Context: an optimization exercise on an open-source flow, tuned for small area and a short achievable clock period. The choices shown serve that exercise and are no tape-out recipe.
Where RTL was checked, it was by simulation tests only, not by an equivalence proof against the original.
Not every run is shown, and edits may drop behaviour that the tests do not exercise.
For runs 2 to 6 and 11, only the layout was checked, not whether the RTL still works.

==> flow/design.v <==
module rec_calc(
    input [16:0] valA,
    input [3:0] op,
    input clk,
    input reset,
    output [16:0] result
);
    logic [16:0] valB;
    logic [16:0] out;
    always @(posedge clk) begin
        if (reset) begin
            valB <= 'b0;
            out <= 'b0;
        end
        else begin
            valB <= out;
            out <= op == 3 ? (valB == 17'b0 ? 17'h1ffff : valA / valB) : op == 2 ? valA * valB : op == 1 ? valA - valB : valA + valB;
        end
    end
    assign result = out;
endmodule
==> flow/run.sh <==
#!/bin/bash
# synth_recipe.tcl (not shown) runs the flow's synth.tcl, then flattens the netlist and writes it again
# the make line also repeats each setting of config.mk as NAME=value (left out here)
make -C /OpenROAD-flow-scripts/flow DESIGN_CONFIG=/design/flow/config.mk WORK_HOME=/design/flow/orfs CLKGATE_MAP_FILE= SYNTH_SCRIPT=/design/flow/synth_recipe.tcl finish
==> flow/config.mk <==
export PLATFORM = sky130hd
export DESIGN_NAME = rec_calc
export DESIGN_NICKNAME = rec_calc
export VERILOG_FILES = /design/flow/design.v
export SDC_FILE = /design/flow/constraint.sdc
export NUM_CORES = 4
export LEC_CHECK = 0
export CAP_MARGIN = 20
export CORE_MARGIN = 2
export CORE_UTILIZATION = 40
export SLEW_MARGIN = 20
==> flow/constraint.sdc <==
create_clock -name core_clock -period 33.0 [get_ports {clk}]
set_input_delay 6.6000 -clock core_clock [delete_from_list [all_inputs] [get_ports {clk}]]
set_output_delay 6.6000 -clock core_clock [all_outputs]
set_load 0.01 [all_outputs]
==> impl_metrics.py, run 1 <==
metrics = {
    "timing": {
        "finalSetupTns_ps": 0,
        "fin_skew_ps": 6.314,
        "tightest_slew_ps": 1035,
        "slew_headroom_pct": 30.95,
        "fin_crit_ps": 32390,
        "fin_ws_ps": 607.2,
        "period_share_pct": 98.16,
        "grt_setup_unrepaired": "true",
        "fmax_mhz": 30.87,
        "setup_violations": 0,
        "hold_violations": 0,
        "timing.hold.ws_ps": 497.9,
        "slew_violations": 0,
    },
    "worst_setup_path": {
        "rrSetupSlack_ps": 5740,
        "endpoint_kind": "register",
        "worst-path-buf-inv": 22,
        "worstReg2RegStart": "valB[7]",
        "critPathTopFamily": "compound AO/OA/AOI/OAI gates",
        "cp.arrival_ps": 32570,
        "r2r_cells": 138,
        "worst_setup_path_start_kind": "input pin",
        "slowest_delay_ps": 460,
        "cp_max_fo": 8,
        "crit_required_ps": 33170,
        "slowest_stage": "or4_1",
        "rr_endpoint": "out[0]",
        "path_class": "in2reg",
    },
    "grt": {
        "use_met2_pct": 48.90,
        "grt_max_degree": 35,
        "grt_pass1_wl_um": 84570,
        "grt_use_total_pct": 29.09,
        "busiest_layer": "met2",
        "antenna_found_initial": 1,
        "met3_usage_pct": 3.001,
        "overflow": 0,
        "grt_pass1_vias": 15920,
        "grt.met1_usage_pct": 38.62,
    },
    "flow_run": {
        "maxCapViolCount": 0,
    },
    "logic_synthesis": {
        "synth_seq_cells": 34,
        "netlist.area_leader.share_pct": 19.93,
        "synth_top_cell_by_area": "ha_1",
        "synth-edff-count": 0,
        "synthArstFlopShare_pct": 0,
        "avgSynthCellArea_sq_um": 7.412,
        "seq_area_frac_synth_pct": 4.775,
        "ys_types": 80,
        "synthesis.area_sq_mm": 0.01425,
        "synth-main-ff-cell": "dfxtp_1",
        "synthCells": 1923,
        "yosys-top-cells-area": "ha_1, fa_1, xnor2_1",
        "ys_warn_count": 1,
    },
    "detailed_routing": {
        "routed_via_density": 5.714,
        "num_vias": 16508,
        "drt_iter0_drc": 1213,
        "drc": 0,
        "post_drt_wl_per_cell_um": 19.49,
        "ant_nets": 0,
        "wl_um": 56310,
        "dr.pass1.iters": 5,
    },
    "finish": {
        "fin_util_pct": 59.19,
        "layout-drive-gt1-share_pct": 33.54,
        "syn2layout_area_growth_pct": 46.63,
        "final_cell_mix": "buf_4, nand2_1, inv_1, ha_1, nor2_1",
        "final_cells": 2889,
        "final_common_cell": "buf_4",
        "fin_nets": 2771,
        "postLayoutCellArea_sq_mm": 0.02090,
    },
    "clock_tree": {
        "clk_pin_slew_worst_paths_ps": 50,
        "ctsHtreeMaxLevel": 2,
        "clkSinkCount": 34,
        "cts_tree": "yes",
        "cts_hold_buf": 0,
        "numCtsBuffers": 5,
        "ctsLongestPathBuffers": 2,
        "clock_latency_ps": 280,
        "clockRootBuffer": "clkbuf_16",
    },
    "outcome": {
        "status": "complete, no violations",
    },
    "floorplanning": {
        "die_h_um": 192.8,
        "initial_core_util_pct": 40.37,
        "top_level_ports": 40,
        "die_area_sq_mm": 0.03716,
        "die_width_um": 192.8,
    },
    "min_path": {
        "hp-class": "reg2reg",
        "worstHoldStart": "out[11]",
        "min_path_cells": 1,
        "min_to": "valB[11]",
    },
    "placed_design": {
        "gp_congestion": 0.9518,
        "placed_area_sq_mm": 0.01846,
        "place_ws_ps": -1850,
        "dp.final_hpwl_um": 42620,
        "io_buffers": 39,
        "dp_cells": 2802,
    },
}
==> run 1: routing by layer <==
metal | wire length, um | vias to the layer above
li1 | - | 7770
met1 | 23960 | 7954
met2 | 26210 | 622
met3 | 3839 | 162
met4 | 2296 | 0
met5 | 0 | -
==> run 1: sequential cells by signal (all words and copies together) (netlist names) <==
register	flops
valB	17
out	17
==> run 1: cells in the mapped netlist, types with 14 or more instances <==
cell / instances
nand2b_1: 21
inv_1: 189
a21oi_1: 111
or2_2: 18
nor3_1: 63
a31oi_1: 25
xor2_1: 36
or3_1: 19
nor2b_1: 28
o21ai_0: 75
a211oi_1: 23
clkbuf_1: 64
nand2_1: 220
a21o_1: 37
xnor2_1: 101
dfxtp_1: 34
mux2_2: 21
o21a_1: 42
o211ai_1: 21
nor2_1: 164
nand3_1: 47
o31ai_1: 18
ha_1: 227
and2_1: 36
nor4_1: 14
fa_1: 95
==> run 1: kinds of logic after synthesis <==
| logic type | Yosys count | share of synthesized area, % |
|---|---|---|
| simple gates | 672 | 22.20 |
| compound gates | 464 | 21.90 |
| fa+ha+maj | 322 | 33.27 |
| buf+inv | 263 | 7.075 |
| xor+xnor | 137 | 8.418 |
| flops | 34 | 4.775 |
| mux | 31 | 2.361 |
==> run 1: worst max path at each step <==
stage | start | end | slack (ps) | depth (start not counted)
after floorplan | valA[16] | out[0] | 40 | 137
after global placement | valA[16] | out[0] | -1260 | 129
after detailed placement | valA[16] | out[0] | -1850 | 127
after CTS | valA[16] | out[0] | 10 | 137
after global routing | valA[16] | out[0] | -620 | 141
final | valA[16] | out[0] | 610 | 139
==> run 1: layout make-up <==
cell class	instances	area, sq um
multi-input cells	1626	14300
repair buffers	569	4481
well taps	461	576.8
clock inverters	1	5.005
diodes	1	2.502
clock buffers	7	142.6
inverters	190	713.2
flip-flops and latches	34	680.7
fillers	3137	14410
==> run 1: what timing repair did <==
| action | in CTS | in global routing |
|---|---|---|
| setup endpoints to repair | 2 | 2 |
| setup buffers | 22 | 57 |
| pin swaps | 31 | 139 |
| resized for setup | 63 | 266 |
Run 1, routed clock nets over the placement:
Drawn at 2 px/um.
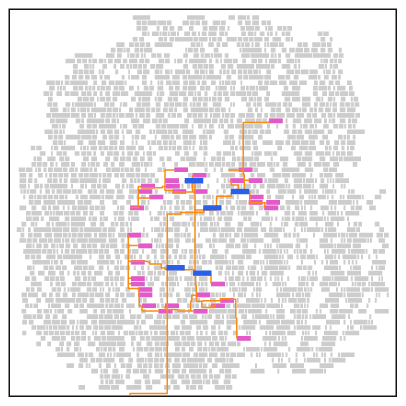
[cells driving clock nets] blue | count: 5
[clock wires] orange | length: 592 um
[flip-flops] magenta | count: 34
routed clock nets: 6

Run 1, cell outlines without signal wires:
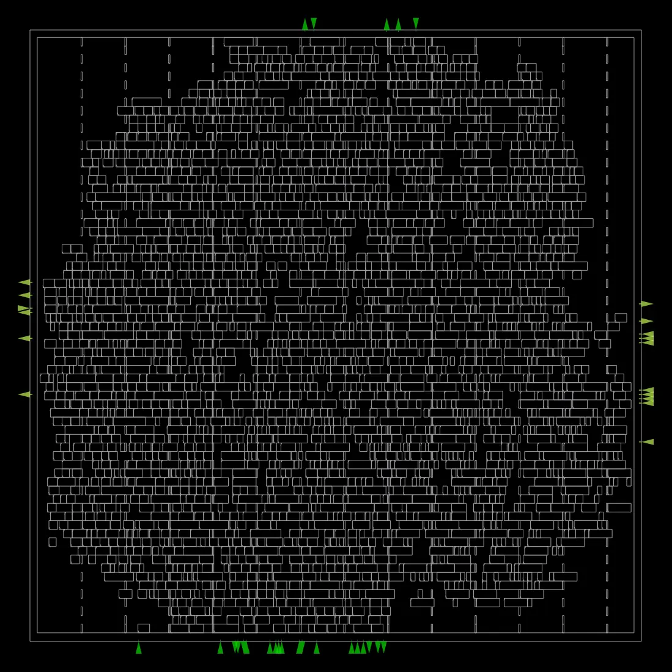
Core Rows: 69
Fillers: 3137
# Taps: 461
core area: 0.03531 sq mm
sequential cells: 34

Run 1, M1 wires:
Drawn at 3 px/um. Supply wires on this layer in grey. Cells faint in the background.
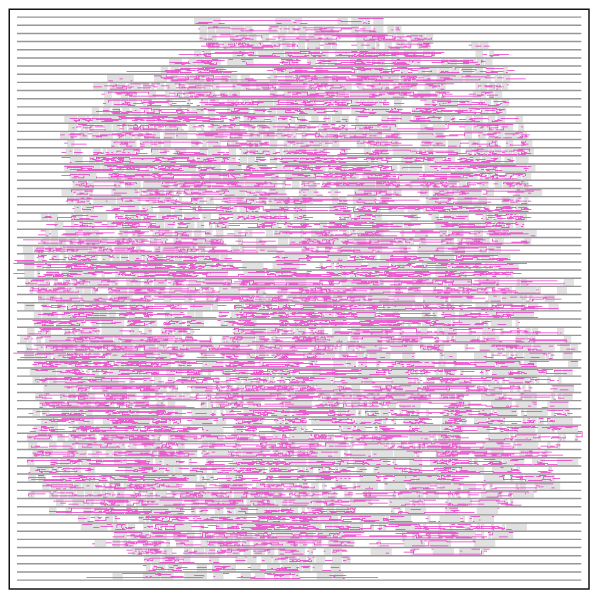
wire length on this layer: 24.0 mm
longest straight run: 65.3 um

Run 1, drive-strength map:
Drawn at 3 px/um.
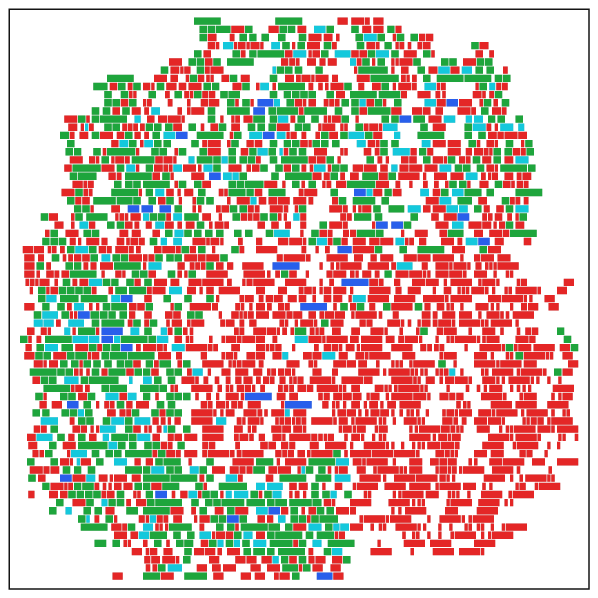

==> inputs of run 2 (changes only) <==
==> flow/design.v (replaced) <==
module rec_calc(
    input [16:0] valA,
    input [3:0] op,
    input clk,
    input reset,
    output [16:0] result
);
    logic [16:0] valB;
    logic [16:0] out;
    logic [16:0] quot;
    logic [16:0] x;
    logic [16:0] nxt;
    logic [18:0] m [1:3];
    logic isdiv, ismul, issub, isadd;
    assign isdiv = (op == 4'd3);
    assign ismul = (op == 4'd2);
    assign issub = (op == 4'd1);
    assign isadd = ~isdiv & ~ismul & ~issub;
    assign m[1] = {2'b0, valB};
    assign m[2] = {1'b0, valB, 1'b0};
    assign m[3] = {2'b0, valB} + {1'b0, valB, 1'b0};
    always_comb begin
        x = (isdiv | issub) ? valA : ismul ? 17'h1ffff : ~valA;
        quot = 17'd0;
        quot[16] = (isdiv & (valB[16:1] == 16'd0) & (x[16] | ~valB[0])) | (ismul & valA[16]);
        if (quot[16]) x[16] = x[16] ^ valB[0];
        for (int j = 7; j >= 0; j--) begin
            logic [17:0] t [1:3];
            logic g [1:4];
            logic [3:0] s;
            logic [16:0] mk;
            g[4] = 1'b0;
            for (int k = 1; k <= 3; k++) begin
                mk = m[k][16:0] & ((17'h1 << (17 - 2*j)) - 17'h1);
                t[k] = {1'b0, x >> (2*j)} + {1'b0, ~mk & ((17'h1 << (17 - 2*j)) - 17'h1)} + 18'd1;
                g[k] = (isdiv & ((m[k] >> (17 - 2*j)) == 19'd0) & t[k][17 - 2*j])
                     | (ismul & ({valA[2*j+1], valA[2*j]} >= k))
                     | ((issub | isadd) & (j == 0) & (k == 1));
            end
            for (int k = 1; k <= 3; k++) s[k] = g[k] & ~g[k+1];
            quot[2*j+1] = g[2];
            quot[2*j] = s[3] | s[1];
            for (int k = 1; k <= 3; k++)
                if (s[k]) x = (x & ((17'h1 << (2*j)) - 17'h1)) | (t[k][16:0] << (2*j));
        end
    end
    assign nxt = isdiv ? quot : issub ? x : ~x;
    always @(posedge clk) begin
        if (reset) begin
            valB <= 'b0;
            out <= 'b0;
        end else begin
            valB <= out;
            out <= nxt;
        end
    end
    assign result = out;
endmodule
--- a/flow/config.mk
+++ b/flow/config.mk
@@ -7,5 +7,7 @@
 export LEC_CHECK = 0
+export ABC_AREA = 1
 export CAP_MARGIN = 20
 export CORE_MARGIN = 2
-export CORE_UTILIZATION = 40
+export CORE_UTILIZATION = 65
+export SETUP_SLACK_MARGIN = 5
 export SLEW_MARGIN = 20
Run 2, drive-strength map:
Drawn at 4 px/um.
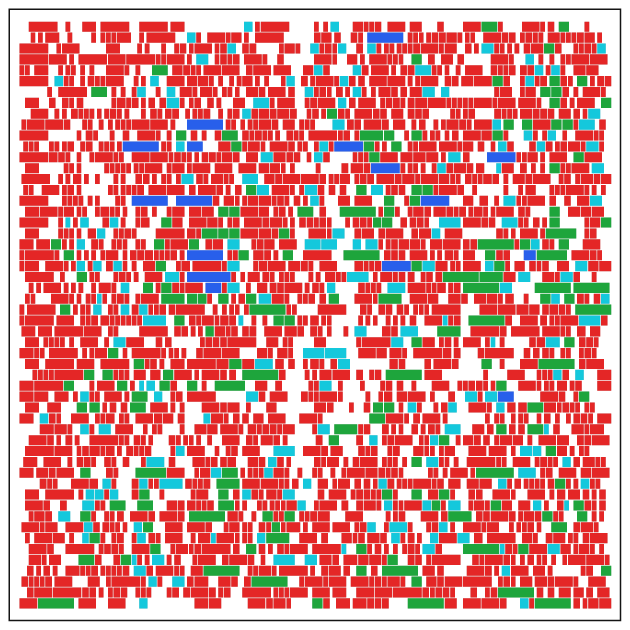
| size | colour | cells |
|---|---|---|
| drive 3 to 4 | green | 175 |
| drive 2 | cyan | 187 |
| drive 6 and up | blue | 16 |
| drive 1 or less | red | 2066 |

Run 2, cell outlines without signal wires:
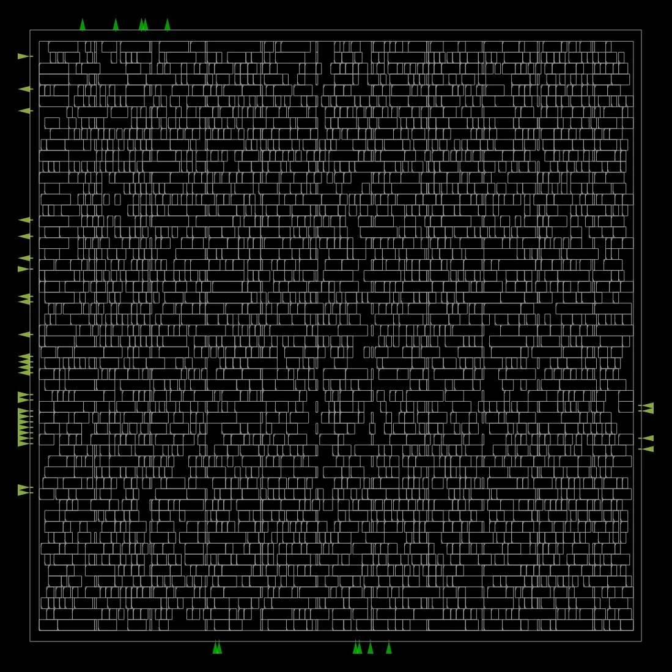
Layout Utilization: 77.01%
Core Rows: 54
core area: 0.02176 sq mm
# Taps: 280
Fillers: 1785

Run 2, M1 wires:
Drawn at 4 px/um. Supply wires on this layer in grey. Cells faint in the background.
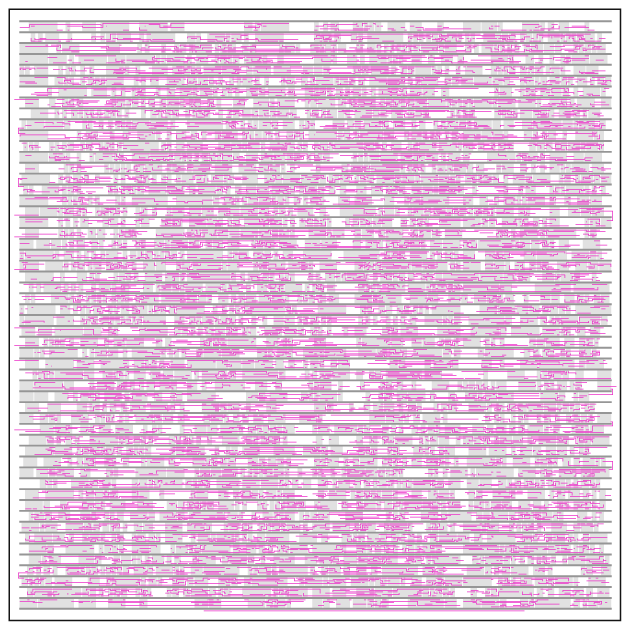
share of all routed wire: 38%
wire length on this layer: 19700 um
main direction: horizontal
longest straight run: 80.0 um
nets with wire on the layer: 2611

==> run 2 against run 1 <==
  * Via count up 0.49%
  * Clock skew down 2.0 ps
  * Maximum frequency up 20%
  * Critical endpoint is now out[3]
  * Die area down 37%
  * Cell count down 5.7%
  * Clock-buffer cell count down 1
  * Utilization up 18 points
==> impl_metrics.py, run 2 <==
metrics = {
    "grt": {
        "antenna_found_initial": 0,
        "grt_pass1_vias": 15160,
        "grt_pass1_wl_um": 77290,
        "grt_use_total_pct": 40.89,
    },
    "logic_synthesis": {
        "synth-edff-count": 0,
        "synth_top_cells_by_count": "nand2_1, inv_1, ha_1, a21oi_1, nand3_1",
        "ys_warn_count": 18,
        "yosysMostFrequentCell": "nand2_1",
        "synth-main-ff-cell": "dfxtp_1",
        "synth_top_family_by_area": "simple AND/OR/NAND/NOR gates",
        "ys_types": 54,
        "synthAdderAreaFrac_pct": 25.95,
        "synth_compound_area_share_pct": 20.17,
        "synthArstFlopShare_pct": 0,
        "seq_area_frac_synth_pct": 4.753,
    },
    "timing": {
        "fin_ws_ps": 6038,
        "tightest_slew_ps": 1438,
        "hold_violations": 0,
        "grt_setup_unrepaired": "false",
        "setup_violations": 0,
        "fmax_mhz": 37.09,
        "period_share_pct": 81.70,
        "fin_skew_ps": 4.273,
    },
    "finish": {
        "final_cell_mix": "nand2_1, inv_1, ha_1, a21oi_1, nand3_1",
        "final_common_cell": "nand2_1",
        "postLayoutCellArea_sq_mm": 0.01675,
        "antenna_cells": 0,
        "final_cells": 2724,
        "fin_nets": 2748,
        "syn2layout_area_growth_pct": 17.00,
    },
    "clock_tree": {
        "clkSinkCount": 34,
        "ctsHtreeMaxLevel": 2,
        "clockRootBuffer": "clkbuf_16",
        "cts_tree": "yes",
        "ctsLongestPathBuffers": 2,
        "clk_pin_slew_worst_paths_ps": 60,
        "numCtsBuffers": 5,
    },
    "flow_run": {
        "maxCapViolCount": 0,
    },
    "placed_design": {
        "io_buffers": 39,
        "placed_area_sq_mm": 0.01490,
        "place_ws_ps": 889.7,
        "gp_congestion": 1.041,
    },
    "floorplanning": {
        "initial_core_util_pct": 65.82,
    },
    "worst_setup_path": {
        "slowest_delay_ps": 470,
        "crit_required_ps": 33150,
        "worst-path-buf-inv": 21,
        "cp_max_fo": 32,
        "cp.arrival_ps": 27110,
        "path_class": "in2reg",
    },
    "min_path": {
        "hp-class": "reg2reg",
    },
    "detailed_routing": {
        "drt_iter0_drc": 1614,
        "ant_nets": 0,
        "post_drt_wl_per_cell_um": 18.95,
        "drc": 0,
        "routed_via_density": 6.090,
        "num_vias": 16589,
    },
    "outcome": {
        "status": "complete, no violations",
    },
}
==> run 2: cell types whose count changed in the layout (fill, tap and decap cells not counted), sizes merged, moves of 32 or more <==
| cell | delta |
|---|---|
| buf | -414 |
| nand2 | +364 |
| inv | +176 |
| a21oi | +139 |
| nand3 | +87 |
| o21ai | +80 |
| fa | -70 |
| nor3 | -61 |
| o21bai | +49 |
| xnor2 | -48 |
| xor2 | +48 |
| o21a | -41 |
| nor2 | -34 |
| a21o | -32 |
==> run 2: layout make-up <==
type / count / area (sq um) / area share [%]
tap: 280 / 350.3 / 2.091
clock inverter: 2 / 37.54 / 0.2240
sequential: 34 / 680.7 / 4.062
multi-input combinational: 1875 / 12810 / 76.44
inverter: 370 / 1420 / 8.476
timing repair buffer: 157 / 1330 / 7.938
clock buffer: 6 / 128.9 / 0.7692
==> run 2: repair_timing <==
item	4_1_cts	5_1_grt
gates cloned	1	3
resized for setup	63	142
pin swaps	6	53
setup buffers	26	71
setup endpoints to repair	17	17
==> run 2: tightest hold or removal path: stages, from the launching register on <==
cell	delay, ps
dfxtp_1	310
inv_1	50
nor2_1	30
==> run 2: worst paths after layout <==
kind,start,end,slack [ps],cells after the start
hold / removal,out[15],valB[15],420,2
setup reg to reg,valB[2],out[3],11680,139
setup / recovery,op[2],out[3],6040,148
hold reg to reg,out[15],valB[15],420,2
==> run 2: kinds of logic after synthesis <==
kind of cell / after synthesis
AND/OR/NAND/NOR: 936
AO/OA/AOI/OAI: 515
buffers and inverters: 401
adder cells (fa/ha/maj): 282
XOR/XNOR: 137
flip-flops: 34
multiplexers: 2
==> run 2: per-layer routing <==
layer / part of all wire, % / GRT usage, % / routed length [um]
met5: 0 / 0 / 0
met4: 6.9 / 20.99 / 3566
met3: 11 / 5.290 / 5913
met2: 43 / 65.94 / 22440
met1: 38 / 53.68 / 19710
Run 2, routed clock nets over the placement:
Drawn at 2 px/um.
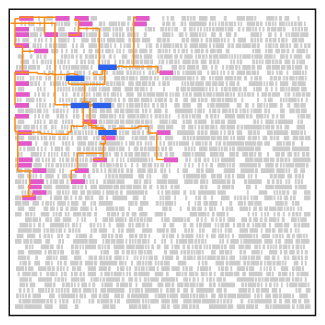

==> inputs of run 3 (changes only) <==
--- a/flow/config.mk
+++ b/flow/config.mk
@@ -11,3 +11,2 @@
 export CORE_UTILIZATION = 65
-export SETUP_SLACK_MARGIN = 5
 export SLEW_MARGIN = 20
Run 3, routed clock nets over the placement:
Drawn at 2 px/um.
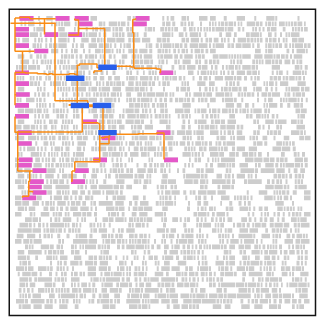
[clock wires] orange | length: 609 um
[flip-flops] magenta | count: 34
[cells driving clock nets] blue | count: 5
routed clock nets: 6

Run 3, M1 wires:
Drawn at 4 px/um. Supply wires on this layer in grey. Cells faint in the background.
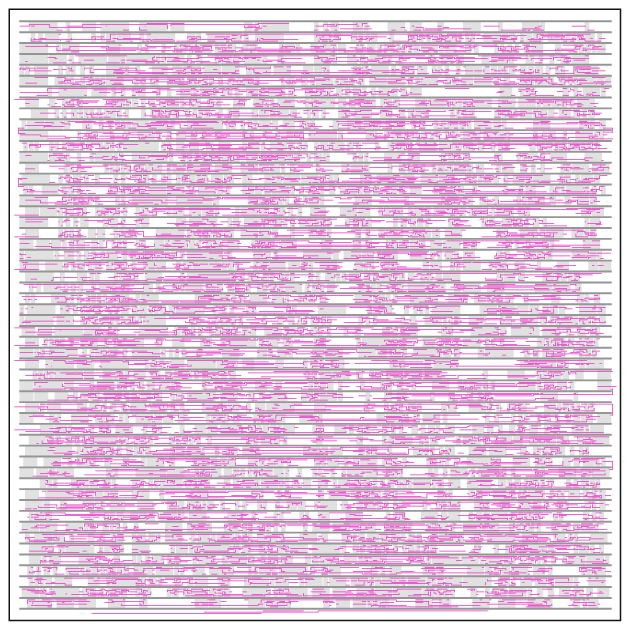
longest straight run: 58.9 um
share of all routed wire: 41%
nets with wire on the layer: 2505
wire length on this layer: 19900 um

==> run 3 against run 2 <==
  * Worst hold slack hardly changed
  * Global-route usage down 0.58 points
  * Highest routed layer unchanged
  * Register-to-register slack worse by 3600 ps
  * Design area is 9.7% lower
  * Largest cell class unchanged
==> impl_metrics.py, run 3 <==
metrics = {
    "logic_synthesis": {
        "seq_area_frac_synth_pct": 4.753,
        "synthesis.area_sq_mm": 0.01432,
        "synth-main-ff-cell": "dfxtp_1",
        "synth_top_cells_by_count": "nand2_1, inv_1, ha_1, a21oi_1, nand3_1",
        "synthCells": 2307,
        "yosysMostFrequentCell": "nand2_1",
        "synth-edff-count": 0,
        "avgSynthCellArea_sq_um": 6.207,
        "ys_warn_count": 18,
        "synth_top_cell_by_area": "ha_1",
        "ys_types": 54,
        "netlist.area_leader.share_pct": 22.46,
        "yosys-top-cells-area": "ha_1, nand2_1, inv_1",
        "synthArstFlopShare_pct": 0,
        "synth_seq_cells": 34,
    },
    "clock_tree": {
        "cts_tree": "yes",
        "ctsHtreeMaxLevel": 2,
        "clock_latency_ps": 280,
        "numCtsBuffers": 5,
        "clk_pin_slew_worst_paths_ps": 60,
        "clkSinkCount": 34,
        "ctsLongestPathBuffers": 2,
        "clockRootBuffer": "clkbuf_16",
    },
    "flow_run": {
        "maxCapViolCount": 0,
    },
    "timing": {
        "slew_headroom_pct": 27.19,
        "finalSetupTns_ps": 0,
        "period_share_pct": 93.68,
        "fin_crit_ps": 30910,
        "fmax_mhz": 32.35,
        "tightest_slew_ps": 1091,
        "setup_violations": 0,
        "fin_skew_ps": 3.735,
        "hold_violations": 0,
        "slew_violations": 0,
        "grt_setup_unrepaired": "false",
        "fin_ws_ps": 2085,
    },
    "worst_setup_path": {
        "r2r_cells": 146,
        "crit_end": "out[3]",
        "crit_required_ps": 33150,
        "critPathMostFrequentCell": "nand2_1",
        "worstReg2RegStart": "valB[9]",
        "rrSetupSlack_ps": 8050,
        "cp.arrival_ps": 31070,
        "crit_start": "op[3]",
        "slowest_delay_ps": 460,
        "path_class": "in2reg",
        "slowest_stage": "ha_1",
        "rr_endpoint": "out[3]",
        "worst_setup_path_start_kind": "input pin",
        "endpoint_kind": "register",
        "cp_max_fo": 32,
    },
    "detailed_routing": {
        "dr.pass1.iters": 6,
        "num_vias": 15874,
        "ant_nets": 0,
        "wl_um": 48320,
        "drc": 0,
        "drt_iter0_drc": 1477,
        "post_drt_wl_per_cell_um": 18.40,
        "routed_via_density": 6.045,
    },
    "finish": {
        "fin_nets": 2648,
        "fillers": 2055,
        "final_cell_mix": "nand2_1, inv_1, ha_1, a21oi_1, nand3_1",
        "multi_input_area_sq_mm": 0.01199,
        "syn2layout_area_growth_pct": 5.688,
        "layout-drive-gt1-share_pct": 6.655,
        "top_regs": "out: 17 flops, valB: 17 flops",
        "final_common_cell": "nand2_1",
        "seq_area_sq_um": 680.7,
    },
    "floorplanning": {
        "die_area_sq_mm": 0.02323,
        "top_level_ports": 40,
        "die_h_um": 152.4,
        "die_width_um": 152.4,
        "core_area_sq_mm": 0.02176,
        "initial_core_util_pct": 65.82,
        "rows": 54,
    },
    "grt": {
        "grt_pass1_vias": 14949,
        "antenna_found_initial": 2,
        "overflow": 0,
        "grt_pass1_wl_um": 76210,
        "grt_max_degree": 33,
        "grt_use_total_pct": 40.31,
    },
    "min_path": {
        "hp-class": "reg2reg",
    },
    "placed_design": {
        "io_buffers": 39,
        "gp_congestion": 1.041,
        "place_ws_ps": 889.7,
        "dp.final_hpwl_um": 37830,
    },
    "outcome": {
        "status": "complete, no violations",
    },
}
Run 3, drive-strength map:
Drawn at 4 px/um.
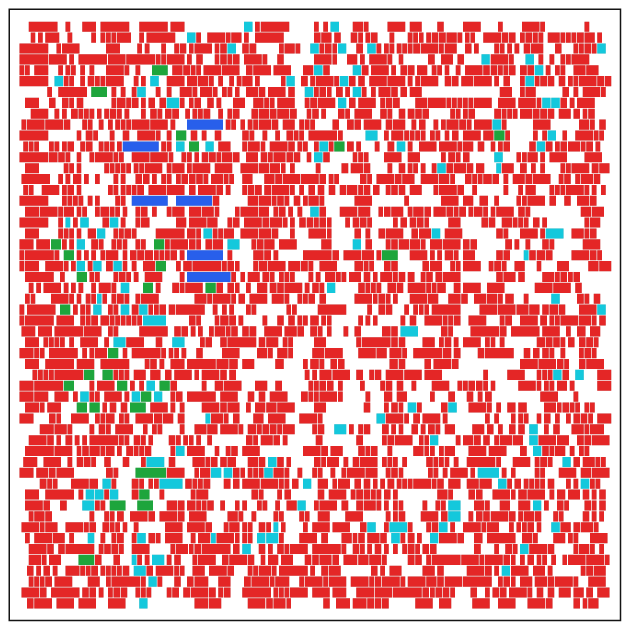
| size | colour | cells |
|---|---|---|
| drive 2 | cyan | 120 |
| drive 3 to 4 | green | 30 |
| drive 1 or less | red | 2188 |
| drive 6 and up | blue | 6 |

-- run 3: cell counts after synthesis --
No cell type changed its count.
-- run 3: worst min-delay path by stage --
stage	from	endpoint	slack [ps]	cells past startpoint
after CTS	out[14]	valB[14]	420	2
after global routing	out[8]	valB[8]	440	2
after floorplan	out[0]	valB[0]	450	2
after global placement	out[14]	valB[14]	410	2
final	out[15]	valB[15]	420	2
after detailed placement	out[14]	valB[14]	410	2
-- run 3: logic make-up (layout without fill, tap and decap cells) --
logic type,count (synthesis),in the layout,synth area share (%)
compound gates,515,515,20.17
xor+xnor,137,137,8.379
fa+ha+maj,282,282,25.95
buf+inv,401,438,11.91
flops,34,34,4.753
mux,2,2,0.1398
other cells,0,2,0
simple gates,936,936,28.69
-- run 3: metrics by stage --
| step | hold slack [ps] | area, sq um | std cells | util, % |
|---|---|---|---|---|
| global route | 436.4 | 15130 | 2624 | 69.54 |
| floorplan | 447.3 | 14320 | 2307 | - |
| global placement | 407.6 | 14900 | 2615 | 68.50 |
| CTS | 420.7 | 15070 | 2623 | 69.27 |
| detailed placement | 409.7 | 14900 | 2615 | 68.50 |
| finish | 420.1 | 15130 | 2626 | 69.57 |
-- run 3: layer usage --
layer	up-vias	track usage, %	share of wire [%]	wire length, um
li1	7657	-	-	-
met1	7213	53.49	41	19860
met2	837	65.02	43	20810
met3	167	5.091	10	4890
met4	0	19.40	5.7	2754
met5	-	0	0	0
-- run 3: what timing repair did --
item                       CTS  global route
setup endpoints to repair    0            17
setup buffers                0             1
resized for setup            0            14
hold endpoints to repair     0             0
hold buffers                 0             0
-- run 3: critical path: cells and delay by family --
kind | cells | cell delay (ps)
compound gates | 59 | 10970
simple gates | 59 | 7310
fa+ha+maj | 9 | 3130
buf+inv | 19 | 2990
-- run 3: cell type report --
class / count / share of cell area (%)
inverters: 370 / 9.185
diodes: 2 / 0.03307
clock buffers: 6 / 0.8515
multi-input cells: 1872 / 79.25
flip-flops and latches: 34 / 4.497
well taps: 280 / 2.315
clock inverters: 2 / 0.2480
repair buffers: 60 / 3.621
Run 3, met3 routing:
Drawn at 4 px/um. Cells faint in the background.
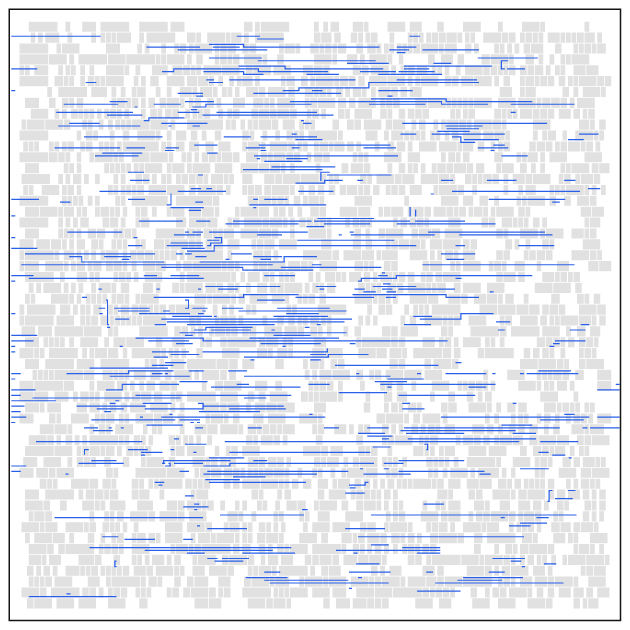

==> inputs of run 4 (changes only) <==
--- a/flow/config.mk
+++ b/flow/config.mk
@@ -10,3 +10,3 @@
 export CORE_MARGIN = 2
-export CORE_UTILIZATION = 65
+export CORE_UTILIZATION = 40
 export SLEW_MARGIN = 20
Run 4, met3 routing:
Drawn at 3 px/um. Cells faint in the background.
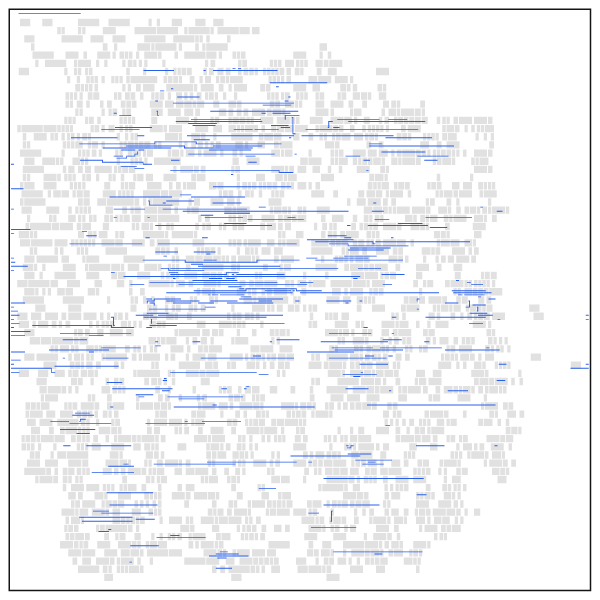
nets with wire on the layer: 215
wire length on this layer: 3560 um
main direction: horizontal
longest straight run: 78.7 um

Run 4, drive-strength map:
Drawn at 3 px/um.
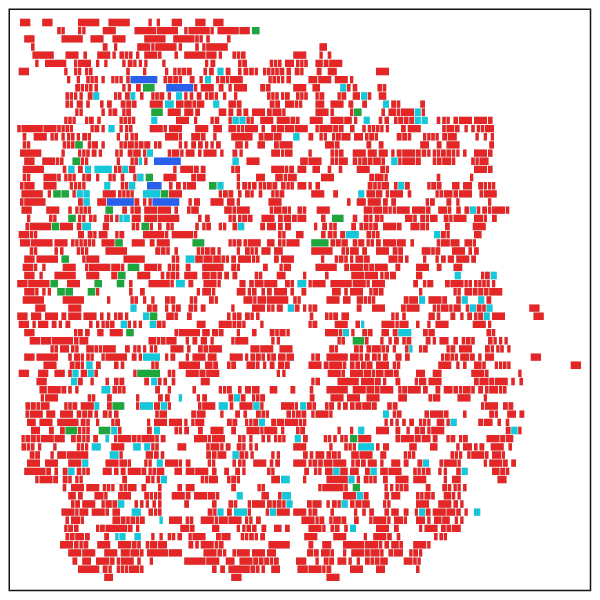
| size | colour | cells |
|---|---|---|
| drive 2 | cyan | 121 |
| drive 3 to 4 | green | 37 |
| drive 6 and up | blue | 6 |
| drive 1 or less | red | 2185 |

Run 4, cell outlines without signal wires:
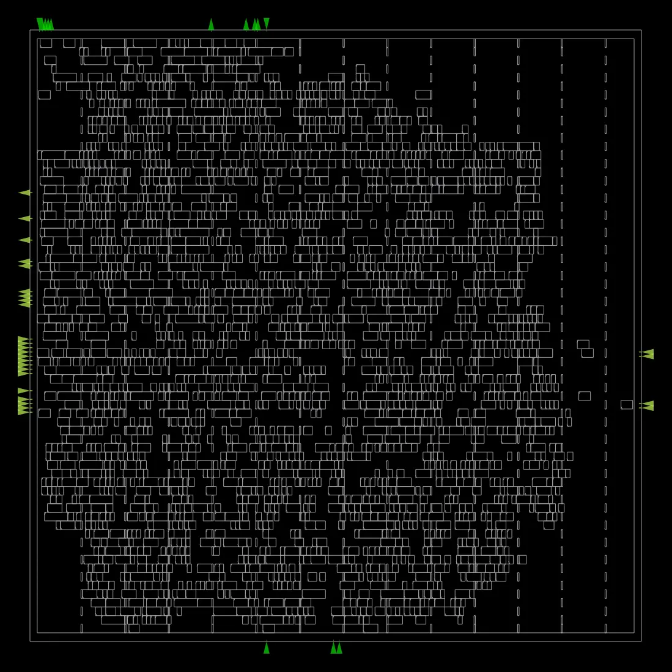
fin cells: 2810
# Taps: 461
core area: 0.03540 sq mm

==> run 4 against run 3 <==
  * Still clean on timing, DRC and antenna
  * Critical path depth increased by 14
  * Clock-buffer cell count increased by 1
  * Design area increased by 1.8%
  * Critical endpoint is now out[9]
  * Largest cell class unchanged
==> impl_metrics.py, run 4 <==
metrics = {
    "floorplanning": {
        "die_area_sq_mm": 0.03733,
        "top_level_ports": 40,
        "rows": 69,
    },
    "finish": {
        "final_common_cell": "nand2_1",
        "antenna_cells": 0,
        "fillers": 3728,
    },
    "timing": {
        "fin_skew_ps": 15.31,
        "tightest_slew_ps": 844.9,
        "fin_crit_ps": 30640,
        "timing.hold.ws_ps": 421.5,
        "period_share_pct": 92.84,
        "fmax_mhz": 32.64,
    },
    "worst_setup_path": {
        "critPathTopFamily": "compound AO/OA/AOI/OAI gates",
        "slowest_stage": "ha_1",
        "worst_setup_path_start_kind": "input pin",
        "cp.arrival_ps": 30800,
        "endpoint_kind": "register",
        "slowest_delay_ps": 410,
    },
    "min_path": {
        "hp-class": "reg2reg",
    },
    "grt": {
        "grt_use_total_pct": 26.72,
        "grt_max_degree": 35,
        "grt_pass1_vias": 14816,
        "antenna_found_initial": 0,
    },
    "placed_design": {
        "dp.final_hpwl_um": 39750,
        "gp_congestion": 0.9770,
    },
    "detailed_routing": {
        "drc": 0,
        "drt_iter0_drc": 1197,
        "post_drt_wl_per_cell_um": 18.11,
        "num_vias": 15387,
        "dr.pass1.iters": 6,
        "wl_um": 50880,
        "ant_nets": 0,
    },
    "logic_synthesis": {
        "yosys-top-cells-area": "ha_1, nand2_1, inv_1",
        "synth_top_cell_by_area": "ha_1",
        "synthArstFlopShare_pct": 0,
        "synth_top_cells_by_count": "nand2_1, inv_1, ha_1, a21oi_1, nand3_1",
    },
    "outcome": {
        "status": "complete, no violations",
    },
    "clock_tree": {
        "numCtsBuffers": 5,
        "clockRootBuffer": "clkbuf_16",
        "clkSinkCount": 34,
        "ctsLongestPathBuffers": 2,
    },
    "flow_run": {
        "maxCapViolCount": 0,
    },
}
run 4: cell counts after synthesis:
Identical to the previous run, type by type.
run 4: worst min-delay path, cell delays in order (launching register included):
cell and delay [ps]:
dfxtp_1 300, inv_1 50, nor2_1 30
run 4: repair_timing:
action,CTS,global route
endpoints found under the setup margin,0,17
setup buffers,0,2
hold endpoints to repair,0,0
gates resized for setup,0,20
run 4: cells by family (layout without fill, tap and decap cells):
family / count (synthesis) / count (layout) / share of synthesized area (%)
and+or+nand+nor: 936 / 936 / 28.69
AOI/OAI and AO/OA: 515 / 515 / 20.17
buffers and inverters: 401 / 443 / 11.91
adders and majority gates: 282 / 282 / 25.95
xor gates and xnor gates: 137 / 137 / 8.379
DFF: 34 / 34 / 4.753
muxes: 2 / 2 / 0.1398
run 4: through the flow:
step | setup WS (ps) | utilization, % | cell area (sq um) | instances
2_1_floorplan | 8070 | - | 14320 | 2307
3_5_place_dp | 764.0 | 42.85 | 15170 | 2800
6_report | 2362 | 43.52 | 15410 | 2810
4_1_cts | 994.3 | 43.27 | 15310 | 2808
5_1_grt | 49.72 | 43.52 | 15410 | 2810
3_3_place_gp | 1175 | 42.85 | 15170 | 2800
run 4: area by class of cell:
class / count / area, sq um / share of cell area [%]
clock buffer: 7 / 142.6 / 0.9259
clock inverter: 1 / 5.005 / 0.03249
inverter: 370 / 1390 / 9.023
multi-input combinational: 1872 / 12030 / 78.06
sequential: 34 / 680.7 / 4.418
tap: 461 / 576.8 / 3.744
timing repair buffer: 65 / 585.6 / 3.801
run 4: layer usage:
layer	global-route usage [%]	part of all wire, %	vias to the layer above
met3	2.476	7.0	130
met1	35.71	44	7009
li1	-	-	7664
met4	11.39	5.0	0
met2	43.89	44	584
met5	0	0	-
run 4: worst paths after layout:
path             from  endpoint  slack [ps]  cells after the start
max             op[3]    out[9]        2360                    160
min           out[14]  valB[14]         420                      2
max reg2reg  valB[11]    out[9]        8320                    156
min reg2reg   out[14]  valB[14]         420                      2
Run 4, routed clock nets over the placement:
Drawn at 2 px/um.
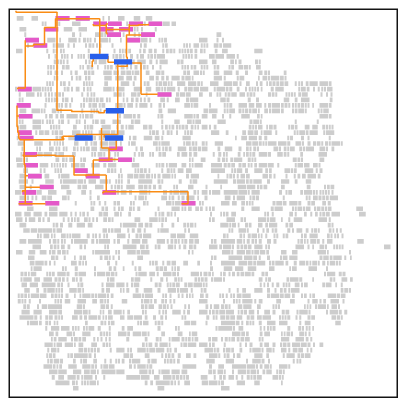

==> inputs of run 5 (changes only) <==
--- a/flow/config.mk
+++ b/flow/config.mk
@@ -7,6 +7,7 @@
 export LEC_CHECK = 0
-export ABC_AREA = 1
+export ABC_AREA = 0
 export CAP_MARGIN = 20
 export CORE_MARGIN = 2
-export CORE_UTILIZATION = 40
+export CORE_UTILIZATION = 65
+export SETUP_SLACK_MARGIN = 5
 export SLEW_MARGIN = 20
Run 5, routed clock nets over the placement:
Drawn at 2 px/um.
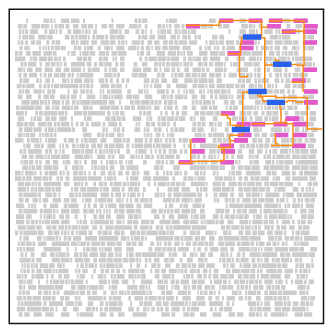
[clock wires] orange | length: 490 um
[cells driving clock nets] blue | count: 5
[flip-flops] magenta | count: 34
routed clock nets: 6

Run 5, M1 wires:
Drawn at 4 px/um. Supply wires on this layer in grey. Cells faint in the background.
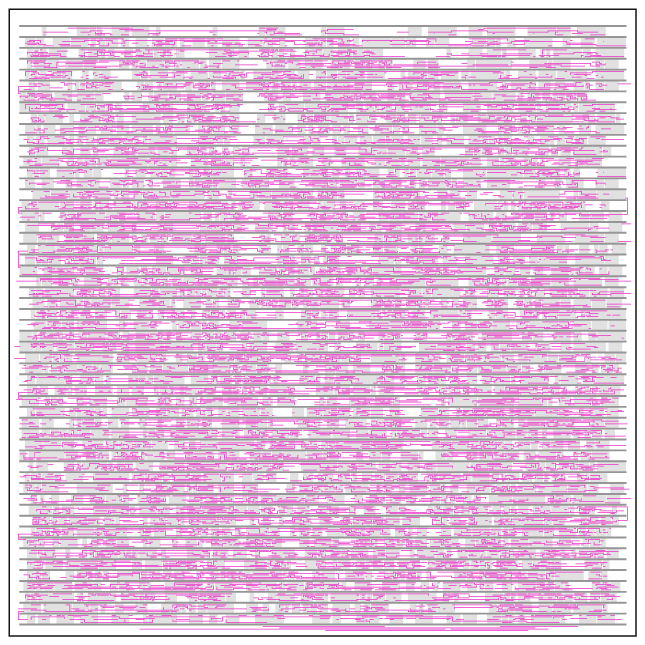
wire length on this layer: 22.7 mm
share of all routed wire: 37%

==> run 5 against run 4 <==
  * Clock skew is 10 ps lower
  * Design area rose by 13%
  * Critical path depth decreased by 63
  * Critical endpoint is now out[7]
  * Largest cell class unchanged
==> impl_metrics.py, run 5 <==
metrics = {
    "outcome": {
        "status": "complete, no violations",
    },
    "worst_setup_path": {
        "cp_max_fo": 18,
        "slowest_delay_ps": 580,
        "worst_setup_path_start_kind": "input pin",
        "slowest_stage": "or4_4",
        "crit_required_ps": 33170,
        "endpoint_kind": "register",
        "cp.arrival_ps": 27960,
        "path_class": "in2reg",
        "critPathMostFrequentCell": "buf_4",
    },
    "grt": {
        "grt_max_degree": 39,
        "grt_pass1_wl_um": 88250,
        "grt_use_total_pct": 46.50,
        "grt_pass1_vias": 16108,
        "overflow": 0,
        "antenna_found_initial": 1,
    },
    "finish": {
        "final_cells": 2452,
        "final_common_cell": "ha_1",
        "syn2layout_area_growth_pct": 15.35,
        "fin_util_pct": 76.62,
        "final_cell_mix": "ha_1, nor2_1, a21oi_1, nand2_1, o21ai_0",
        "fin_nets": 2470,
        "top_regs": "out: 17 flops, valB: 17 flops",
    },
    "min_path": {
        "hp-class": "reg2reg",
    },
    "timing": {
        "fin_crit_ps": 27790,
        "hold_violations": 0,
        "fin_ws_ps": 5213,
        "period_share_pct": 84.20,
        "finalSetupTns_ps": 0,
        "slew_headroom_pct": 20.21,
        "tightest_slew_ps": 1196,
        "timing.hold.ws_ps": 460.2,
        "setup_violations": 0,
        "fin_skew_ps": 4.975,
        "fmax_mhz": 35.99,
        "grt_setup_unrepaired": "true",
    },
    "placed_design": {
        "dp_cells": 2373,
        "place_ws_ps": 1225,
        "gp_congestion": 1.096,
        "dp.final_hpwl_um": 44690,
    },
    "detailed_routing": {
        "dr.pass1.iters": 9,
        "drc": 0,
        "wl_um": 60730,
        "post_drt_wl_per_cell_um": 24.77,
        "drt_iter0_drc": 2309,
        "num_vias": 17532,
        "routed_via_density": 7.150,
        "ant_nets": 0,
    },
    "logic_synthesis": {
        "synth-edff-count": 0,
        "ys_types": 101,
        "seq_area_frac_synth_pct": 4.512,
        "synthArstFlopShare_pct": 0,
        "netlist.area_leader.share_pct": 21.32,
        "avgSynthCellArea_sq_um": 7.270,
        "ys_warn_count": 18,
        "synthCells": 2075,
        "synth_top_cell_by_area": "ha_1",
        "synth_seq_cells": 34,
        "yosysMostFrequentCell": "ha_1",
        "synthesis.area_sq_mm": 0.01508,
        "synth_top_cells_by_count": "ha_1, a21oi_1, nor2_1, nand2_1, o21ai_0",
        "yosys-top-cells-area": "ha_1, xnor2_1, a21oi_1",
        "synth-main-ff-cell": "dfxtp_1",
    },
    "floorplanning": {
        "core_area_sq_mm": 0.02271,
        "initial_core_util_pct": 66.42,
        "top_level_ports": 40,
        "die_width_um": 156.3,
        "die_area_sq_mm": 0.02444,
        "rows": 55,
    },
    "flow_run": {
        "maxCapViolCount": 0,
    },
    "clock_tree": {
        "clkSinkCount": 34,
        "ctsHtreeMaxLevel": 2,
        "cts_tree": "yes",
        "clockRootBuffer": "clkbuf_16",
        "clk_pin_slew_worst_paths_ps": 60,
        "ctsLongestPathBuffers": 2,
        "numCtsBuffers": 5,
        "cts_hold_buf": 0,
        "clock_latency_ps": 280,
    },
}
Run 5, drive-strength map:
Drawn at 4 px/um.
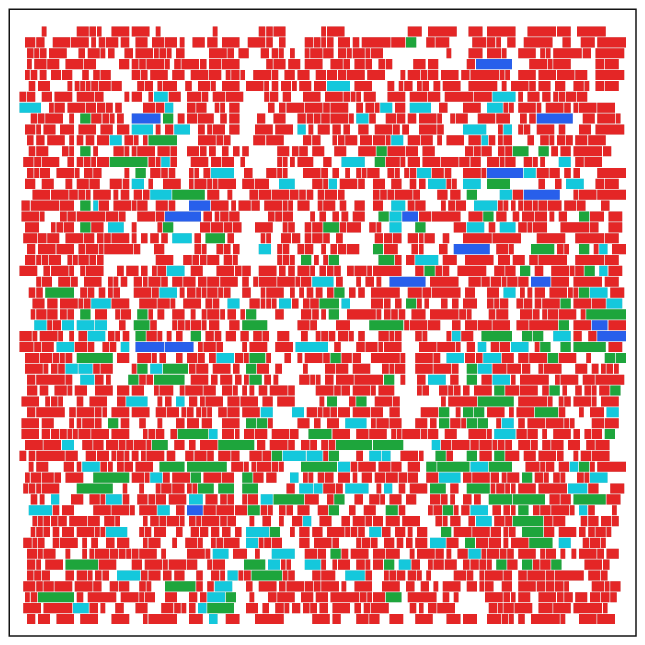
| size | colour | cells |
|---|---|---|
| drive 1 or less | red | 1872 |
| drive 6 and up | blue | 16 |
| drive 3 to 4 | green | 144 |
| drive 2 | cyan | 134 |

run 5: cell types whose count changed after synthesis, sizes merged, moves of 40 or more:
cell / change
nor2b: +64
xnor2: +56
o21bai: -42
nor2: +57
a21o: +55
nor3: +57
nand3: -73
a21oi: -54
inv: -276
nand2: -416
nand2b: +48
o21a: +40
run 5: cells by family (layout without fill, tap and decap cells):
family | count (synthesis) | count (layout) | share of synthesized area [%]
DFF | 34 | 34 | 4.512
adders and majority gates | 282 | 282 | 24.64
other | 0 | 1 | 0
and+or+nand+nor | 713 | 713 | 23.61
muxes | 39 | 39 | 2.787
AOI/OAI and AO/OA | 694 | 695 | 30.61
buffers and inverters | 144 | 234 | 3.940
xor gates and xnor gates | 169 | 169 | 9.912
run 5: worst max-delay path: cells and delay by family:
family / cells / cell delay, ps
buffers and inverters: 14 / 2740
and+or+nand+nor: 26 / 6400
adders and majority gates: 9 / 2690
muxes: 4 / 960
AOI/OAI and AO/OA: 44 / 8550
run 5: cell type report:
class | instances | area [sq um]
Clock buffer | 7 | 142.6
Antenna cell | 1 | 2.502
Fill cell | 1769 | 5309
Multi-Input combinational cell | 1898 | 14670
Tap cell | 285 | 356.6
Clock inverter | 1 | 5.005
Timing Repair Buffer | 134 | 1199
Inverter | 92 | 345.3
Sequential cell | 34 | 680.7
run 5: final timing paths:
kind	start	to	slack, ps	depth (start not counted)
hold / removal	out[8]	valB[8]	460	1
hold reg to reg	out[8]	valB[8]	460	1
setup / recovery	op[2]	out[7]	5210	97
setup reg to reg	valB[6]	out[7]	10380	93
run 5: layer usage:
| layer | global-route usage [%] | wire, um |
|---|---|---|
| met1 | 58.44 | 22670 |
| met4 | 31.37 | 4765 |
| met5 | 0 | 0 |
| met3 | 10.47 | 8016 |
| met2 | 70.88 | 25280 |
run 5: timing repair:
action,in CTS,in global routing
gates resized for setup,75,121
buffers inserted,13,54
gates cloned,0,3
pin swaps,10,34
setup endpoints to repair,17,17
run 5: stage by stage:
stage	cell area (sq um)
finish	17400
global route	17400
CTS	16370
detailed placement	15810
global placement	15810
floorplan	15080
Run 5, cell outlines without signal wires:
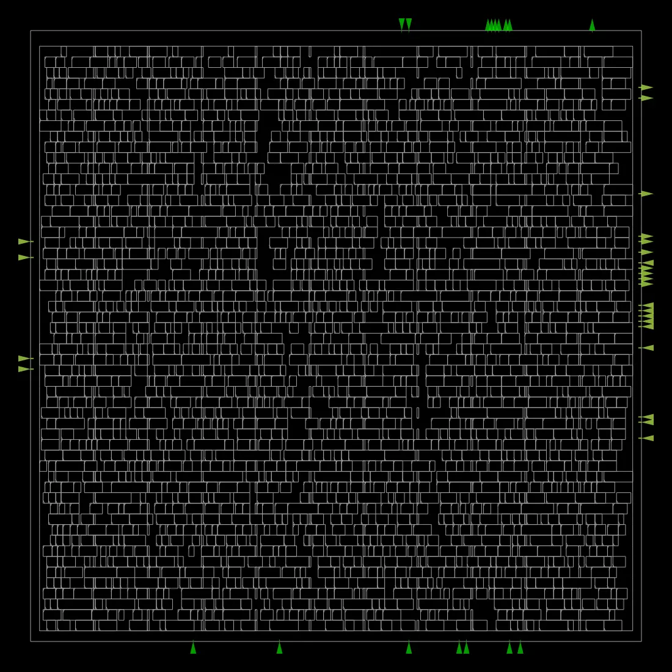

==> inputs of run 6 (changes only) <==
==> flow/flow/run.sh (new file) <==
#!/bin/bash
# Standard synthesis and layout; the layout's timing repair aims for a setup
# slack of SETUP_MARGIN ns at the design's clock period, so that it sizes and
# buffers the critical paths harder than the default margin of 0 would.
set -euo pipefail
SETUP_MARGIN=$(cat flow/setup_margin.txt)
bash standard.sh synth > synth.log 2>&1
bash standard.sh SETUP_SLACK_MARGIN=$SETUP_MARGIN finish > layout.log 2>&1
==> flow/flow/setup_margin.txt (new file) <==
12
==> flow/standard.sh (new file) <==
#!/bin/bash
# synth_recipe.tcl (not shown) runs the flow's synth.tcl, then flattens the netlist and writes it again
# the make line also repeats each setting of config.mk as NAME=value (left out here)
make -C /OpenROAD-flow-scripts/flow DESIGN_CONFIG=/design/flow/config.mk WORK_HOME=/design/flow/orfs CLKGATE_MAP_FILE= SYNTH_SCRIPT=/design/flow/synth_recipe.tcl "${@:-finish}"
--- a/flow/config.mk
+++ b/flow/config.mk
@@ -7,7 +7,6 @@
 export LEC_CHECK = 0
-export ABC_AREA = 0
+export ABC_AREA = 1
 export CAP_MARGIN = 20
 export CORE_MARGIN = 2
-export CORE_UTILIZATION = 65
-export SETUP_SLACK_MARGIN = 5
+export CORE_UTILIZATION = 40
 export SLEW_MARGIN = 20
removed: flow/run.sh
Run 6, cell outlines without signal wires:
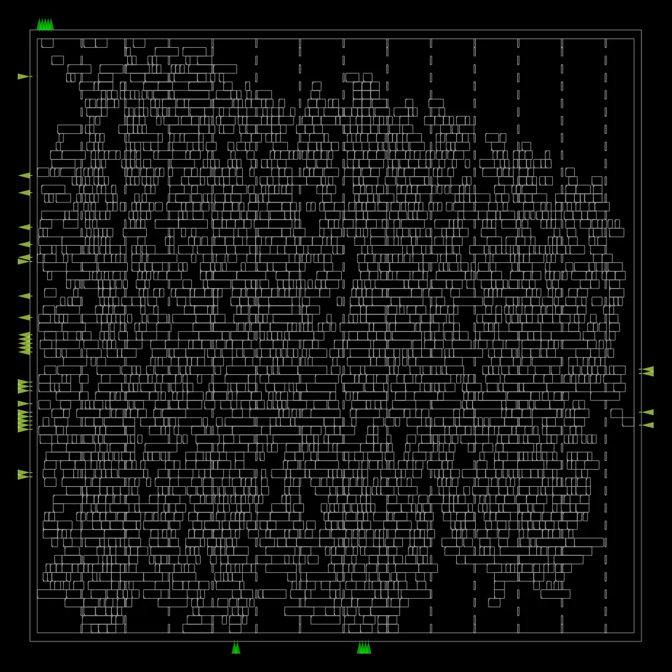
Fillers: 3352
Core Rows: 69

Run 6, drive-strength map:
Drawn at 3 px/um.
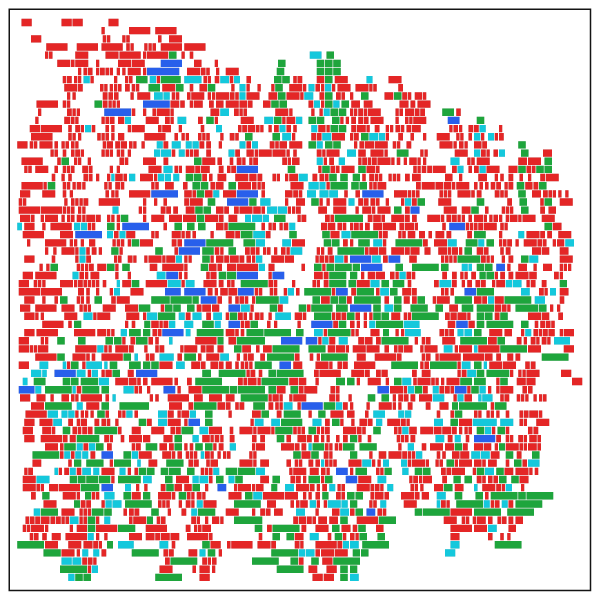
| size | colour | cells |
|---|---|---|
| drive 2 | cyan | 279 |
| drive 1 or less | red | 1866 |
| drive 3 to 4 | green | 426 |
| drive 6 and up | blue | 53 |

Run 6, routed clock nets over the placement:
Drawn at 2 px/um.
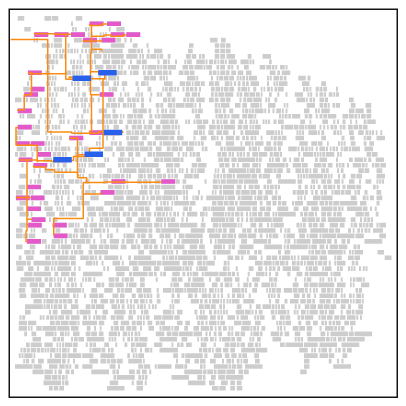
[flip-flops] magenta | count: 34
[cells driving clock nets] blue | count: 5
[clock wires] orange | length: 680 um
routed clock nets: 6

==> run 6 against run 5 <==
  * Clock skew increased by 7.5 ps
  * Area after synthesis decreased by 5.1%
  * Still clean on timing, DRC and antenna
  * Sequential share of layout area decreased by 0.49 points
  * Maximum frequency increased by 11%
  * First-iteration DRC count decreased by 48%
  * Highest routed layer unchanged
  * Cell count increased by 26%
  * Non-clock buffer count increased by 199
==> impl_metrics.py, run 6 <==
metrics = {
    "timing": {
        "fin_crit_ps": 25130,
        "timing.hold.ws_ps": 419.6,
        "fmax_mhz": 39.79,
        "finalSetupTns_ps": 0,
        "grt_setup_unrepaired": "true",
        "slew_violations": 0,
        "tightest_slew_ps": 938.5,
        "fin_skew_ps": 12.45,
        "fin_ws_ps": 7866,
        "slew_headroom_pct": 37.36,
        "period_share_pct": 76.16,
        "hold_violations": 0,
        "setup_violations": 0,
    },
    "grt": {
        "grt_pass1_wl_um": 87050,
        "grt_use_total_pct": 29.12,
        "overflow": 0,
        "grt_pass1_vias": 16522,
        "use_met2_pct": 48.21,
        "busiest_layer": "met2",
        "grt_max_degree": 33,
        "grt.met1_usage_pct": 37.92,
        "antenna_found_initial": 0,
        "met3_usage_pct": 2.423,
    },
    "logic_synthesis": {
        "synth_top_cell_by_area": "ha_1",
        "synth_seq_cells": 34,
        "synth_top_family_by_area": "simple AND/OR/NAND/NOR gates",
        "synth-main-ff-cell": "dfxtp_1",
        "synthesis.area_sq_mm": 0.01432,
        "synth_xor_xnor_area_share_pct": 8.379,
        "ys_types": 54,
        "synthAdderAreaFrac_pct": 25.95,
        "ys_warn_count": 18,
        "netlist.area_leader.share_pct": 22.46,
        "synth_mux_area_share_pct": 0.1398,
        "synthSimpleGateAreaFrac_pct": 28.69,
        "seq_area_frac_synth_pct": 4.753,
        "synth_top_cells_by_count": "nand2_1, inv_1, ha_1, a21oi_1, nand3_1",
        "synth_compound_area_share_pct": 20.17,
        "yosysMostFrequentCell": "nand2_1",
        "synthArstFlopShare_pct": 0,
        "synthCells": 2307,
        "synth-edff-count": 0,
        "avgSynthCellArea_sq_um": 6.207,
        "yosys-top-cells-area": "ha_1, nand2_1, inv_1",
    },
    "worst_setup_path": {
        "rr_endpoint": "out[9]",
        "crit_end": "out[9]",
        "slowest_stage": "o211ai_1",
        "endpoint_kind": "register",
        "path_class": "in2reg",
        "worst_setup_path_start_kind": "input pin",
        "worstReg2RegStart": "valB[11]",
        "r2r_cells": 151,
        "cp.arrival_ps": 25280,
        "crit_required_ps": 33150,
        "slowest_delay_ps": 370,
        "critPathMostFrequentCell": "nand2_2",
        "rrSetupSlack_ps": 13210,
        "cp_max_fo": 13,
        "crit_start": "op[3]",
    },
    "floorplanning": {
        "initial_core_util_pct": 40.46,
        "die_h_um": 193.2,
        "core_area_sq_mm": 0.03540,
        "die_width_um": 193.2,
        "top_level_ports": 40,
        "die_area_sq_mm": 0.03733,
    },
    "outcome": {
        "status": "complete, no violations",
    },
    "clock_tree": {
        "clock_latency_ps": 300,
        "cts_hold_buf": 0,
        "clkSinkCount": 34,
        "clk_pin_slew_worst_paths_ps": 70,
        "numCtsBuffers": 5,
        "cts_tree": "yes",
        "ctsHtreeMaxLevel": 2,
        "ctsLongestPathBuffers": 2,
        "clockRootBuffer": "clkbuf_16",
    },
    "flow_run": {
        "maxCapViolCount": 0,
    },
    "detailed_routing": {
        "num_vias": 17021,
        "wl_um": 58230,
        "routed_via_density": 5.517,
        "dr.pass1.iters": 5,
        "drt_iter0_drc": 1210,
        "post_drt_wl_per_cell_um": 18.87,
        "drc": 0,
        "ant_nets": 0,
    },
    "finish": {
        "top_regs": "out: 17 flops, valB: 17 flops",
        "final_cell_mix": "nand2_1, inv_1, buf_4, ha_1, a21oi_1",
        "antenna_cells": 0,
        "final_common_cell": "nand2_1",
        "syn2layout_area_growth_pct": 38.98,
        "fin_nets": 2928,
    },
    "placed_design": {
        "gp_congestion": 0.9795,
        "dp.final_hpwl_um": 40540,
        "place_ws_ps": 3093,
    },
    "min_path": {
        "hp-class": "reg2reg",
    },
}
==> run 6: worst min-delay path by stage <==
| stage | depth (start not counted) | slack (ps) | start | end |
|---|---|---|---|---|
| after floorplan | 2 | 450 | out[0] | valB[0] |
| after global placement | 2 | 410 | out[4] | valB[4] |
| after detailed placement | 2 | 410 | out[4] | valB[4] |
| after CTS | 2 | 420 | out[4] | valB[4] |
| after global routing | 2 | 440 | out[7] | valB[7] |
| final | 2 | 420 | out[4] | valB[4] |
==> run 6: critical path: cells and delay by family <==
family,cells,cell delay [ps]
AOI/OAI and AO/OA,50,6810
and+or+nand+nor,61,5830
buffers and inverters,33,3540
adders and majority gates,9,2300
xor gates and xnor gates,1,110
==> run 6: cell type report <==
class / instances / area [sq um] / area share (%)
inverter: 370 / 1474 / 7.406
sequential: 34 / 680.7 / 3.420
tap: 461 / 576.8 / 2.898
multi-input combinational: 1879 / 14190 / 71.32
clock buffer: 5 / 125.1 / 0.6287
clock inverter: 3 / 45.04 / 0.2263
timing repair buffer: 333 / 2806 / 14.10
==> run 6: repair_timing <==
item	4_1_cts	5_1_grt
buffers inserted	196	79
cloned	6	1
endpoints found under the setup margin	17	17
pin swaps	134	197
resized for setup	209	214
==> run 6: stage by stage <==
stage	instance area (sq um)	cells	util, %
4_1_cts	18390	3005	51.94
6_report	19900	3085	56.22
5_1_grt	19900	3085	56.22
3_5_place_dp	15680	2795	44.29
2_1_floorplan	14910	2307	-
3_3_place_gp	15680	2795	44.29
==> run 6: cell families (layout without fill, tap and decap cells) <==
logic type,count (synthesis),count (layout)
AO/OA/AOI/OAI,515,515
XOR/XNOR,137,137
adder cells (fa/ha/maj),282,282
buffers and inverters,401,711
flip-flops,34,34
multiplexers,2,2
AND/OR/NAND/NOR,936,943
==> run 6: routing by layer <==
metal	up-vias	part of all wire, %
met2	712	45
met3	173	6.8
met1	7891	42
li1	8245	-
met4	0	5.7
met5	-	0
Run 6, met3 routing:
Drawn at 3 px/um. Cells faint in the background.
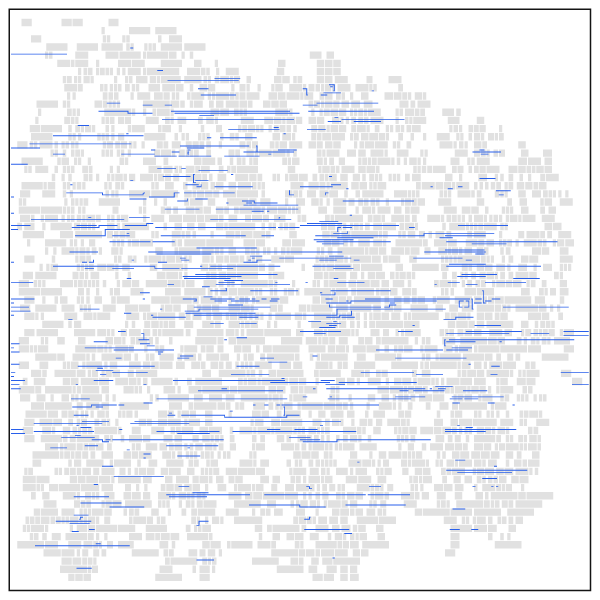

==> inputs of run 7 (changes only) <==
==> flow/design.v (replaced) <==
module rec_calc(
    input [16:0] valA,
    input [3:0] op,
    input clk,
    input reset,
    output [16:0] result
);
    logic [16:0] valB;
    logic [16:0] out;
    logic [16:0] quot;
    logic [16:0] x;
    logic [16:0] nxt;
    logic [18:0] m [1:3];
    logic isdiv, ismul, issub, inv;
    assign isdiv = (op == 4'd3);
    assign ismul = (op == 4'd2);
    assign issub = (op == 4'd1);
    assign inv = isdiv | issub;
    assign m[1] = {2'b0, valB};
    assign m[2] = {1'b0, valB, 1'b0};
    assign m[3] = {2'b0, valB} + {1'b0, valB, 1'b0};
    always_comb begin
        x = ismul ? 17'd0 : valA;
        quot = 17'd0;
        if (isdiv) quot[16] = (valB[16:1] == 16'd0) & (x[16] >= valB[0]);
        else quot[16] = ismul & valA[16];
        if (quot[16]) x[16] = x[16] ^ valB[0];
        for (int j = 7; j >= 0; j--) begin
            logic [17:0] t [1:3];
            logic g [1:3];
            logic [3:0] s;
            logic [16:0] mk;
            for (int k = 1; k <= 3; k++) begin
                mk = m[k][16:0] & ((17'h1 << (17 - 2*j)) - 17'h1);
                t[k] = {1'b0, x >> (2*j)} + {1'b0, inv ? ~mk & ((17'h1 << (17 - 2*j)) - 17'h1) : mk} + inv;
                g[k] = ((m[k] >> (17 - 2*j)) == 19'd0) & t[k][17 - 2*j];
            end
            if (isdiv) begin
                s[3] = g[3];
                s[2] = g[2] & ~g[3];
                s[1] = g[1] & ~g[2];
            end else if (ismul) begin
                s[3] = valA[2*j+1] & valA[2*j];
                s[2] = valA[2*j+1] & ~valA[2*j];
                s[1] = ~valA[2*j+1] & valA[2*j];
            end else begin
                s[3] = 1'b0;
                s[2] = 1'b0;
                s[1] = (j == 0);
            end
            quot[2*j+1] = s[3] | s[2];
            quot[2*j] = s[3] | s[1];
            for (int k = 1; k <= 3; k++)
                if (s[k]) x = (x & ((17'h1 << (2*j)) - 17'h1)) | (t[k][16:0] << (2*j));
        end
    end
    assign nxt = isdiv ? quot : x;
    always @(posedge clk) begin
        if (reset) begin
            valB <= 'b0;
            out <= 'b0;
        end else begin
            valB <= out;
            out <= nxt;
        end
    end
    assign result = out;
endmodule
==> flow/run.sh (new file) <==
#!/bin/bash
# synth_recipe.tcl (not shown) runs the flow's synth.tcl, then flattens the netlist and writes it again
# the make line also repeats each setting of config.mk as NAME=value (left out here)
make -C /OpenROAD-flow-scripts/flow DESIGN_CONFIG=/design/flow/config.mk WORK_HOME=/design/flow/orfs CLKGATE_MAP_FILE= SYNTH_SCRIPT=/design/flow/synth_recipe.tcl finish
removed: flow/flow/run.sh
removed: flow/flow/setup_margin.txt
removed: flow/standard.sh
Run 7, met3 routing:
Drawn at 3 px/um. Cells faint in the background.
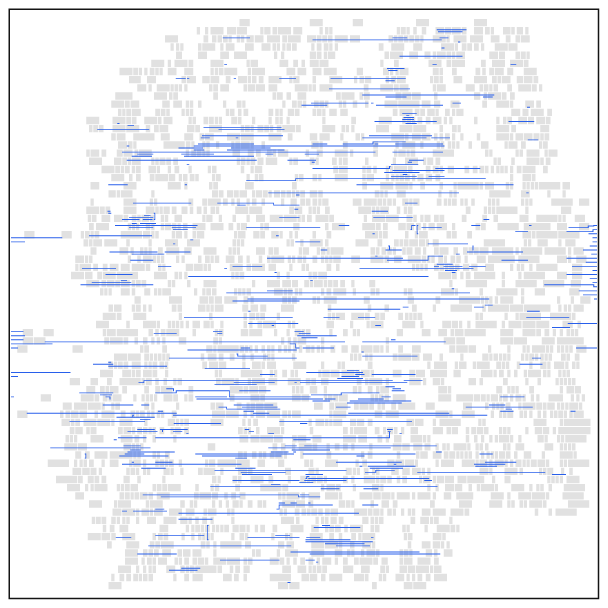
share of all routed wire: 8.3%
nets with wire on the layer: 237
wire length on this layer: 4830 um
longest straight run: 104 um

Run 7, drive-strength map:
Drawn at 3 px/um.
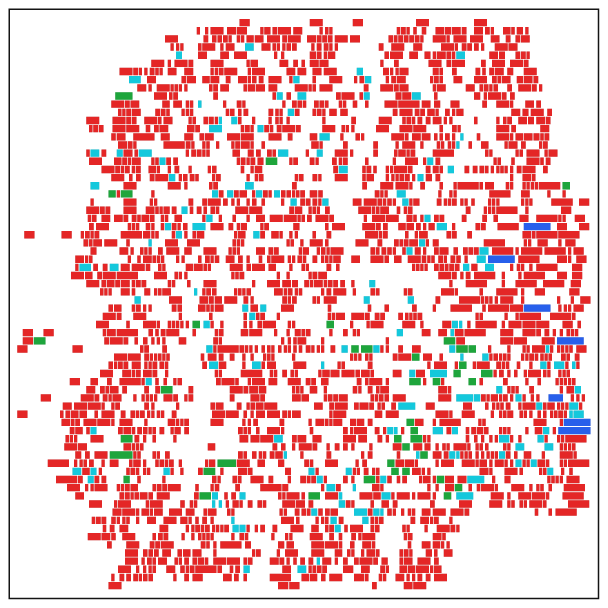
| size | colour | cells |
|---|---|---|
| drive 6 and up | blue | 7 |
| drive 2 | cyan | 148 |
| drive 3 to 4 | green | 41 |
| drive 1 or less | red | 2214 |

==> run 7 against run 6 <==
  * Via count decreased by 4.4%
  * Worst setup slack got worse by 5200 ps
  * Sequential share of layout area increased by 0.87 points
  * Non-clock buffer count decreased by 272
  * Die area increased by 2.9%
  * Register-to-register slack got worse by 4900 ps
  * Utilization decreased by 13 points
  * Clock skew decreased by 5.3 ps
  * First-iteration DRC count increased by 25%
  * Critical path depth decreased by 24
  * Critical endpoint is now out[2]
==> impl_metrics.py, run 7 <==
metrics = {
    "timing": {
        "fmax_mhz": 33.00,
        "period_share_pct": 91.83,
        "fin_crit_ps": 30300,
        "hold_violations": 0,
        "grt_setup_unrepaired": "false",
        "setup_violations": 0,
        "finalSetupTns_ps": 0,
        "tightest_slew_ps": 1057,
        "slew_headroom_pct": 29.49,
        "fin_skew_ps": 7.188,
        "slew_violations": 0,
    },
    "grt": {
        "grt_use_total_pct": 29.78,
        "overflow": 0,
        "grt_pass1_vias": 15458,
        "grt_pass1_wl_um": 88970,
        "grt_max_degree": 41,
        "antenna_found_initial": 0,
    },
    "worst_setup_path": {
        "r2r_cells": 136,
        "rr_endpoint": "out[2]",
        "cp_max_fo": 27,
        "slowest_stage": "clkdlybuf4s50_1",
        "slowest_delay_ps": 560,
        "rrSetupSlack_ps": 8330,
        "critPathMostFrequentCell": "nand2_1",
        "crit_required_ps": 33170,
        "worst_setup_path_start_kind": "input pin",
        "path_class": "in2reg",
        "endpoint_kind": "register",
        "cp.arrival_ps": 30480,
        "worstReg2RegStart": "valB[16]",
    },
    "finish": {
        "layout-drive-gt1-share_pct": 8.133,
        "final_common_cell": "nand2_1",
        "fin_nets": 2700,
        "top_regs": "out: 17 flops, valB: 17 flops",
        "syn2layout_area_growth_pct": 7.615,
        "final_cell_mix": "nand2_1, inv_1, ha_1, a21oi_1, nand3_1",
        "fillers": 3935,
    },
    "placed_design": {
        "gp_congestion": 1.003,
        "dp.final_hpwl_um": 46000,
        "io_buffers": 39,
    },
    "clock_tree": {
        "cts_tree": "yes",
        "cts.repair.resized": 0,
        "numCtsBuffers": 5,
        "cts_hold_buf": 0,
        "post_cts_buffers": 0,
        "ctsLongestPathBuffers": 2,
        "clock_latency_ps": 280,
        "clockRootBuffer": "clkbuf_16",
        "clkSinkCount": 34,
        "clk_pin_slew_worst_paths_ps": 60,
        "ctsHtreeMaxLevel": 2,
    },
    "floorplanning": {
        "die_width_um": 196.0,
        "initial_core_util_pct": 40.45,
        "die_area_sq_mm": 0.03840,
        "rows": 70,
        "die_h_um": 196.0,
        "top_level_ports": 40,
    },
    "outcome": {
        "status": "complete, no violations",
    },
    "detailed_routing": {
        "routed_via_density": 5.650,
        "wl_um": 57910,
        "post_drt_wl_per_cell_um": 20.11,
        "dr.pass1.iters": 6,
        "num_vias": 16266,
        "drt_iter0_drc": 1518,
        "ant_nets": 0,
        "drc": 0,
    },
    "min_path": {
        "worstHoldStart": "out[12]",
        "hp-class": "reg2reg",
        "min_path_cells": 2,
        "min_to": "valB[12]",
    },
    "logic_synthesis": {
        "synth_top_cell_by_area": "ha_1",
        "yosys-top-cells-area": "ha_1, nand2_1, a21oi_1",
        "yosysMostFrequentCell": "nand2_1",
        "synth-main-ff-cell": "dfxtp_1",
        "seq_area_frac_synth_pct": 4.618,
        "ys_types": 62,
        "netlist.area_leader.share_pct": 21.22,
        "avgSynthCellArea_sq_um": 6.187,
        "synthArstFlopShare_pct": 0,
        "synthesis.area_sq_mm": 0.01474,
        "synthCells": 2382,
        "synth_top_cells_by_count": "nand2_1, inv_1, ha_1, a21oi_1, nand3_1",
        "synth_seq_cells": 34,
        "ys_warn_count": 18,
        "synth-edff-count": 0,
    },
    "flow_run": {
        "maxCapViolCount": 0,
    },
}
Run 7, cell outlines without signal wires:
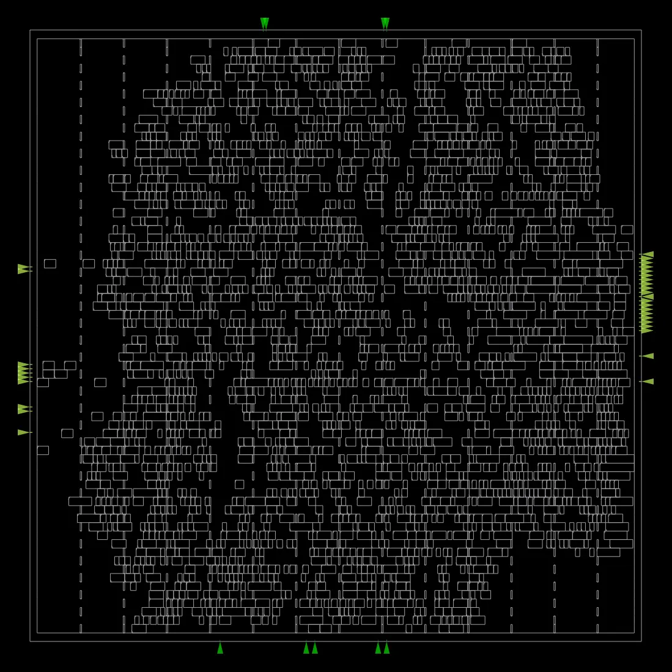
core area: 0.03643 sq mm
Layout Utilization: 43.53%

run 7: cell count changes in the layout (fill, tap and decap cells not counted), moves of 20 or more:
cell | previous run | this run
buf_4 | 263 | 22
nand2_1 | 470 | 605
a21oi_1 | 186 | 241
ha_4 | 55 | 0
ha_1 | 199 | 250
nand2_2 | 84 | 36
a21oi_2 | 53 | 6
inv_1 | 327 | 282
nand3_1 | 117 | 151
xor2_1 | 84 | 116
o21bai_1 | 49 | 25
o21ai_2 | 31 | 11
run 7: cell families after synthesis:
logic type      after synthesis  share of synthesized area, %
compound gates              526                         20.83
xor+xnor                    181                         10.76
simple gates               1025                         30.78
buf+inv                     349                         9.483
flops                        34                         4.618
fa+ha+maj                   267                         23.53
run 7: how the worst max path moves through the flow:
stage                      from      end  slack, ps
after floorplan           op[3]  out[15]       9250
after global placement    op[0]   out[2]       3390
after detailed placement  op[0]   out[2]       3190
after CTS                 op[0]   out[2]       3380
after global routing      op[0]   out[2]        800
final                     op[0]   out[2]       2700
run 7: layout make-up:
class,instances,area (sq um),share of cell area [%]
well taps,468,585.6,3.692
diodes,1,2.502,0.01578
clock buffers,6,138.9,0.8757
repair buffers,61,555.5,3.503
inverters,309,1162,7.329
flip-flops and latches,34,680.7,4.292
clock inverters,1,30.03,0.1893
multi-input cells,1999,12700,80.10
run 7: metrics by stage:
stage	hold WS, ps	cells	utilization (%)	worst slack, ps	instance area (sq um)
floorplan	447.3	2382	-	9252	14740
global placement	410.8	2871	43.06	3393	15690
detailed placement	423.3	2871	43.06	3195	15690
CTS	433.1	2878	43.52	3380	15860
global route	443.8	2878	43.52	802.9	15860
finish	425.2	2879	43.53	2697	15860
run 7: critical path: cells and delay by family:
family / cells / cell delay (ps)
AO/OA/AOI/OAI: 51 / 9470
adder cells (fa/ha/maj): 8 / 3010
buffers and inverters: 15 / 4110
AND/OR/NAND/NOR: 56 / 7210
run 7: per-layer routing:
metal / part of all wire, % / global-route usage, % / wire, um
met3: 8.3 / 5.020 / 4830
met1: 45 / 39.79 / 25800
met5: 0 / 0 / 0
met2: 43 / 48.10 / 24870
met4: 4.2 / 10.89 / 2416
Run 7, routed clock nets over the placement:
Drawn at 2 px/um.
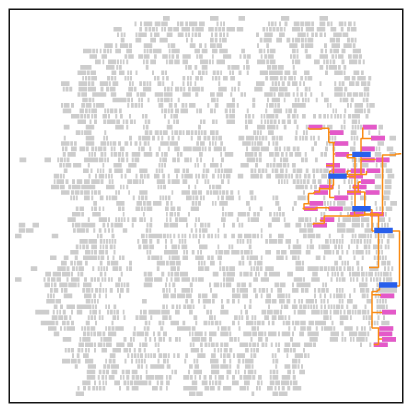

==> inputs of run 8 (changes only) <==
==> flow/design.v (replaced) <==
module calc_row #(parameter int W = 17, parameter int K = 3) (
    input  logic [W-1:0]   x,
    input  logic [K*W-1:0] mk,      
    input  logic [K-1:0]   hz,      
    input  logic [K-1:0]   en,      
    output logic [W-1:0]   xn,
    output logic [K-1:0]   g
);
    logic [W:0] t [1:K];
    always_comb begin
        for (int k = 1; k <= K; k++) begin
            t[k] = {1'b0, x} - {1'b0, mk[(k-1)*W +: W]};
            g[k-1] = (hz[k-1] & ~t[k][W]) | en[k-1];
        end
        xn = x & {W{~g[0]}};
        for (int k = 1; k <= K; k++)
            xn = xn | (t[k][W-1:0] & {W{g[k-1] & (k == K || !g[k])}});
    end
endmodule
module rec_calc(
    input [16:0] valA,
    input [3:0] op,
    input clk,
    input reset,
    output [16:0] result
);
    logic [16:0] valB;
    logic [16:0] out;
    logic [16:0] quot;
    logic [16:0] nxt;
    logic [18:0] m [1:3];
    logic isdiv, ismul, issub, isadd;
    logic [16:0] x [0:7];
    assign isdiv = (op == 4'd3);
    assign ismul = (op == 4'd2);
    assign issub = (op == 4'd1);
    assign isadd = ~isdiv & ~ismul & ~issub;
    always_comb
        for (int k = 1; k <= 3; k++) m[k] = valB * k;
    logic [16:0] x0;
    assign x0 = (isdiv | issub) ? valA : ismul ? 17'h1ffff : ~valA;
    logic [20:0] mk0;
    logic [6:0] hz0, en0, g0;
    always_comb
        for (int k = 1; k <= 7; k++) begin
            logic [2:0] lo;
            lo = valB[2:0] * k;
            mk0[(k-1)*3 +: 3] = lo;
            hz0[k-1] = isdiv & (valB <= 17'd7 / k);
            en0[k-1] = ismul & (valA[16:14] >= k);
        end
    calc_row #(.W(3), .K(7)) row_top (.x(x0[16:14]), .mk(mk0), .hz(hz0), .en(en0), .xn(x[7][16:14]), .g(g0));
    assign x[7][13:0] = x0[13:0];
    assign quot[16] = g0[3];
    assign quot[15] = (g0[1] & ~g0[3]) | g0[5];
    assign quot[14] = (g0[0] & ~g0[1]) | (g0[2] & ~g0[3]) | (g0[4] & ~g0[5]) | g0[6];
    for (genvar j = 6; j >= 0; j--) begin : rows
        localparam int W = 17 - 2 * j;
        logic [3*W-1:0] mk;
        logic [2:0] hz, en, g;
        always_comb
            for (int k = 1; k <= 3; k++) begin
                mk[(k-1)*W +: W] = m[k][W-1:0];
                hz[k-1] = isdiv & ((m[k] >> W) == 19'd0);
                en[k-1] = (ismul & ({valA[2*j+1], valA[2*j]} >= k))
                        | ((issub | isadd) & (j == 0) & (k == 1));
            end
        calc_row #(.W(W), .K(3)) row (.x(x[j+1][16:2*j]), .mk(mk), .hz(hz), .en(en), .xn(x[j][16:2*j]), .g(g));
        if (j > 0) begin : low
            assign x[j][2*j-1:0] = x[j+1][2*j-1:0];
        end
        assign quot[2*j+1] = g[1];
        assign quot[2*j] = (g[0] & ~g[1]) | g[2];
    end
    assign nxt = isdiv ? quot : issub ? x[0] : ~x[0];
    always @(posedge clk) begin
        if (reset) begin
            valB <= 'b0;
            out <= 'b0;
        end else begin
            valB <= out;
            out <= nxt;
        end
    end
    assign result = out;
endmodule
--- a/flow/config.mk
+++ b/flow/config.mk
@@ -10,3 +10,6 @@
 export CORE_MARGIN = 2
-export CORE_UTILIZATION = 40
+export CORE_UTILIZATION = 65
+export SETUP_SLACK_MARGIN = 5
 export SLEW_MARGIN = 20
+export SYNTH_HIERARCHICAL = 1
+export SYNTH_MINIMUM_KEEP_SIZE = 0
Run 8, routed clock nets over the placement:
Drawn at 2 px/um.
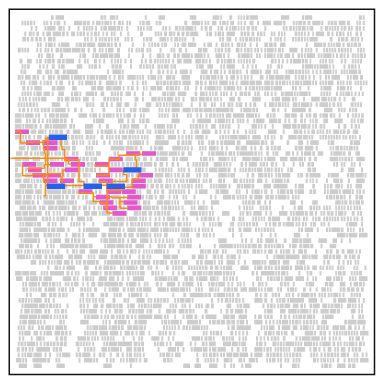
[cells driving clock nets] blue | count: 5
[clock wires] orange | length: 402 um
[flip-flops] magenta | count: 34
routed clock nets: 6

Run 8, M1 wires:
Drawn at 3 px/um. Supply wires on this layer in grey. Cells faint in the background.
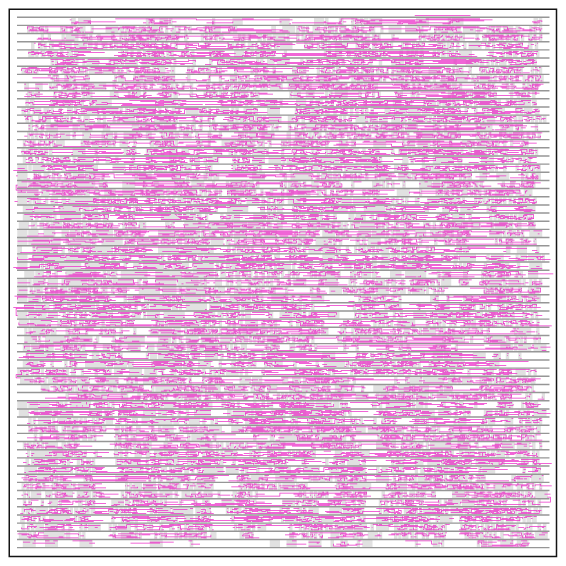
wire length on this layer: 28.5 mm
nets with wire on the layer: 3885
main direction: horizontal
longest straight run: 40.5 um
share of all routed wire: 40%

Run 8, met3 routing:
Drawn at 4 px/um. Cells faint in the background.
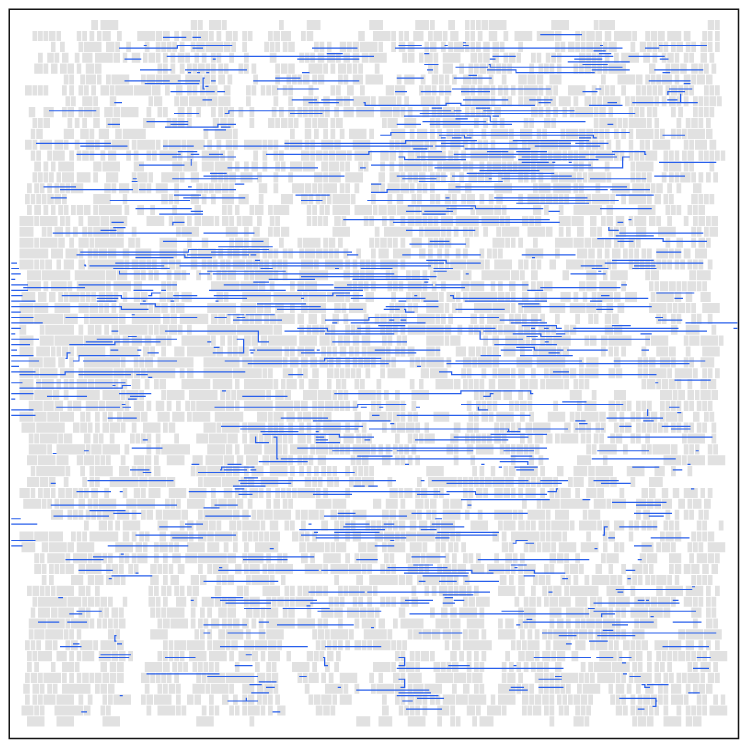
longest straight run: 81.9 um
share of all routed wire: 11%
main direction: horizontal
nets with wire on the layer: 428

==> run 8 against run 7 <==
  * Cell count up 43%
  * Non-clock buffer count down 1
  * Via count up 47%
  * Still clean on timing, DRC and antenna
  * Design area up 36%
  * Synthesized cell count up 55%
  * Critical path depth down 41
==> impl_metrics.py, run 8 <==
metrics = {
    "detailed_routing": {
        "drt_iter0_drc": 2513,
        "drc": 0,
    },
    "clock_tree": {
        "clockRootBuffer": "clkbuf_16",
        "cts_tree": "yes",
        "ctsHtreeMaxLevel": 2,
        "clock_latency_ps": 280,
        "post_cts_buffers": 0,
    },
    "worst_setup_path": {
        "critPathMostFrequentCell": "nand2_1",
        "crit_required_ps": 33120,
        "cp_max_fo": 33,
        "cp.arrival_ps": 22720,
        "endpoint_kind": "register",
        "path_class": "in2reg",
    },
    "logic_synthesis": {
        "synth_top_cell_by_area": "nand2_1",
        "synthCells": 3684,
        "ys_types": 49,
        "yosys-top-cells-area": "nand2_1, ha_1, inv_1",
        "synth_top_cells_by_count": "nand2_1, inv_1, nand3_1, ha_1, nor2_1",
        "netlist.area_leader.share_pct": 20.34,
        "synthArstFlopShare_pct": 0,
    },
    "timing": {
        "grt_setup_unrepaired": "false",
        "setup_violations": 0,
        "slew_violations": 0,
        "fin_skew_ps": 4.206,
    },
    "finish": {
        "layout-drive-gt1-share_pct": 6.389,
        "top_regs": "out: 17 flops, valB: 17 flops",
        "final_common_cell": "nand2_1",
        "final_cell_mix": "nand2_1, inv_1, nand3_1, ha_1, nor2_1",
        "syn2layout_area_growth_pct": 4.481,
        "fin_nets": 4070,
    },
    "floorplanning": {
        "core_area_sq_mm": 0.03139,
        "die_width_um": 181.9,
        "die_area_sq_mm": 0.03310,
        "rows": 65,
    },
    "outcome": {
        "status": "complete, no violations",
    },
    "grt": {
        "overflow": 0,
        "grt_use_total_pct": 42.26,
        "grt_pass1_vias": 22447,
    },
}
## run 8: changes by cell type in the layout (fill, tap and decap cells not counted), sizes merged, moves of 67 or more
cell,delta
nand2,+543
o21ai,-83
nand3,+230
inv,+494
nor2,+108
nand4,+67
## run 8: critical path, delay by kind of cell
| family | cells | cell delay, ps |
|---|---|---|
| AOI/OAI and AO/OA | 13 | 3010 |
| adders and majority gates | 8 | 3910 |
| buffers and inverters | 12 | 2190 |
| and+or+nand+nor | 56 | 6950 |
## run 8: layout make-up
cell class | instances | area (sq um)
inverters | 804 | 3018
clock buffers | 6 | 138.9
clock inverters | 2 | 12.51
multi-input cells | 2819 | 16600
fillers | 2976 | 9892
flip-flops and latches | 34 | 681.9
well taps | 402 | 503.0
repair buffers | 60 | 543.0
## run 8: cell families after synthesis
family	count (synthesis)	share of synthesized area, %
other	1	0.01822
adders and majority gates	323	20.66
DFF	34	3.308
AOI/OAI and AO/OA	332	9.674
buffers and inverters	842	16.21
and+or+nand+nor	2026	44.77
xor gates and xnor gates	126	5.363
## run 8: per-layer routing
| metal | global-route usage [%] | part of all wire, % |
|---|---|---|
| met1 | 54.11 | 40 |
| met2 | 68.21 | 42 |
| met3 | 7.702 | 11 |
| met5 | 0 | 0.041 |
| met4 | 21.13 | 6.2 |
## run 8: through the flow
stage / hold slack, ps / cells / worst slack, ps / cell area (sq um)
2_1_floorplan: 447.3 / 3695 / 14810 / 20620
3_3_place_gp: 410.4 / 4119 / 10650 / 21350
3_5_place_dp: 419.2 / 4119 / 10650 / 21350
4_1_cts: 431.8 / 4127 / 10850 / 21510
5_1_grt: 461.5 / 4127 / 9391 / 21500
6_report: 428.9 / 4127 / 10400 / 21500
## run 8: final timing paths
kind,start,to,slack (ps),depth (start not counted)
setup / recovery,op[0],out[15],10400,89
hold / removal,out[5],valB[5],430,2
setup reg to reg,valB[10],out[15],16270,87
hold reg to reg,out[5],valB[5],430,2
Run 8, cell outlines without signal wires:
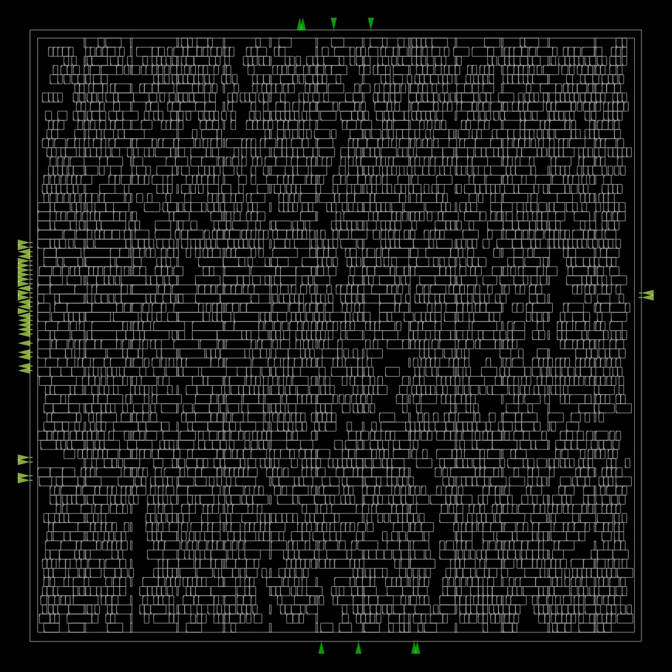

==> inputs of run 9 (changes only) <==
--- a/flow/config.mk
+++ b/flow/config.mk
@@ -13,3 +13 @@
 export SLEW_MARGIN = 20
-export SYNTH_HIERARCHICAL = 1
-export SYNTH_MINIMUM_KEEP_SIZE = 0
Run 9, cell outlines without signal wires:
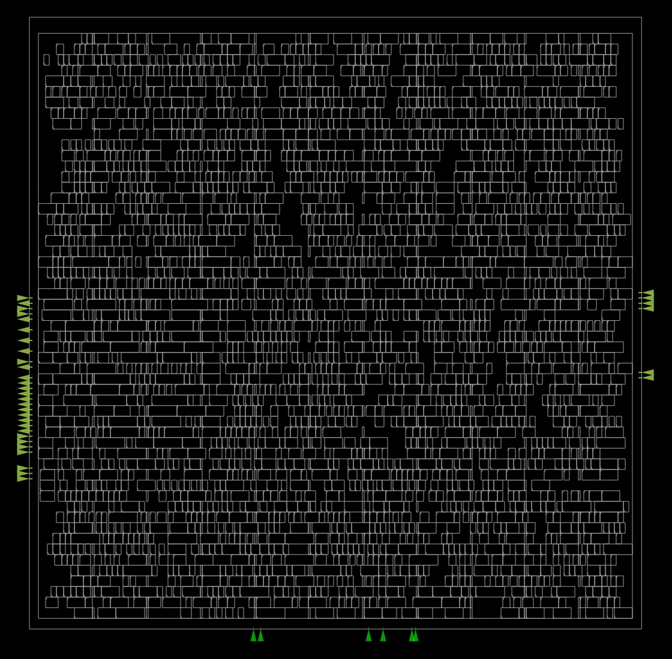
Fillers: 2055
Core Rows: 55
# Taps: 285

Run 9, M1 wires:
Drawn at 4 px/um. Supply wires on this layer in grey. Cells faint in the background.
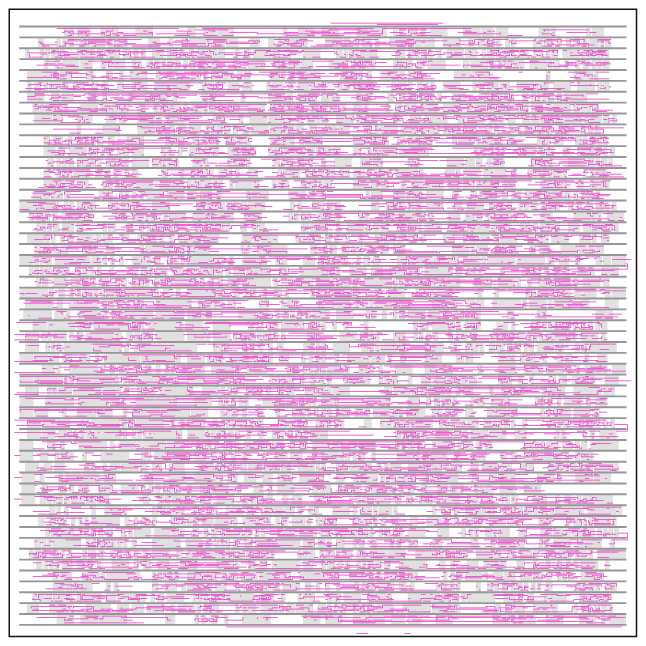
main direction: horizontal
wire length on this layer: 21.0 mm

==> run 9 against run 8 <==
  * Still clean on timing, DRC and antenna
  * Register-to-register slack got worse by 3900 ps
  * Design area fell by 25%
  * Non-clock buffer count decreased by 5
  * Sequential share of layout area rose by 1.1 points
  * Highest routed layer is now met4
==> impl_metrics.py, run 9 <==
metrics = {
    "grt": {
        "use_met2_pct": 67.90,
        "met3_usage_pct": 8.363,
        "grt_pass1_wl_um": 83830,
        "busiest_layer": "met2",
        "grt_use_total_pct": 43.06,
        "grt_pass1_vias": 16555,
        "overflow": 0,
        "grt.met1_usage_pct": 54.57,
        "antenna_found_initial": 1,
    },
    "worst_setup_path": {
        "critPathMostFrequentCell": "nand2_1",
        "cp_max_fo": 37,
        "slowest_stage": "o221ai_1",
        "worst_setup_path_start_kind": "input pin",
        "r2r_cells": 118,
        "rr_endpoint": "out[16]",
        "worstReg2RegStart": "valB[1]",
        "endpoint_kind": "register",
        "rrSetupSlack_ps": 12380,
        "crit_required_ps": 33150,
        "slowest_delay_ps": 500,
        "path_class": "in2reg",
        "cp.arrival_ps": 26370,
    },
    "logic_synthesis": {
        "yosys-top-cells-area": "ha_1, nand2_1, inv_1",
        "netlist.area_leader.share_pct": 22.20,
        "synth-main-ff-cell": "dfxtp_1",
        "ys_types": 66,
        "avgSynthCellArea_sq_um": 6.071,
        "synth_top_cell_by_area": "ha_1",
        "ys_warn_count": 29,
        "synthCells": 2488,
        "synthArstFlopShare_pct": 0,
        "synthesis.area_sq_mm": 0.01510,
        "synth_top_cells_by_count": "nand2_1, inv_1, ha_1, a21oi_1, nor2_1",
        "synth_seq_cells": 34,
        "synth-edff-count": 0,
    },
    "clock_tree": {
        "post_cts_buffers": 0,
        "clock_latency_ps": 280,
        "cts_tree": "yes",
        "cts_hold_buf": 0,
        "ctsHtreeMaxLevel": 2,
        "clockRootBuffer": "clkbuf_16",
        "clk_pin_slew_worst_paths_ps": 50,
        "clkSinkCount": 34,
    },
    "detailed_routing": {
        "dr.pass1.iters": 8,
        "routed_via_density": 6.273,
        "drt_iter0_drc": 2037,
        "num_vias": 17664,
        "wl_met3_um": 6457,
        "wl_um": 53690,
        "routed.top_layer": "met4",
        "drc": 0,
        "met2_length_um": 22460,
        "wl_met1_um": 20980,
    },
    "timing": {
        "grt_setup_unrepaired": "false",
        "period_share_pct": 79.46,
        "fin_ws_ps": 6779,
        "fin_crit_ps": 26220,
        "tightest_slew_ps": 1135,
        "slew_violations": 0,
        "slew_headroom_pct": 24.25,
        "setup_violations": 0,
        "finalSetupTns_ps": 0,
        "fin_skew_ps": 2.438,
        "fmax_mhz": 38.14,
    },
    "min_path": {
        "worstHoldStart": "out[14]",
        "min_to": "valB[14]",
        "min_path_cells": 2,
    },
    "floorplanning": {
        "die_width_um": 156.4,
        "core_area_sq_mm": 0.02271,
        "die_area_sq_mm": 0.02447,
        "die_h_um": 156.4,
        "top_level_ports": 40,
        "initial_core_util_pct": 66.51,
    },
    "placed_design": {
        "placed_area_sq_mm": 0.01587,
        "place_ws_ps": 5703,
        "io_buffers": 39,
    },
    "finish": {
        "layout-drive-gt1-share_pct": 5.968,
        "fin_nets": 2846,
        "postLayoutCellArea_sq_mm": 0.01606,
        "syn2layout_area_growth_pct": 6.337,
        "top_regs": "out: 17 flops, valB: 17 flops",
        "final_cell_mix": "nand2_1, inv_1, ha_1, a21oi_1, nor2_1",
        "final_common_cell": "nand2_1",
    },
    "flow_run": {
        "maxCapViolCount": 0,
    },
    "outcome": {
        "status": "complete, no violations",
    },
}
Run 9, met3 routing:
Drawn at 4 px/um. Cells faint in the background.
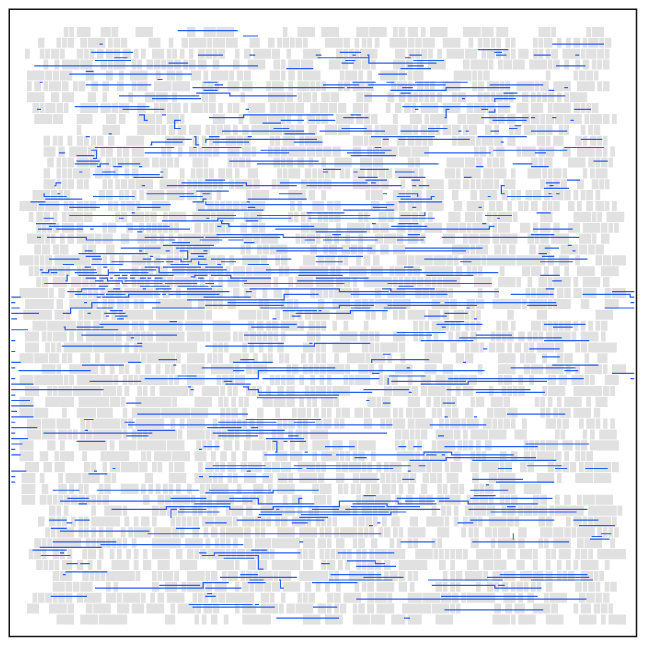
nets with wire on the layer: 390
wire length on this layer: 6460 um

==> run 9: changes by cell type after synthesis, moves of 18 or more <==
cell	change
a21oi_2	-18
nand3_1	-220
buf_6	-18
ha_1	-27
o22ai_1	+36
nand2_1	-574
o21ai_0	+77
nand3_2	-28
inv_2	-22
nand3b_1	-55
a21oi_1	+49
nand4_1	-55
inv_1	-391
==> run 9: how the worst max path moves through the flow <==
stage,startpoint,end
4_1_cts,op[0],out[6]
3_3_place_gp,op[0],out[6]
3_5_place_dp,op[0],out[6]
6_report,op[3],out[16]
5_1_grt,op[3],out[2]
2_1_floorplan,op[3],out[2]
==> run 9: worst max-delay path, delay by kind of cell <==
family / cells / cell delay (ps)
xor+xnor: 1 / 160
compound gates: 38 / 6980
simple gates: 60 / 7330
buf+inv: 16 / 2340
fa+ha+maj: 8 / 2920
==> run 9: logic make-up (layout without fill, tap and decap cells) <==
| kind of cell | after synthesis | after routing | synth area share [%] |
|---|---|---|---|
| AND/OR/NAND/NOR | 1088 | 1088 | 31.83 |
| AO/OA/AOI/OAI | 537 | 537 | 20.39 |
| buffers and inverters | 411 | 453 | 10.39 |
| adder cells (fa/ha/maj) | 294 | 294 | 25.65 |
| XOR/XNOR | 124 | 124 | 7.240 |
| flip-flops | 34 | 34 | 4.506 |
| other | 0 | 1 | 0 |
==> run 9: stage by stage <==
step | instances | hold WS [ps]
finish | 2816 | 421.6
global route | 2815 | 446.3
CTS | 2815 | 422.5
global placement | 2807 | 409.0
floorplan | 2488 | 447.3
detailed placement | 2807 | 409.1
==> run 9: layout make-up <==
cell class	count	area (sq um)
multi-input combinational	2043	12890
fill	2055	6648
inverter	390	1470
sequential	34	681.9
timing repair buffer	55	514.2
tap	285	356.6
clock buffer	7	142.6
clock inverter	1	5.005
antenna	1	2.502
Run 9, routed clock nets over the placement:
Drawn at 2 px/um.
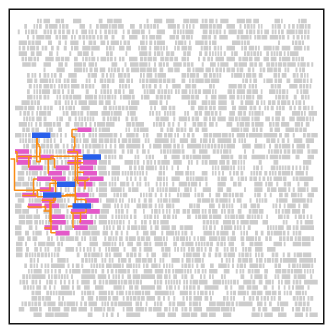

==> inputs of run 10 (changes only) <==
==> flow/flow/run.sh (new file) <==
#!/bin/bash
# Standard synthesis and layout; the layout's timing repair aims for a setup
# slack of SETUP_MARGIN ns at the design's clock period.
set -euo pipefail
SETUP_MARGIN=$(cat flow/setup_margin.txt)
bash standard.sh synth > synth.log 2>&1
bash standard.sh SETUP_SLACK_MARGIN=$SETUP_MARGIN finish > layout.log 2>&1
==> flow/flow/setup_margin.txt (new file) <==
8
==> flow/standard.sh (new file) <==
#!/bin/bash
# synth_recipe.tcl (not shown) runs the flow's synth.tcl, then flattens the netlist and writes it again
# the make line also repeats each setting of config.mk as NAME=value (left out here)
make -C /OpenROAD-flow-scripts/flow DESIGN_CONFIG=/design/flow/config.mk WORK_HOME=/design/flow/orfs CLKGATE_MAP_FILE= SYNTH_SCRIPT=/design/flow/synth_recipe.tcl "${@:-finish}"
--- a/flow/config.mk
+++ b/flow/config.mk
@@ -11,3 +11,2 @@
 export CORE_UTILIZATION = 65
-export SETUP_SLACK_MARGIN = 5
 export SLEW_MARGIN = 20
removed: flow/run.sh
Run 10, routed clock nets over the placement:
Drawn at 2 px/um.
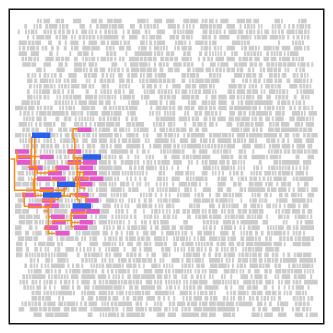
[clock wires] orange | length: 441 um
[flip-flops] magenta | count: 34
[cells driving clock nets] blue | count: 5
flops lie: middle left
routed clock nets: 6

Run 10, M1 wires:
Drawn at 4 px/um. Supply wires on this layer in grey. Cells faint in the background.
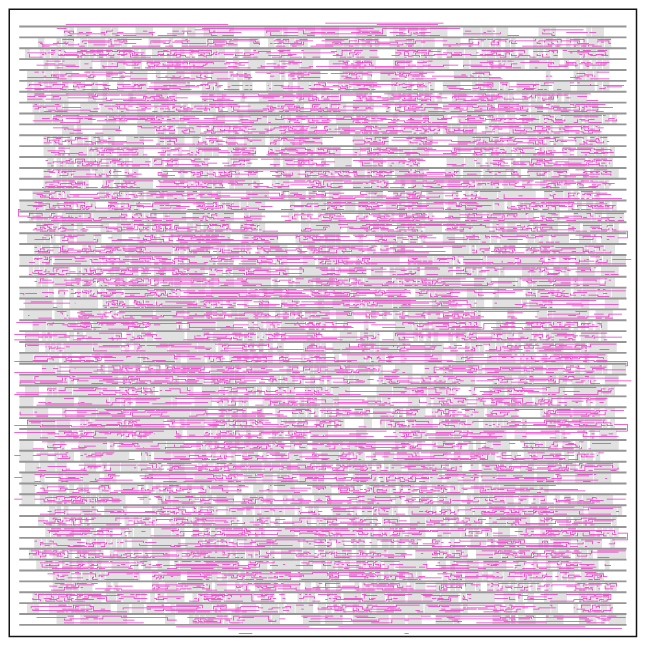
longest straight run: 98.4 um
share of all routed wire: 39%
nets with wire on the layer: 2743

==> run 10 against run 9 <==
  * Worst hold slack improved by 0.64 ps
==> impl_metrics.py, run 10 <==
metrics = {
    "floorplanning": {
        "rows": 55,
        "die_area_sq_mm": 0.02447,
        "die_h_um": 156.4,
        "die_width_um": 156.4,
    },
    "timing": {
        "fin_crit_ps": 24060,
        "fin_ws_ps": 8941,
        "finalSetupTns_ps": 0,
    },
    "grt": {
        "grt_pass1_wl_um": 84230,
        "antenna_found_initial": 2,
        "grt_pass1_vias": 16642,
    },
    "logic_synthesis": {
        "ys_warn_count": 29,
        "synth_top_cell_by_area": "ha_1",
        "synth_seq_cells": 34,
        "ys_types": 66,
        "synthesis.area_sq_mm": 0.01510,
        "avgSynthCellArea_sq_um": 6.071,
        "yosys-top-cells-area": "ha_1, nand2_1, inv_1",
    },
    "flow_run": {
        "maxCapViolCount": 0,
    },
    "clock_tree": {
        "cts_tree": "yes",
        "cts_hold_buf": 0,
        "clockRootBuffer": "clkbuf_16",
        "clk_pin_slew_worst_paths_ps": 50,
    },
    "finish": {
        "layout-drive-gt1-share_pct": 10.40,
        "final_cell_mix": "nand2_1, inv_1, ha_1, a21oi_1, nor2_1",
        "seq_area_sq_um": 681.9,
        "multi_input_area_sq_mm": 0.01336,
        "top_regs": "out: 17 flops, valB: 17 flops",
        "final_common_cell": "nand2_1",
        "fin_nets": 2884,
    },
    "detailed_routing": {
        "routed_via_density": 6.254,
        "drt_iter0_drc": 2218,
        "drc": 0,
        "num_vias": 17850,
        "wl_um": 55310,
    },
    "worst_setup_path": {
        "endpoint_kind": "register",
        "slowest_stage": "ha_1",
        "crit_required_ps": 33150,
        "cp_max_fo": 19,
        "critPathMostFrequentCell": "nand2_1",
    },
    "placed_design": {
        "placed_area_sq_mm": 0.01587,
        "dp_cells": 2807,
        "place_ws_ps": 5703,
    },
    "outcome": {
        "status": "complete, no violations",
    },
}
Run 10, cell outlines without signal wires:
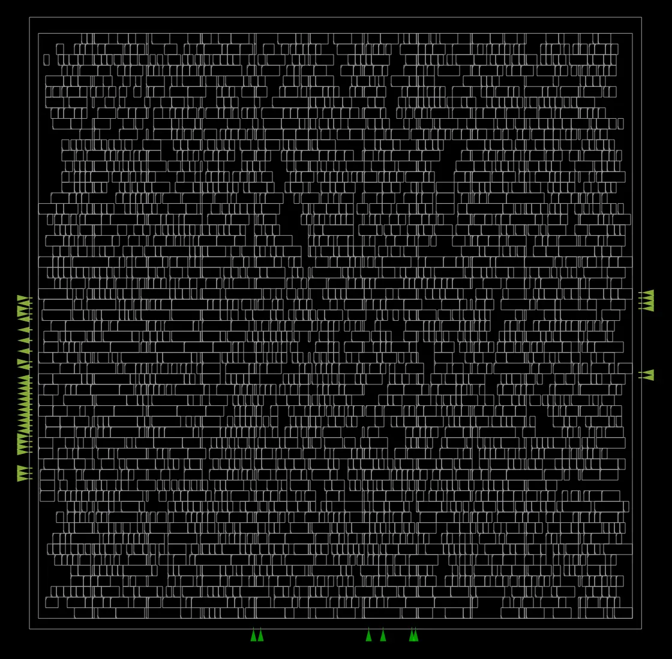
Layout Utilization: 74.34%
fin cells: 2854
sequential cell area share: 4.039%
core area: 0.02271 sq mm

run 10: cell counts after synthesis:
Identical to the previous run, type by type.
run 10: through the flow:
stage / utilization, % / hold WS [ps]
2_1_floorplan: - / 447.3
3_3_place_gp: 69.88 / 409.0
3_5_place_dp: 69.88 / 409.1
4_1_cts: 71.07 / 422.5
5_1_grt: 74.33 / 446.3
6_report: 74.34 / 422.2
run 10: worst max-delay path, delay by kind of cell:
family	cells	cell delay, ps
adder cells (fa/ha/maj)	8	2670
AO/OA/AOI/OAI	37	5700
AND/OR/NAND/NOR	58	6510
XOR/XNOR	1	200
buffers and inverters	19	2430
run 10: what timing repair did:
item / CTS / global route
setup buffers: 6 / 31
pin swaps: 4 / 23
endpoints found under the setup margin: 17 / 17
cloned: 0 / 1
gates resized for setup: 25 / 111
run 10: cell type report:
| class | count | share of cell area [%] |
|---|---|---|
| Tap cell | 285 | 2.112 |
| Clock inverter | 1 | 0.02965 |
| Inverter | 390 | 8.842 |
| Timing Repair Buffer | 93 | 4.966 |
| Multi-Input combinational cell | 2043 | 79.15 |
| Clock buffer | 7 | 0.8449 |
| Antenna cell | 1 | 0.01482 |
| Sequential cell | 34 | 4.039 |
run 10: logic make-up after synthesis:
group | share of synthesized area [%]
AND/OR/NAND/NOR | 31.83
adder cells (fa/ha/maj) | 25.65
buffers and inverters | 10.39
flip-flops | 4.506
XOR/XNOR | 7.240
AO/OA/AOI/OAI | 20.39
run 10: worst paths after layout:
path | from | slack, ps | end
setup / recovery | op[3] | 8940 | out[16]
hold / removal | out[14] | 420 | valB[14]
setup reg to reg | valB[1] | 14220 | out[16]
hold reg to reg | out[14] | 420 | valB[14]
run 10: layer usage:
layer	up-vias	part of all wire, %	GRT usage (%)
li1	8496	-	-
met1	7938	39	54.50
met2	1128	43	68.64
met3	286	12	8.668
met4	2	6.9	25.03
met5	-	0.090	0
Run 10, drive-strength map:
Drawn at 4 px/um.
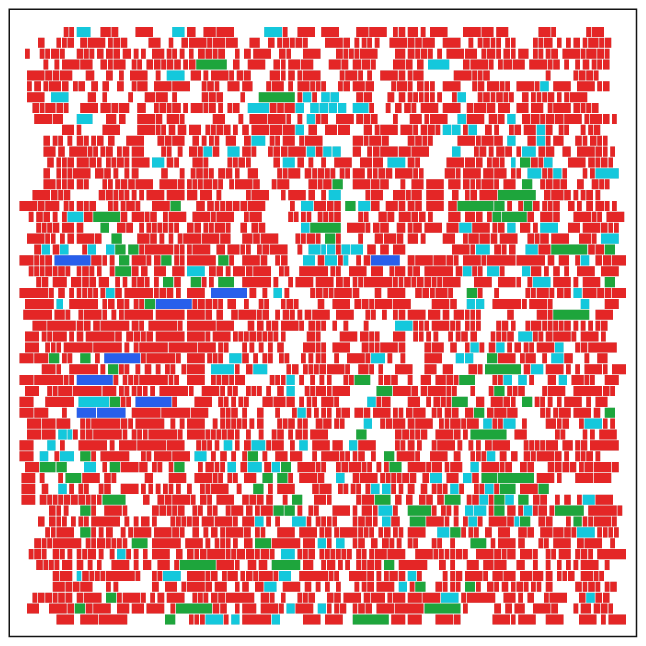

==> inputs of run 11 (changes only) <==
--- a/flow/design.v
+++ b/flow/design.v
@@ -42,3 +42,4 @@
     logic [20:0] mk0;
-    logic [6:0] hz0, en0, g0;
+    logic [6:0] hz0, g0;
+    logic [2:0] xt, xm;
     always_comb
@@ -48,6 +49,7 @@
             mk0[(k-1)*3 +: 3] = lo;
-            hz0[k-1] = isdiv & (valB <= 17'd7 / k);
-            en0[k-1] = ismul & (valA[16:14] >= k);
+            hz0[k-1] = (valB <= 17'd7 / k);
         end
-    calc_row #(.W(3), .K(7)) row_top (.x(x0[16:14]), .mk(mk0), .hz(hz0), .en(en0), .xn(x[7][16:14]), .g(g0));
+    calc_row #(.W(3), .K(7)) row_top (.x(valA[16:14]), .mk(mk0), .hz(hz0), .en(7'd0), .xn(xt), .g(g0));
+    assign xm = ~(valA[16:14] * valB[2:0]);
+    assign x[7][16:14] = (isdiv | issub) ? (isdiv ? xt : valA[16:14]) : ismul ? xm : ~valA[16:14];
     assign x[7][13:0] = x0[13:0];
==> flow/run.sh (new file) <==
#!/bin/bash
# synth_recipe.tcl (not shown) runs the flow's synth.tcl, then flattens the netlist and writes it again
# the make line also repeats each setting of config.mk as NAME=value (left out here)
make -C /OpenROAD-flow-scripts/flow DESIGN_CONFIG=/design/flow/config.mk WORK_HOME=/design/flow/orfs CLKGATE_MAP_FILE= SYNTH_SCRIPT=/design/flow/synth_recipe.tcl finish
--- a/flow/config.mk
+++ b/flow/config.mk
@@ -11,2 +11,3 @@
 export CORE_UTILIZATION = 65
+export SETUP_SLACK_MARGIN = 5
 export SLEW_MARGIN = 20
removed: flow/flow/run.sh
removed: flow/flow/setup_margin.txt
removed: flow/standard.sh
Run 11, drive-strength map:
Drawn at 4 px/um.
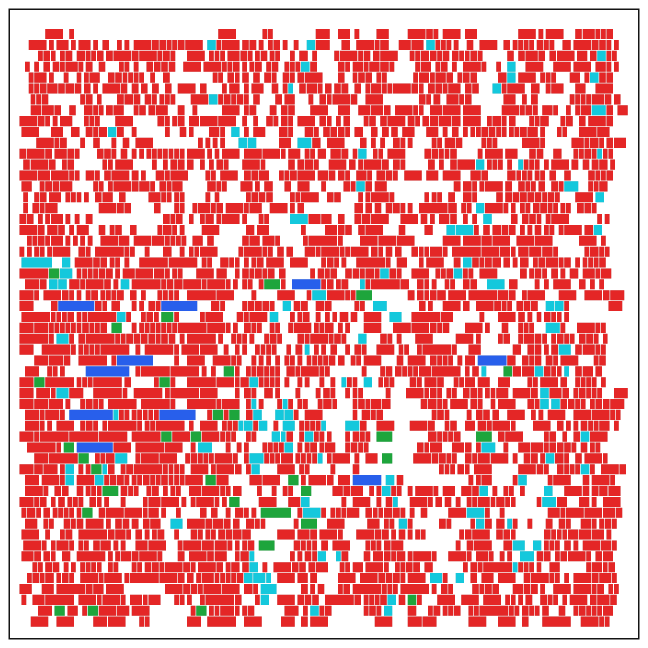
| size | colour | cells |
|---|---|---|
| drive 6 and up | blue | 10 |
| drive 1 or less | red | 2406 |
| drive 3 to 4 | green | 32 |
| drive 2 | cyan | 125 |

Run 11, met3 routing:
Drawn at 4 px/um. Cells faint in the background.
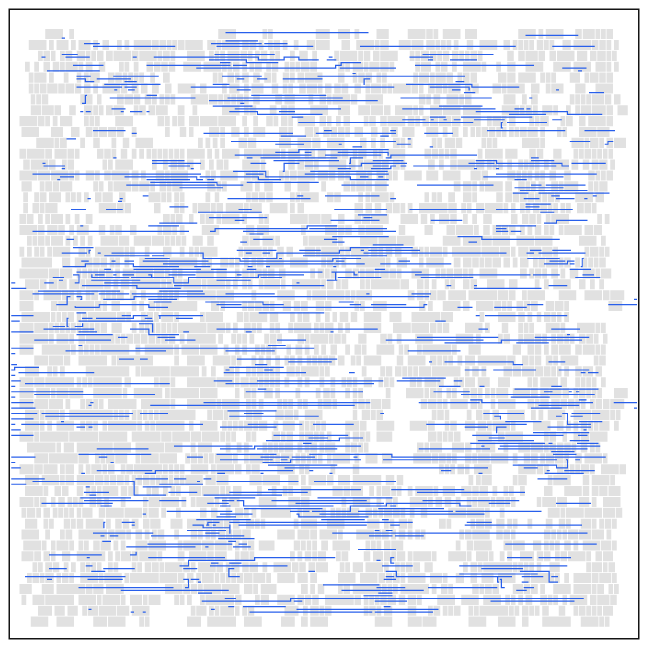
nets with wire on the layer: 418
share of all routed wire: 13%
longest straight run: 73.6 um

Run 11, routed clock nets over the placement:
Drawn at 2 px/um.
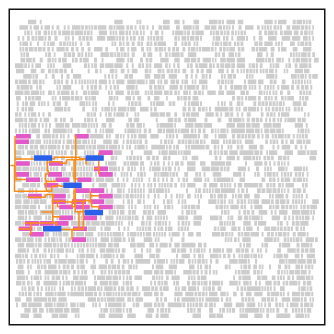
[clock wires] orange | length: 429 um
[flip-flops] magenta | count: 34
[cells driving clock nets] blue | count: 5
routed clock nets: 6
flops lie: middle left

==> run 11 against run 10 <==
  * Still clean
  * Area after synthesis increased by 0.71%
  * Via count increased by 1.3%
  * Sequential share of layout area increased by 0.16 points
  * Wire length decreased by 0.32%
  * Register-to-register slack got worse by 2900 ps
  * Critical path type unchanged
  * Largest cell class unchanged
==> impl_metrics.py, run 11 <==
metrics = {
    "worst_setup_path": {
        "crit_required_ps": 33160,
        "path_class": "in2reg",
        "worst-path-buf-inv": 10,
        "critPathTopFamily": "simple AND/OR/NAND/NOR gates",
        "worst_setup_path_start_kind": "input pin",
        "endpoint_kind": "register",
        "slowest_delay_ps": 670,
        "critPathMostFrequentCell": "nand2_1",
        "cp_max_fo": 13,
        "cp.arrival_ps": 26690,
        "slowest_stage": "o21ai_0",
    },
    "grt": {
        "grt_pass1_vias": 16597,
        "use_met2_pct": 67.04,
        "busiest_layer": "met2",
        "grt.met1_usage_pct": 57.51,
        "grt_max_degree": 32,
        "met3_usage_pct": 9.224,
        "grt_use_total_pct": 43.84,
        "grt_pass1_wl_um": 85130,
        "antenna_found_initial": 1,
        "overflow": 0,
    },
    "finish": {
        "seq_area_sq_um": 681.9,
        "multi_input_area_sq_mm": 0.01297,
        "syn2layout_area_growth_pct": 6.785,
        "final_cell_mix": "nand2_1, inv_1, ha_1, a21oi_1, nor2_1",
        "final_common_cell": "nand2_1",
        "layout-drive-gt1-share_pct": 6.490,
        "antenna_cells": 0,
        "fillers": 1975,
        "fin_util_pct": 71.32,
        "fin_nets": 2894,
        "top_regs": "out: 17 flops, valB: 17 flops",
    },
    "timing": {
        "setup_violations": 0,
        "hold_violations": 0,
        "grt_setup_unrepaired": "false",
        "fin_crit_ps": 26530,
        "period_share_pct": 80.40,
        "slew_violations": 0,
        "fin_skew_ps": 2.354,
        "timing.hold.ws_ps": 426.8,
        "finalSetupTns_ps": 0,
        "tightest_slew_ps": 1007,
        "fin_ws_ps": 6468,
        "slew_headroom_pct": 32.82,
        "fmax_mhz": 37.69,
    },
    "floorplanning": {
        "initial_core_util_pct": 66.78,
        "die_h_um": 157.0,
        "top_level_ports": 40,
        "die_area_sq_mm": 0.02464,
        "rows": 55,
        "core_area_sq_mm": 0.02278,
        "die_width_um": 157.0,
    },
    "detailed_routing": {
        "wl_um": 55130,
        "routed_via_density": 6.263,
        "dr.pass1.iters": 8,
        "ant_nets": 0,
        "num_vias": 18076,
        "drt_iter0_drc": 2315,
        "drc": 0,
        "post_drt_wl_per_cell_um": 19.10,
    },
    "clock_tree": {
        "ctsLongestPathBuffers": 2,
        "cts_tree": "yes",
        "numCtsBuffers": 5,
        "clockRootBuffer": "clkbuf_16",
        "ctsHtreeMaxLevel": 2,
        "cts_hold_buf": 0,
        "clock_latency_ps": 280,
        "clkSinkCount": 34,
        "clk_pin_slew_worst_paths_ps": 50,
    },
    "placed_design": {
        "dp.final_hpwl_um": 43560,
        "io_buffers": 39,
        "gp_congestion": 1.058,
        "place_ws_ps": 6672,
    },
    "logic_synthesis": {
        "synth_seq_cells": 34,
        "synthesis.area_sq_mm": 0.01521,
        "synth-main-ff-cell": "dfxtp_1",
        "synth_top_cell_by_area": "ha_1",
        "ys_types": 56,
        "synthArstFlopShare_pct": 0,
        "netlist.area_leader.share_pct": 22.45,
        "yosysMostFrequentCell": "nand2_1",
        "yosys-top-cells-area": "ha_1, nand2_1, inv_1",
        "synth-edff-count": 0,
        "synth_top_cells_by_count": "nand2_1, inv_1, ha_1, a21oi_1, nor2_1",
        "synthCells": 2527,
        "ys_warn_count": 29,
        "seq_area_frac_synth_pct": 4.474,
        "avgSynthCellArea_sq_um": 6.020,
    },
    "flow_run": {
        "maxCapViolCount": 0,
    },
    "min_path": {
        "hp-class": "reg2reg",
    },
    "outcome": {
        "status": "complete, no violations",
    },
}
run 11: timing repair:
item	4_1_cts	5_1_grt
resized for setup	0	3
setup endpoints to repair	0	14
setup buffers	0	0
hold endpoints to repair	0	0
run 11: per-stage QoR:
step	std cells	area, sq um
after floorplan	2527	15210
after detailed placement	2878	16040
after global routing	2886	16240
after global placement	2878	16040
final	2886	16240
after CTS	2886	16240
run 11: path summary, 6_finish.rpt:
check | from | to | slack (ps) | cells after the start
max | valA[15] | out[4] | 6470 | 115
min | out[1] | valB[1] | 430 | 2
max reg2reg | valB[1] | out[4] | 11300 | 117
min reg2reg | out[1] | valB[1] | 430 | 2
run 11: cell type report:
class / count / share of cell area [%]
Timing Repair Buffer: 60 / 3.374
Clock buffer: 5 / 0.7702
Sequential cell: 34 / 4.198
Multi-Input combinational cell: 2085 / 79.87
Tap cell: 313 / 2.411
Inverter: 386 / 8.950
Clock inverter: 3 / 0.4236
run 11: routing by layer:
metal  up-vias  share of wire (%)
met1      8080                 40
met2      1195                 41
met5         -              0.031
met3       251                 13
li1       8548                  -
met4         2                6.5
run 11: worst min-delay path: stages, from the launching register on:
cell	delay, ps
dfxtp_1	320
inv_1	50
nor2_1	30
run 11: cells by family (layout without fill, tap and decap cells):
logic type,count (synthesis),in the layout,share of synthesized area (%)
flops,34,34,4.474
simple gates,1132,1132,33.26
compound gates,561,561,20.75
fa+ha+maj,299,299,25.88
buf+inv,408,454,10.28
xor+xnor,93,93,5.354

-- afterwards: timing with drivers on the ports --
The results above use ideal ports. As a check the final layouts listed here were re-extracted and re-timed, cells and wires unchanged.
Step 1: set_driving_cell puts a clkbuf_16 on clk and a buf_2 on each other input, an assumption about the parent block.
Step 2 times the ports against the registers' clock, not the clock port: input delays grow and output delays shrink by t, the midpoint of the rising clock arrivals with the driver on.
Slacks: no drivers / after step 1 / after step 2; pairs: no drivers / after step 1.
run	t (ns)	slack for setup (ns)	worst setup path after step 2
run 1	0.329	0.607 / 0.617 / 0.288	input to register
run 2	0.320	6.038 / 6.050 / 5.730	input to register
run 3	0.319	2.085 / 2.101 / 1.783	input to register
run 4	0.321	2.362 / 2.380 / 2.059	input to register
run 5	0.309	5.213 / 5.214 / 4.904	input to register
run 6	0.330	7.866 / 7.867 / 7.537	input to register
run 7	0.310	2.697 / 2.710 / 2.399	input to register
run 8	0.305	10.404 / 10.409 / 10.104	input to register
run 9	0.308	6.779 / 6.785 / 6.476	input to register
run 10	0.310	8.941 / 8.952 / 8.642	input to register
run 11	0.310	6.468 / 6.475 / 6.165	input to register
After both steps setup and hold are still met in every run listed. For run 6, which loses most, drivers alone change the setup slack by +0.001 ns; drivers and shift together by -0.329 ns.
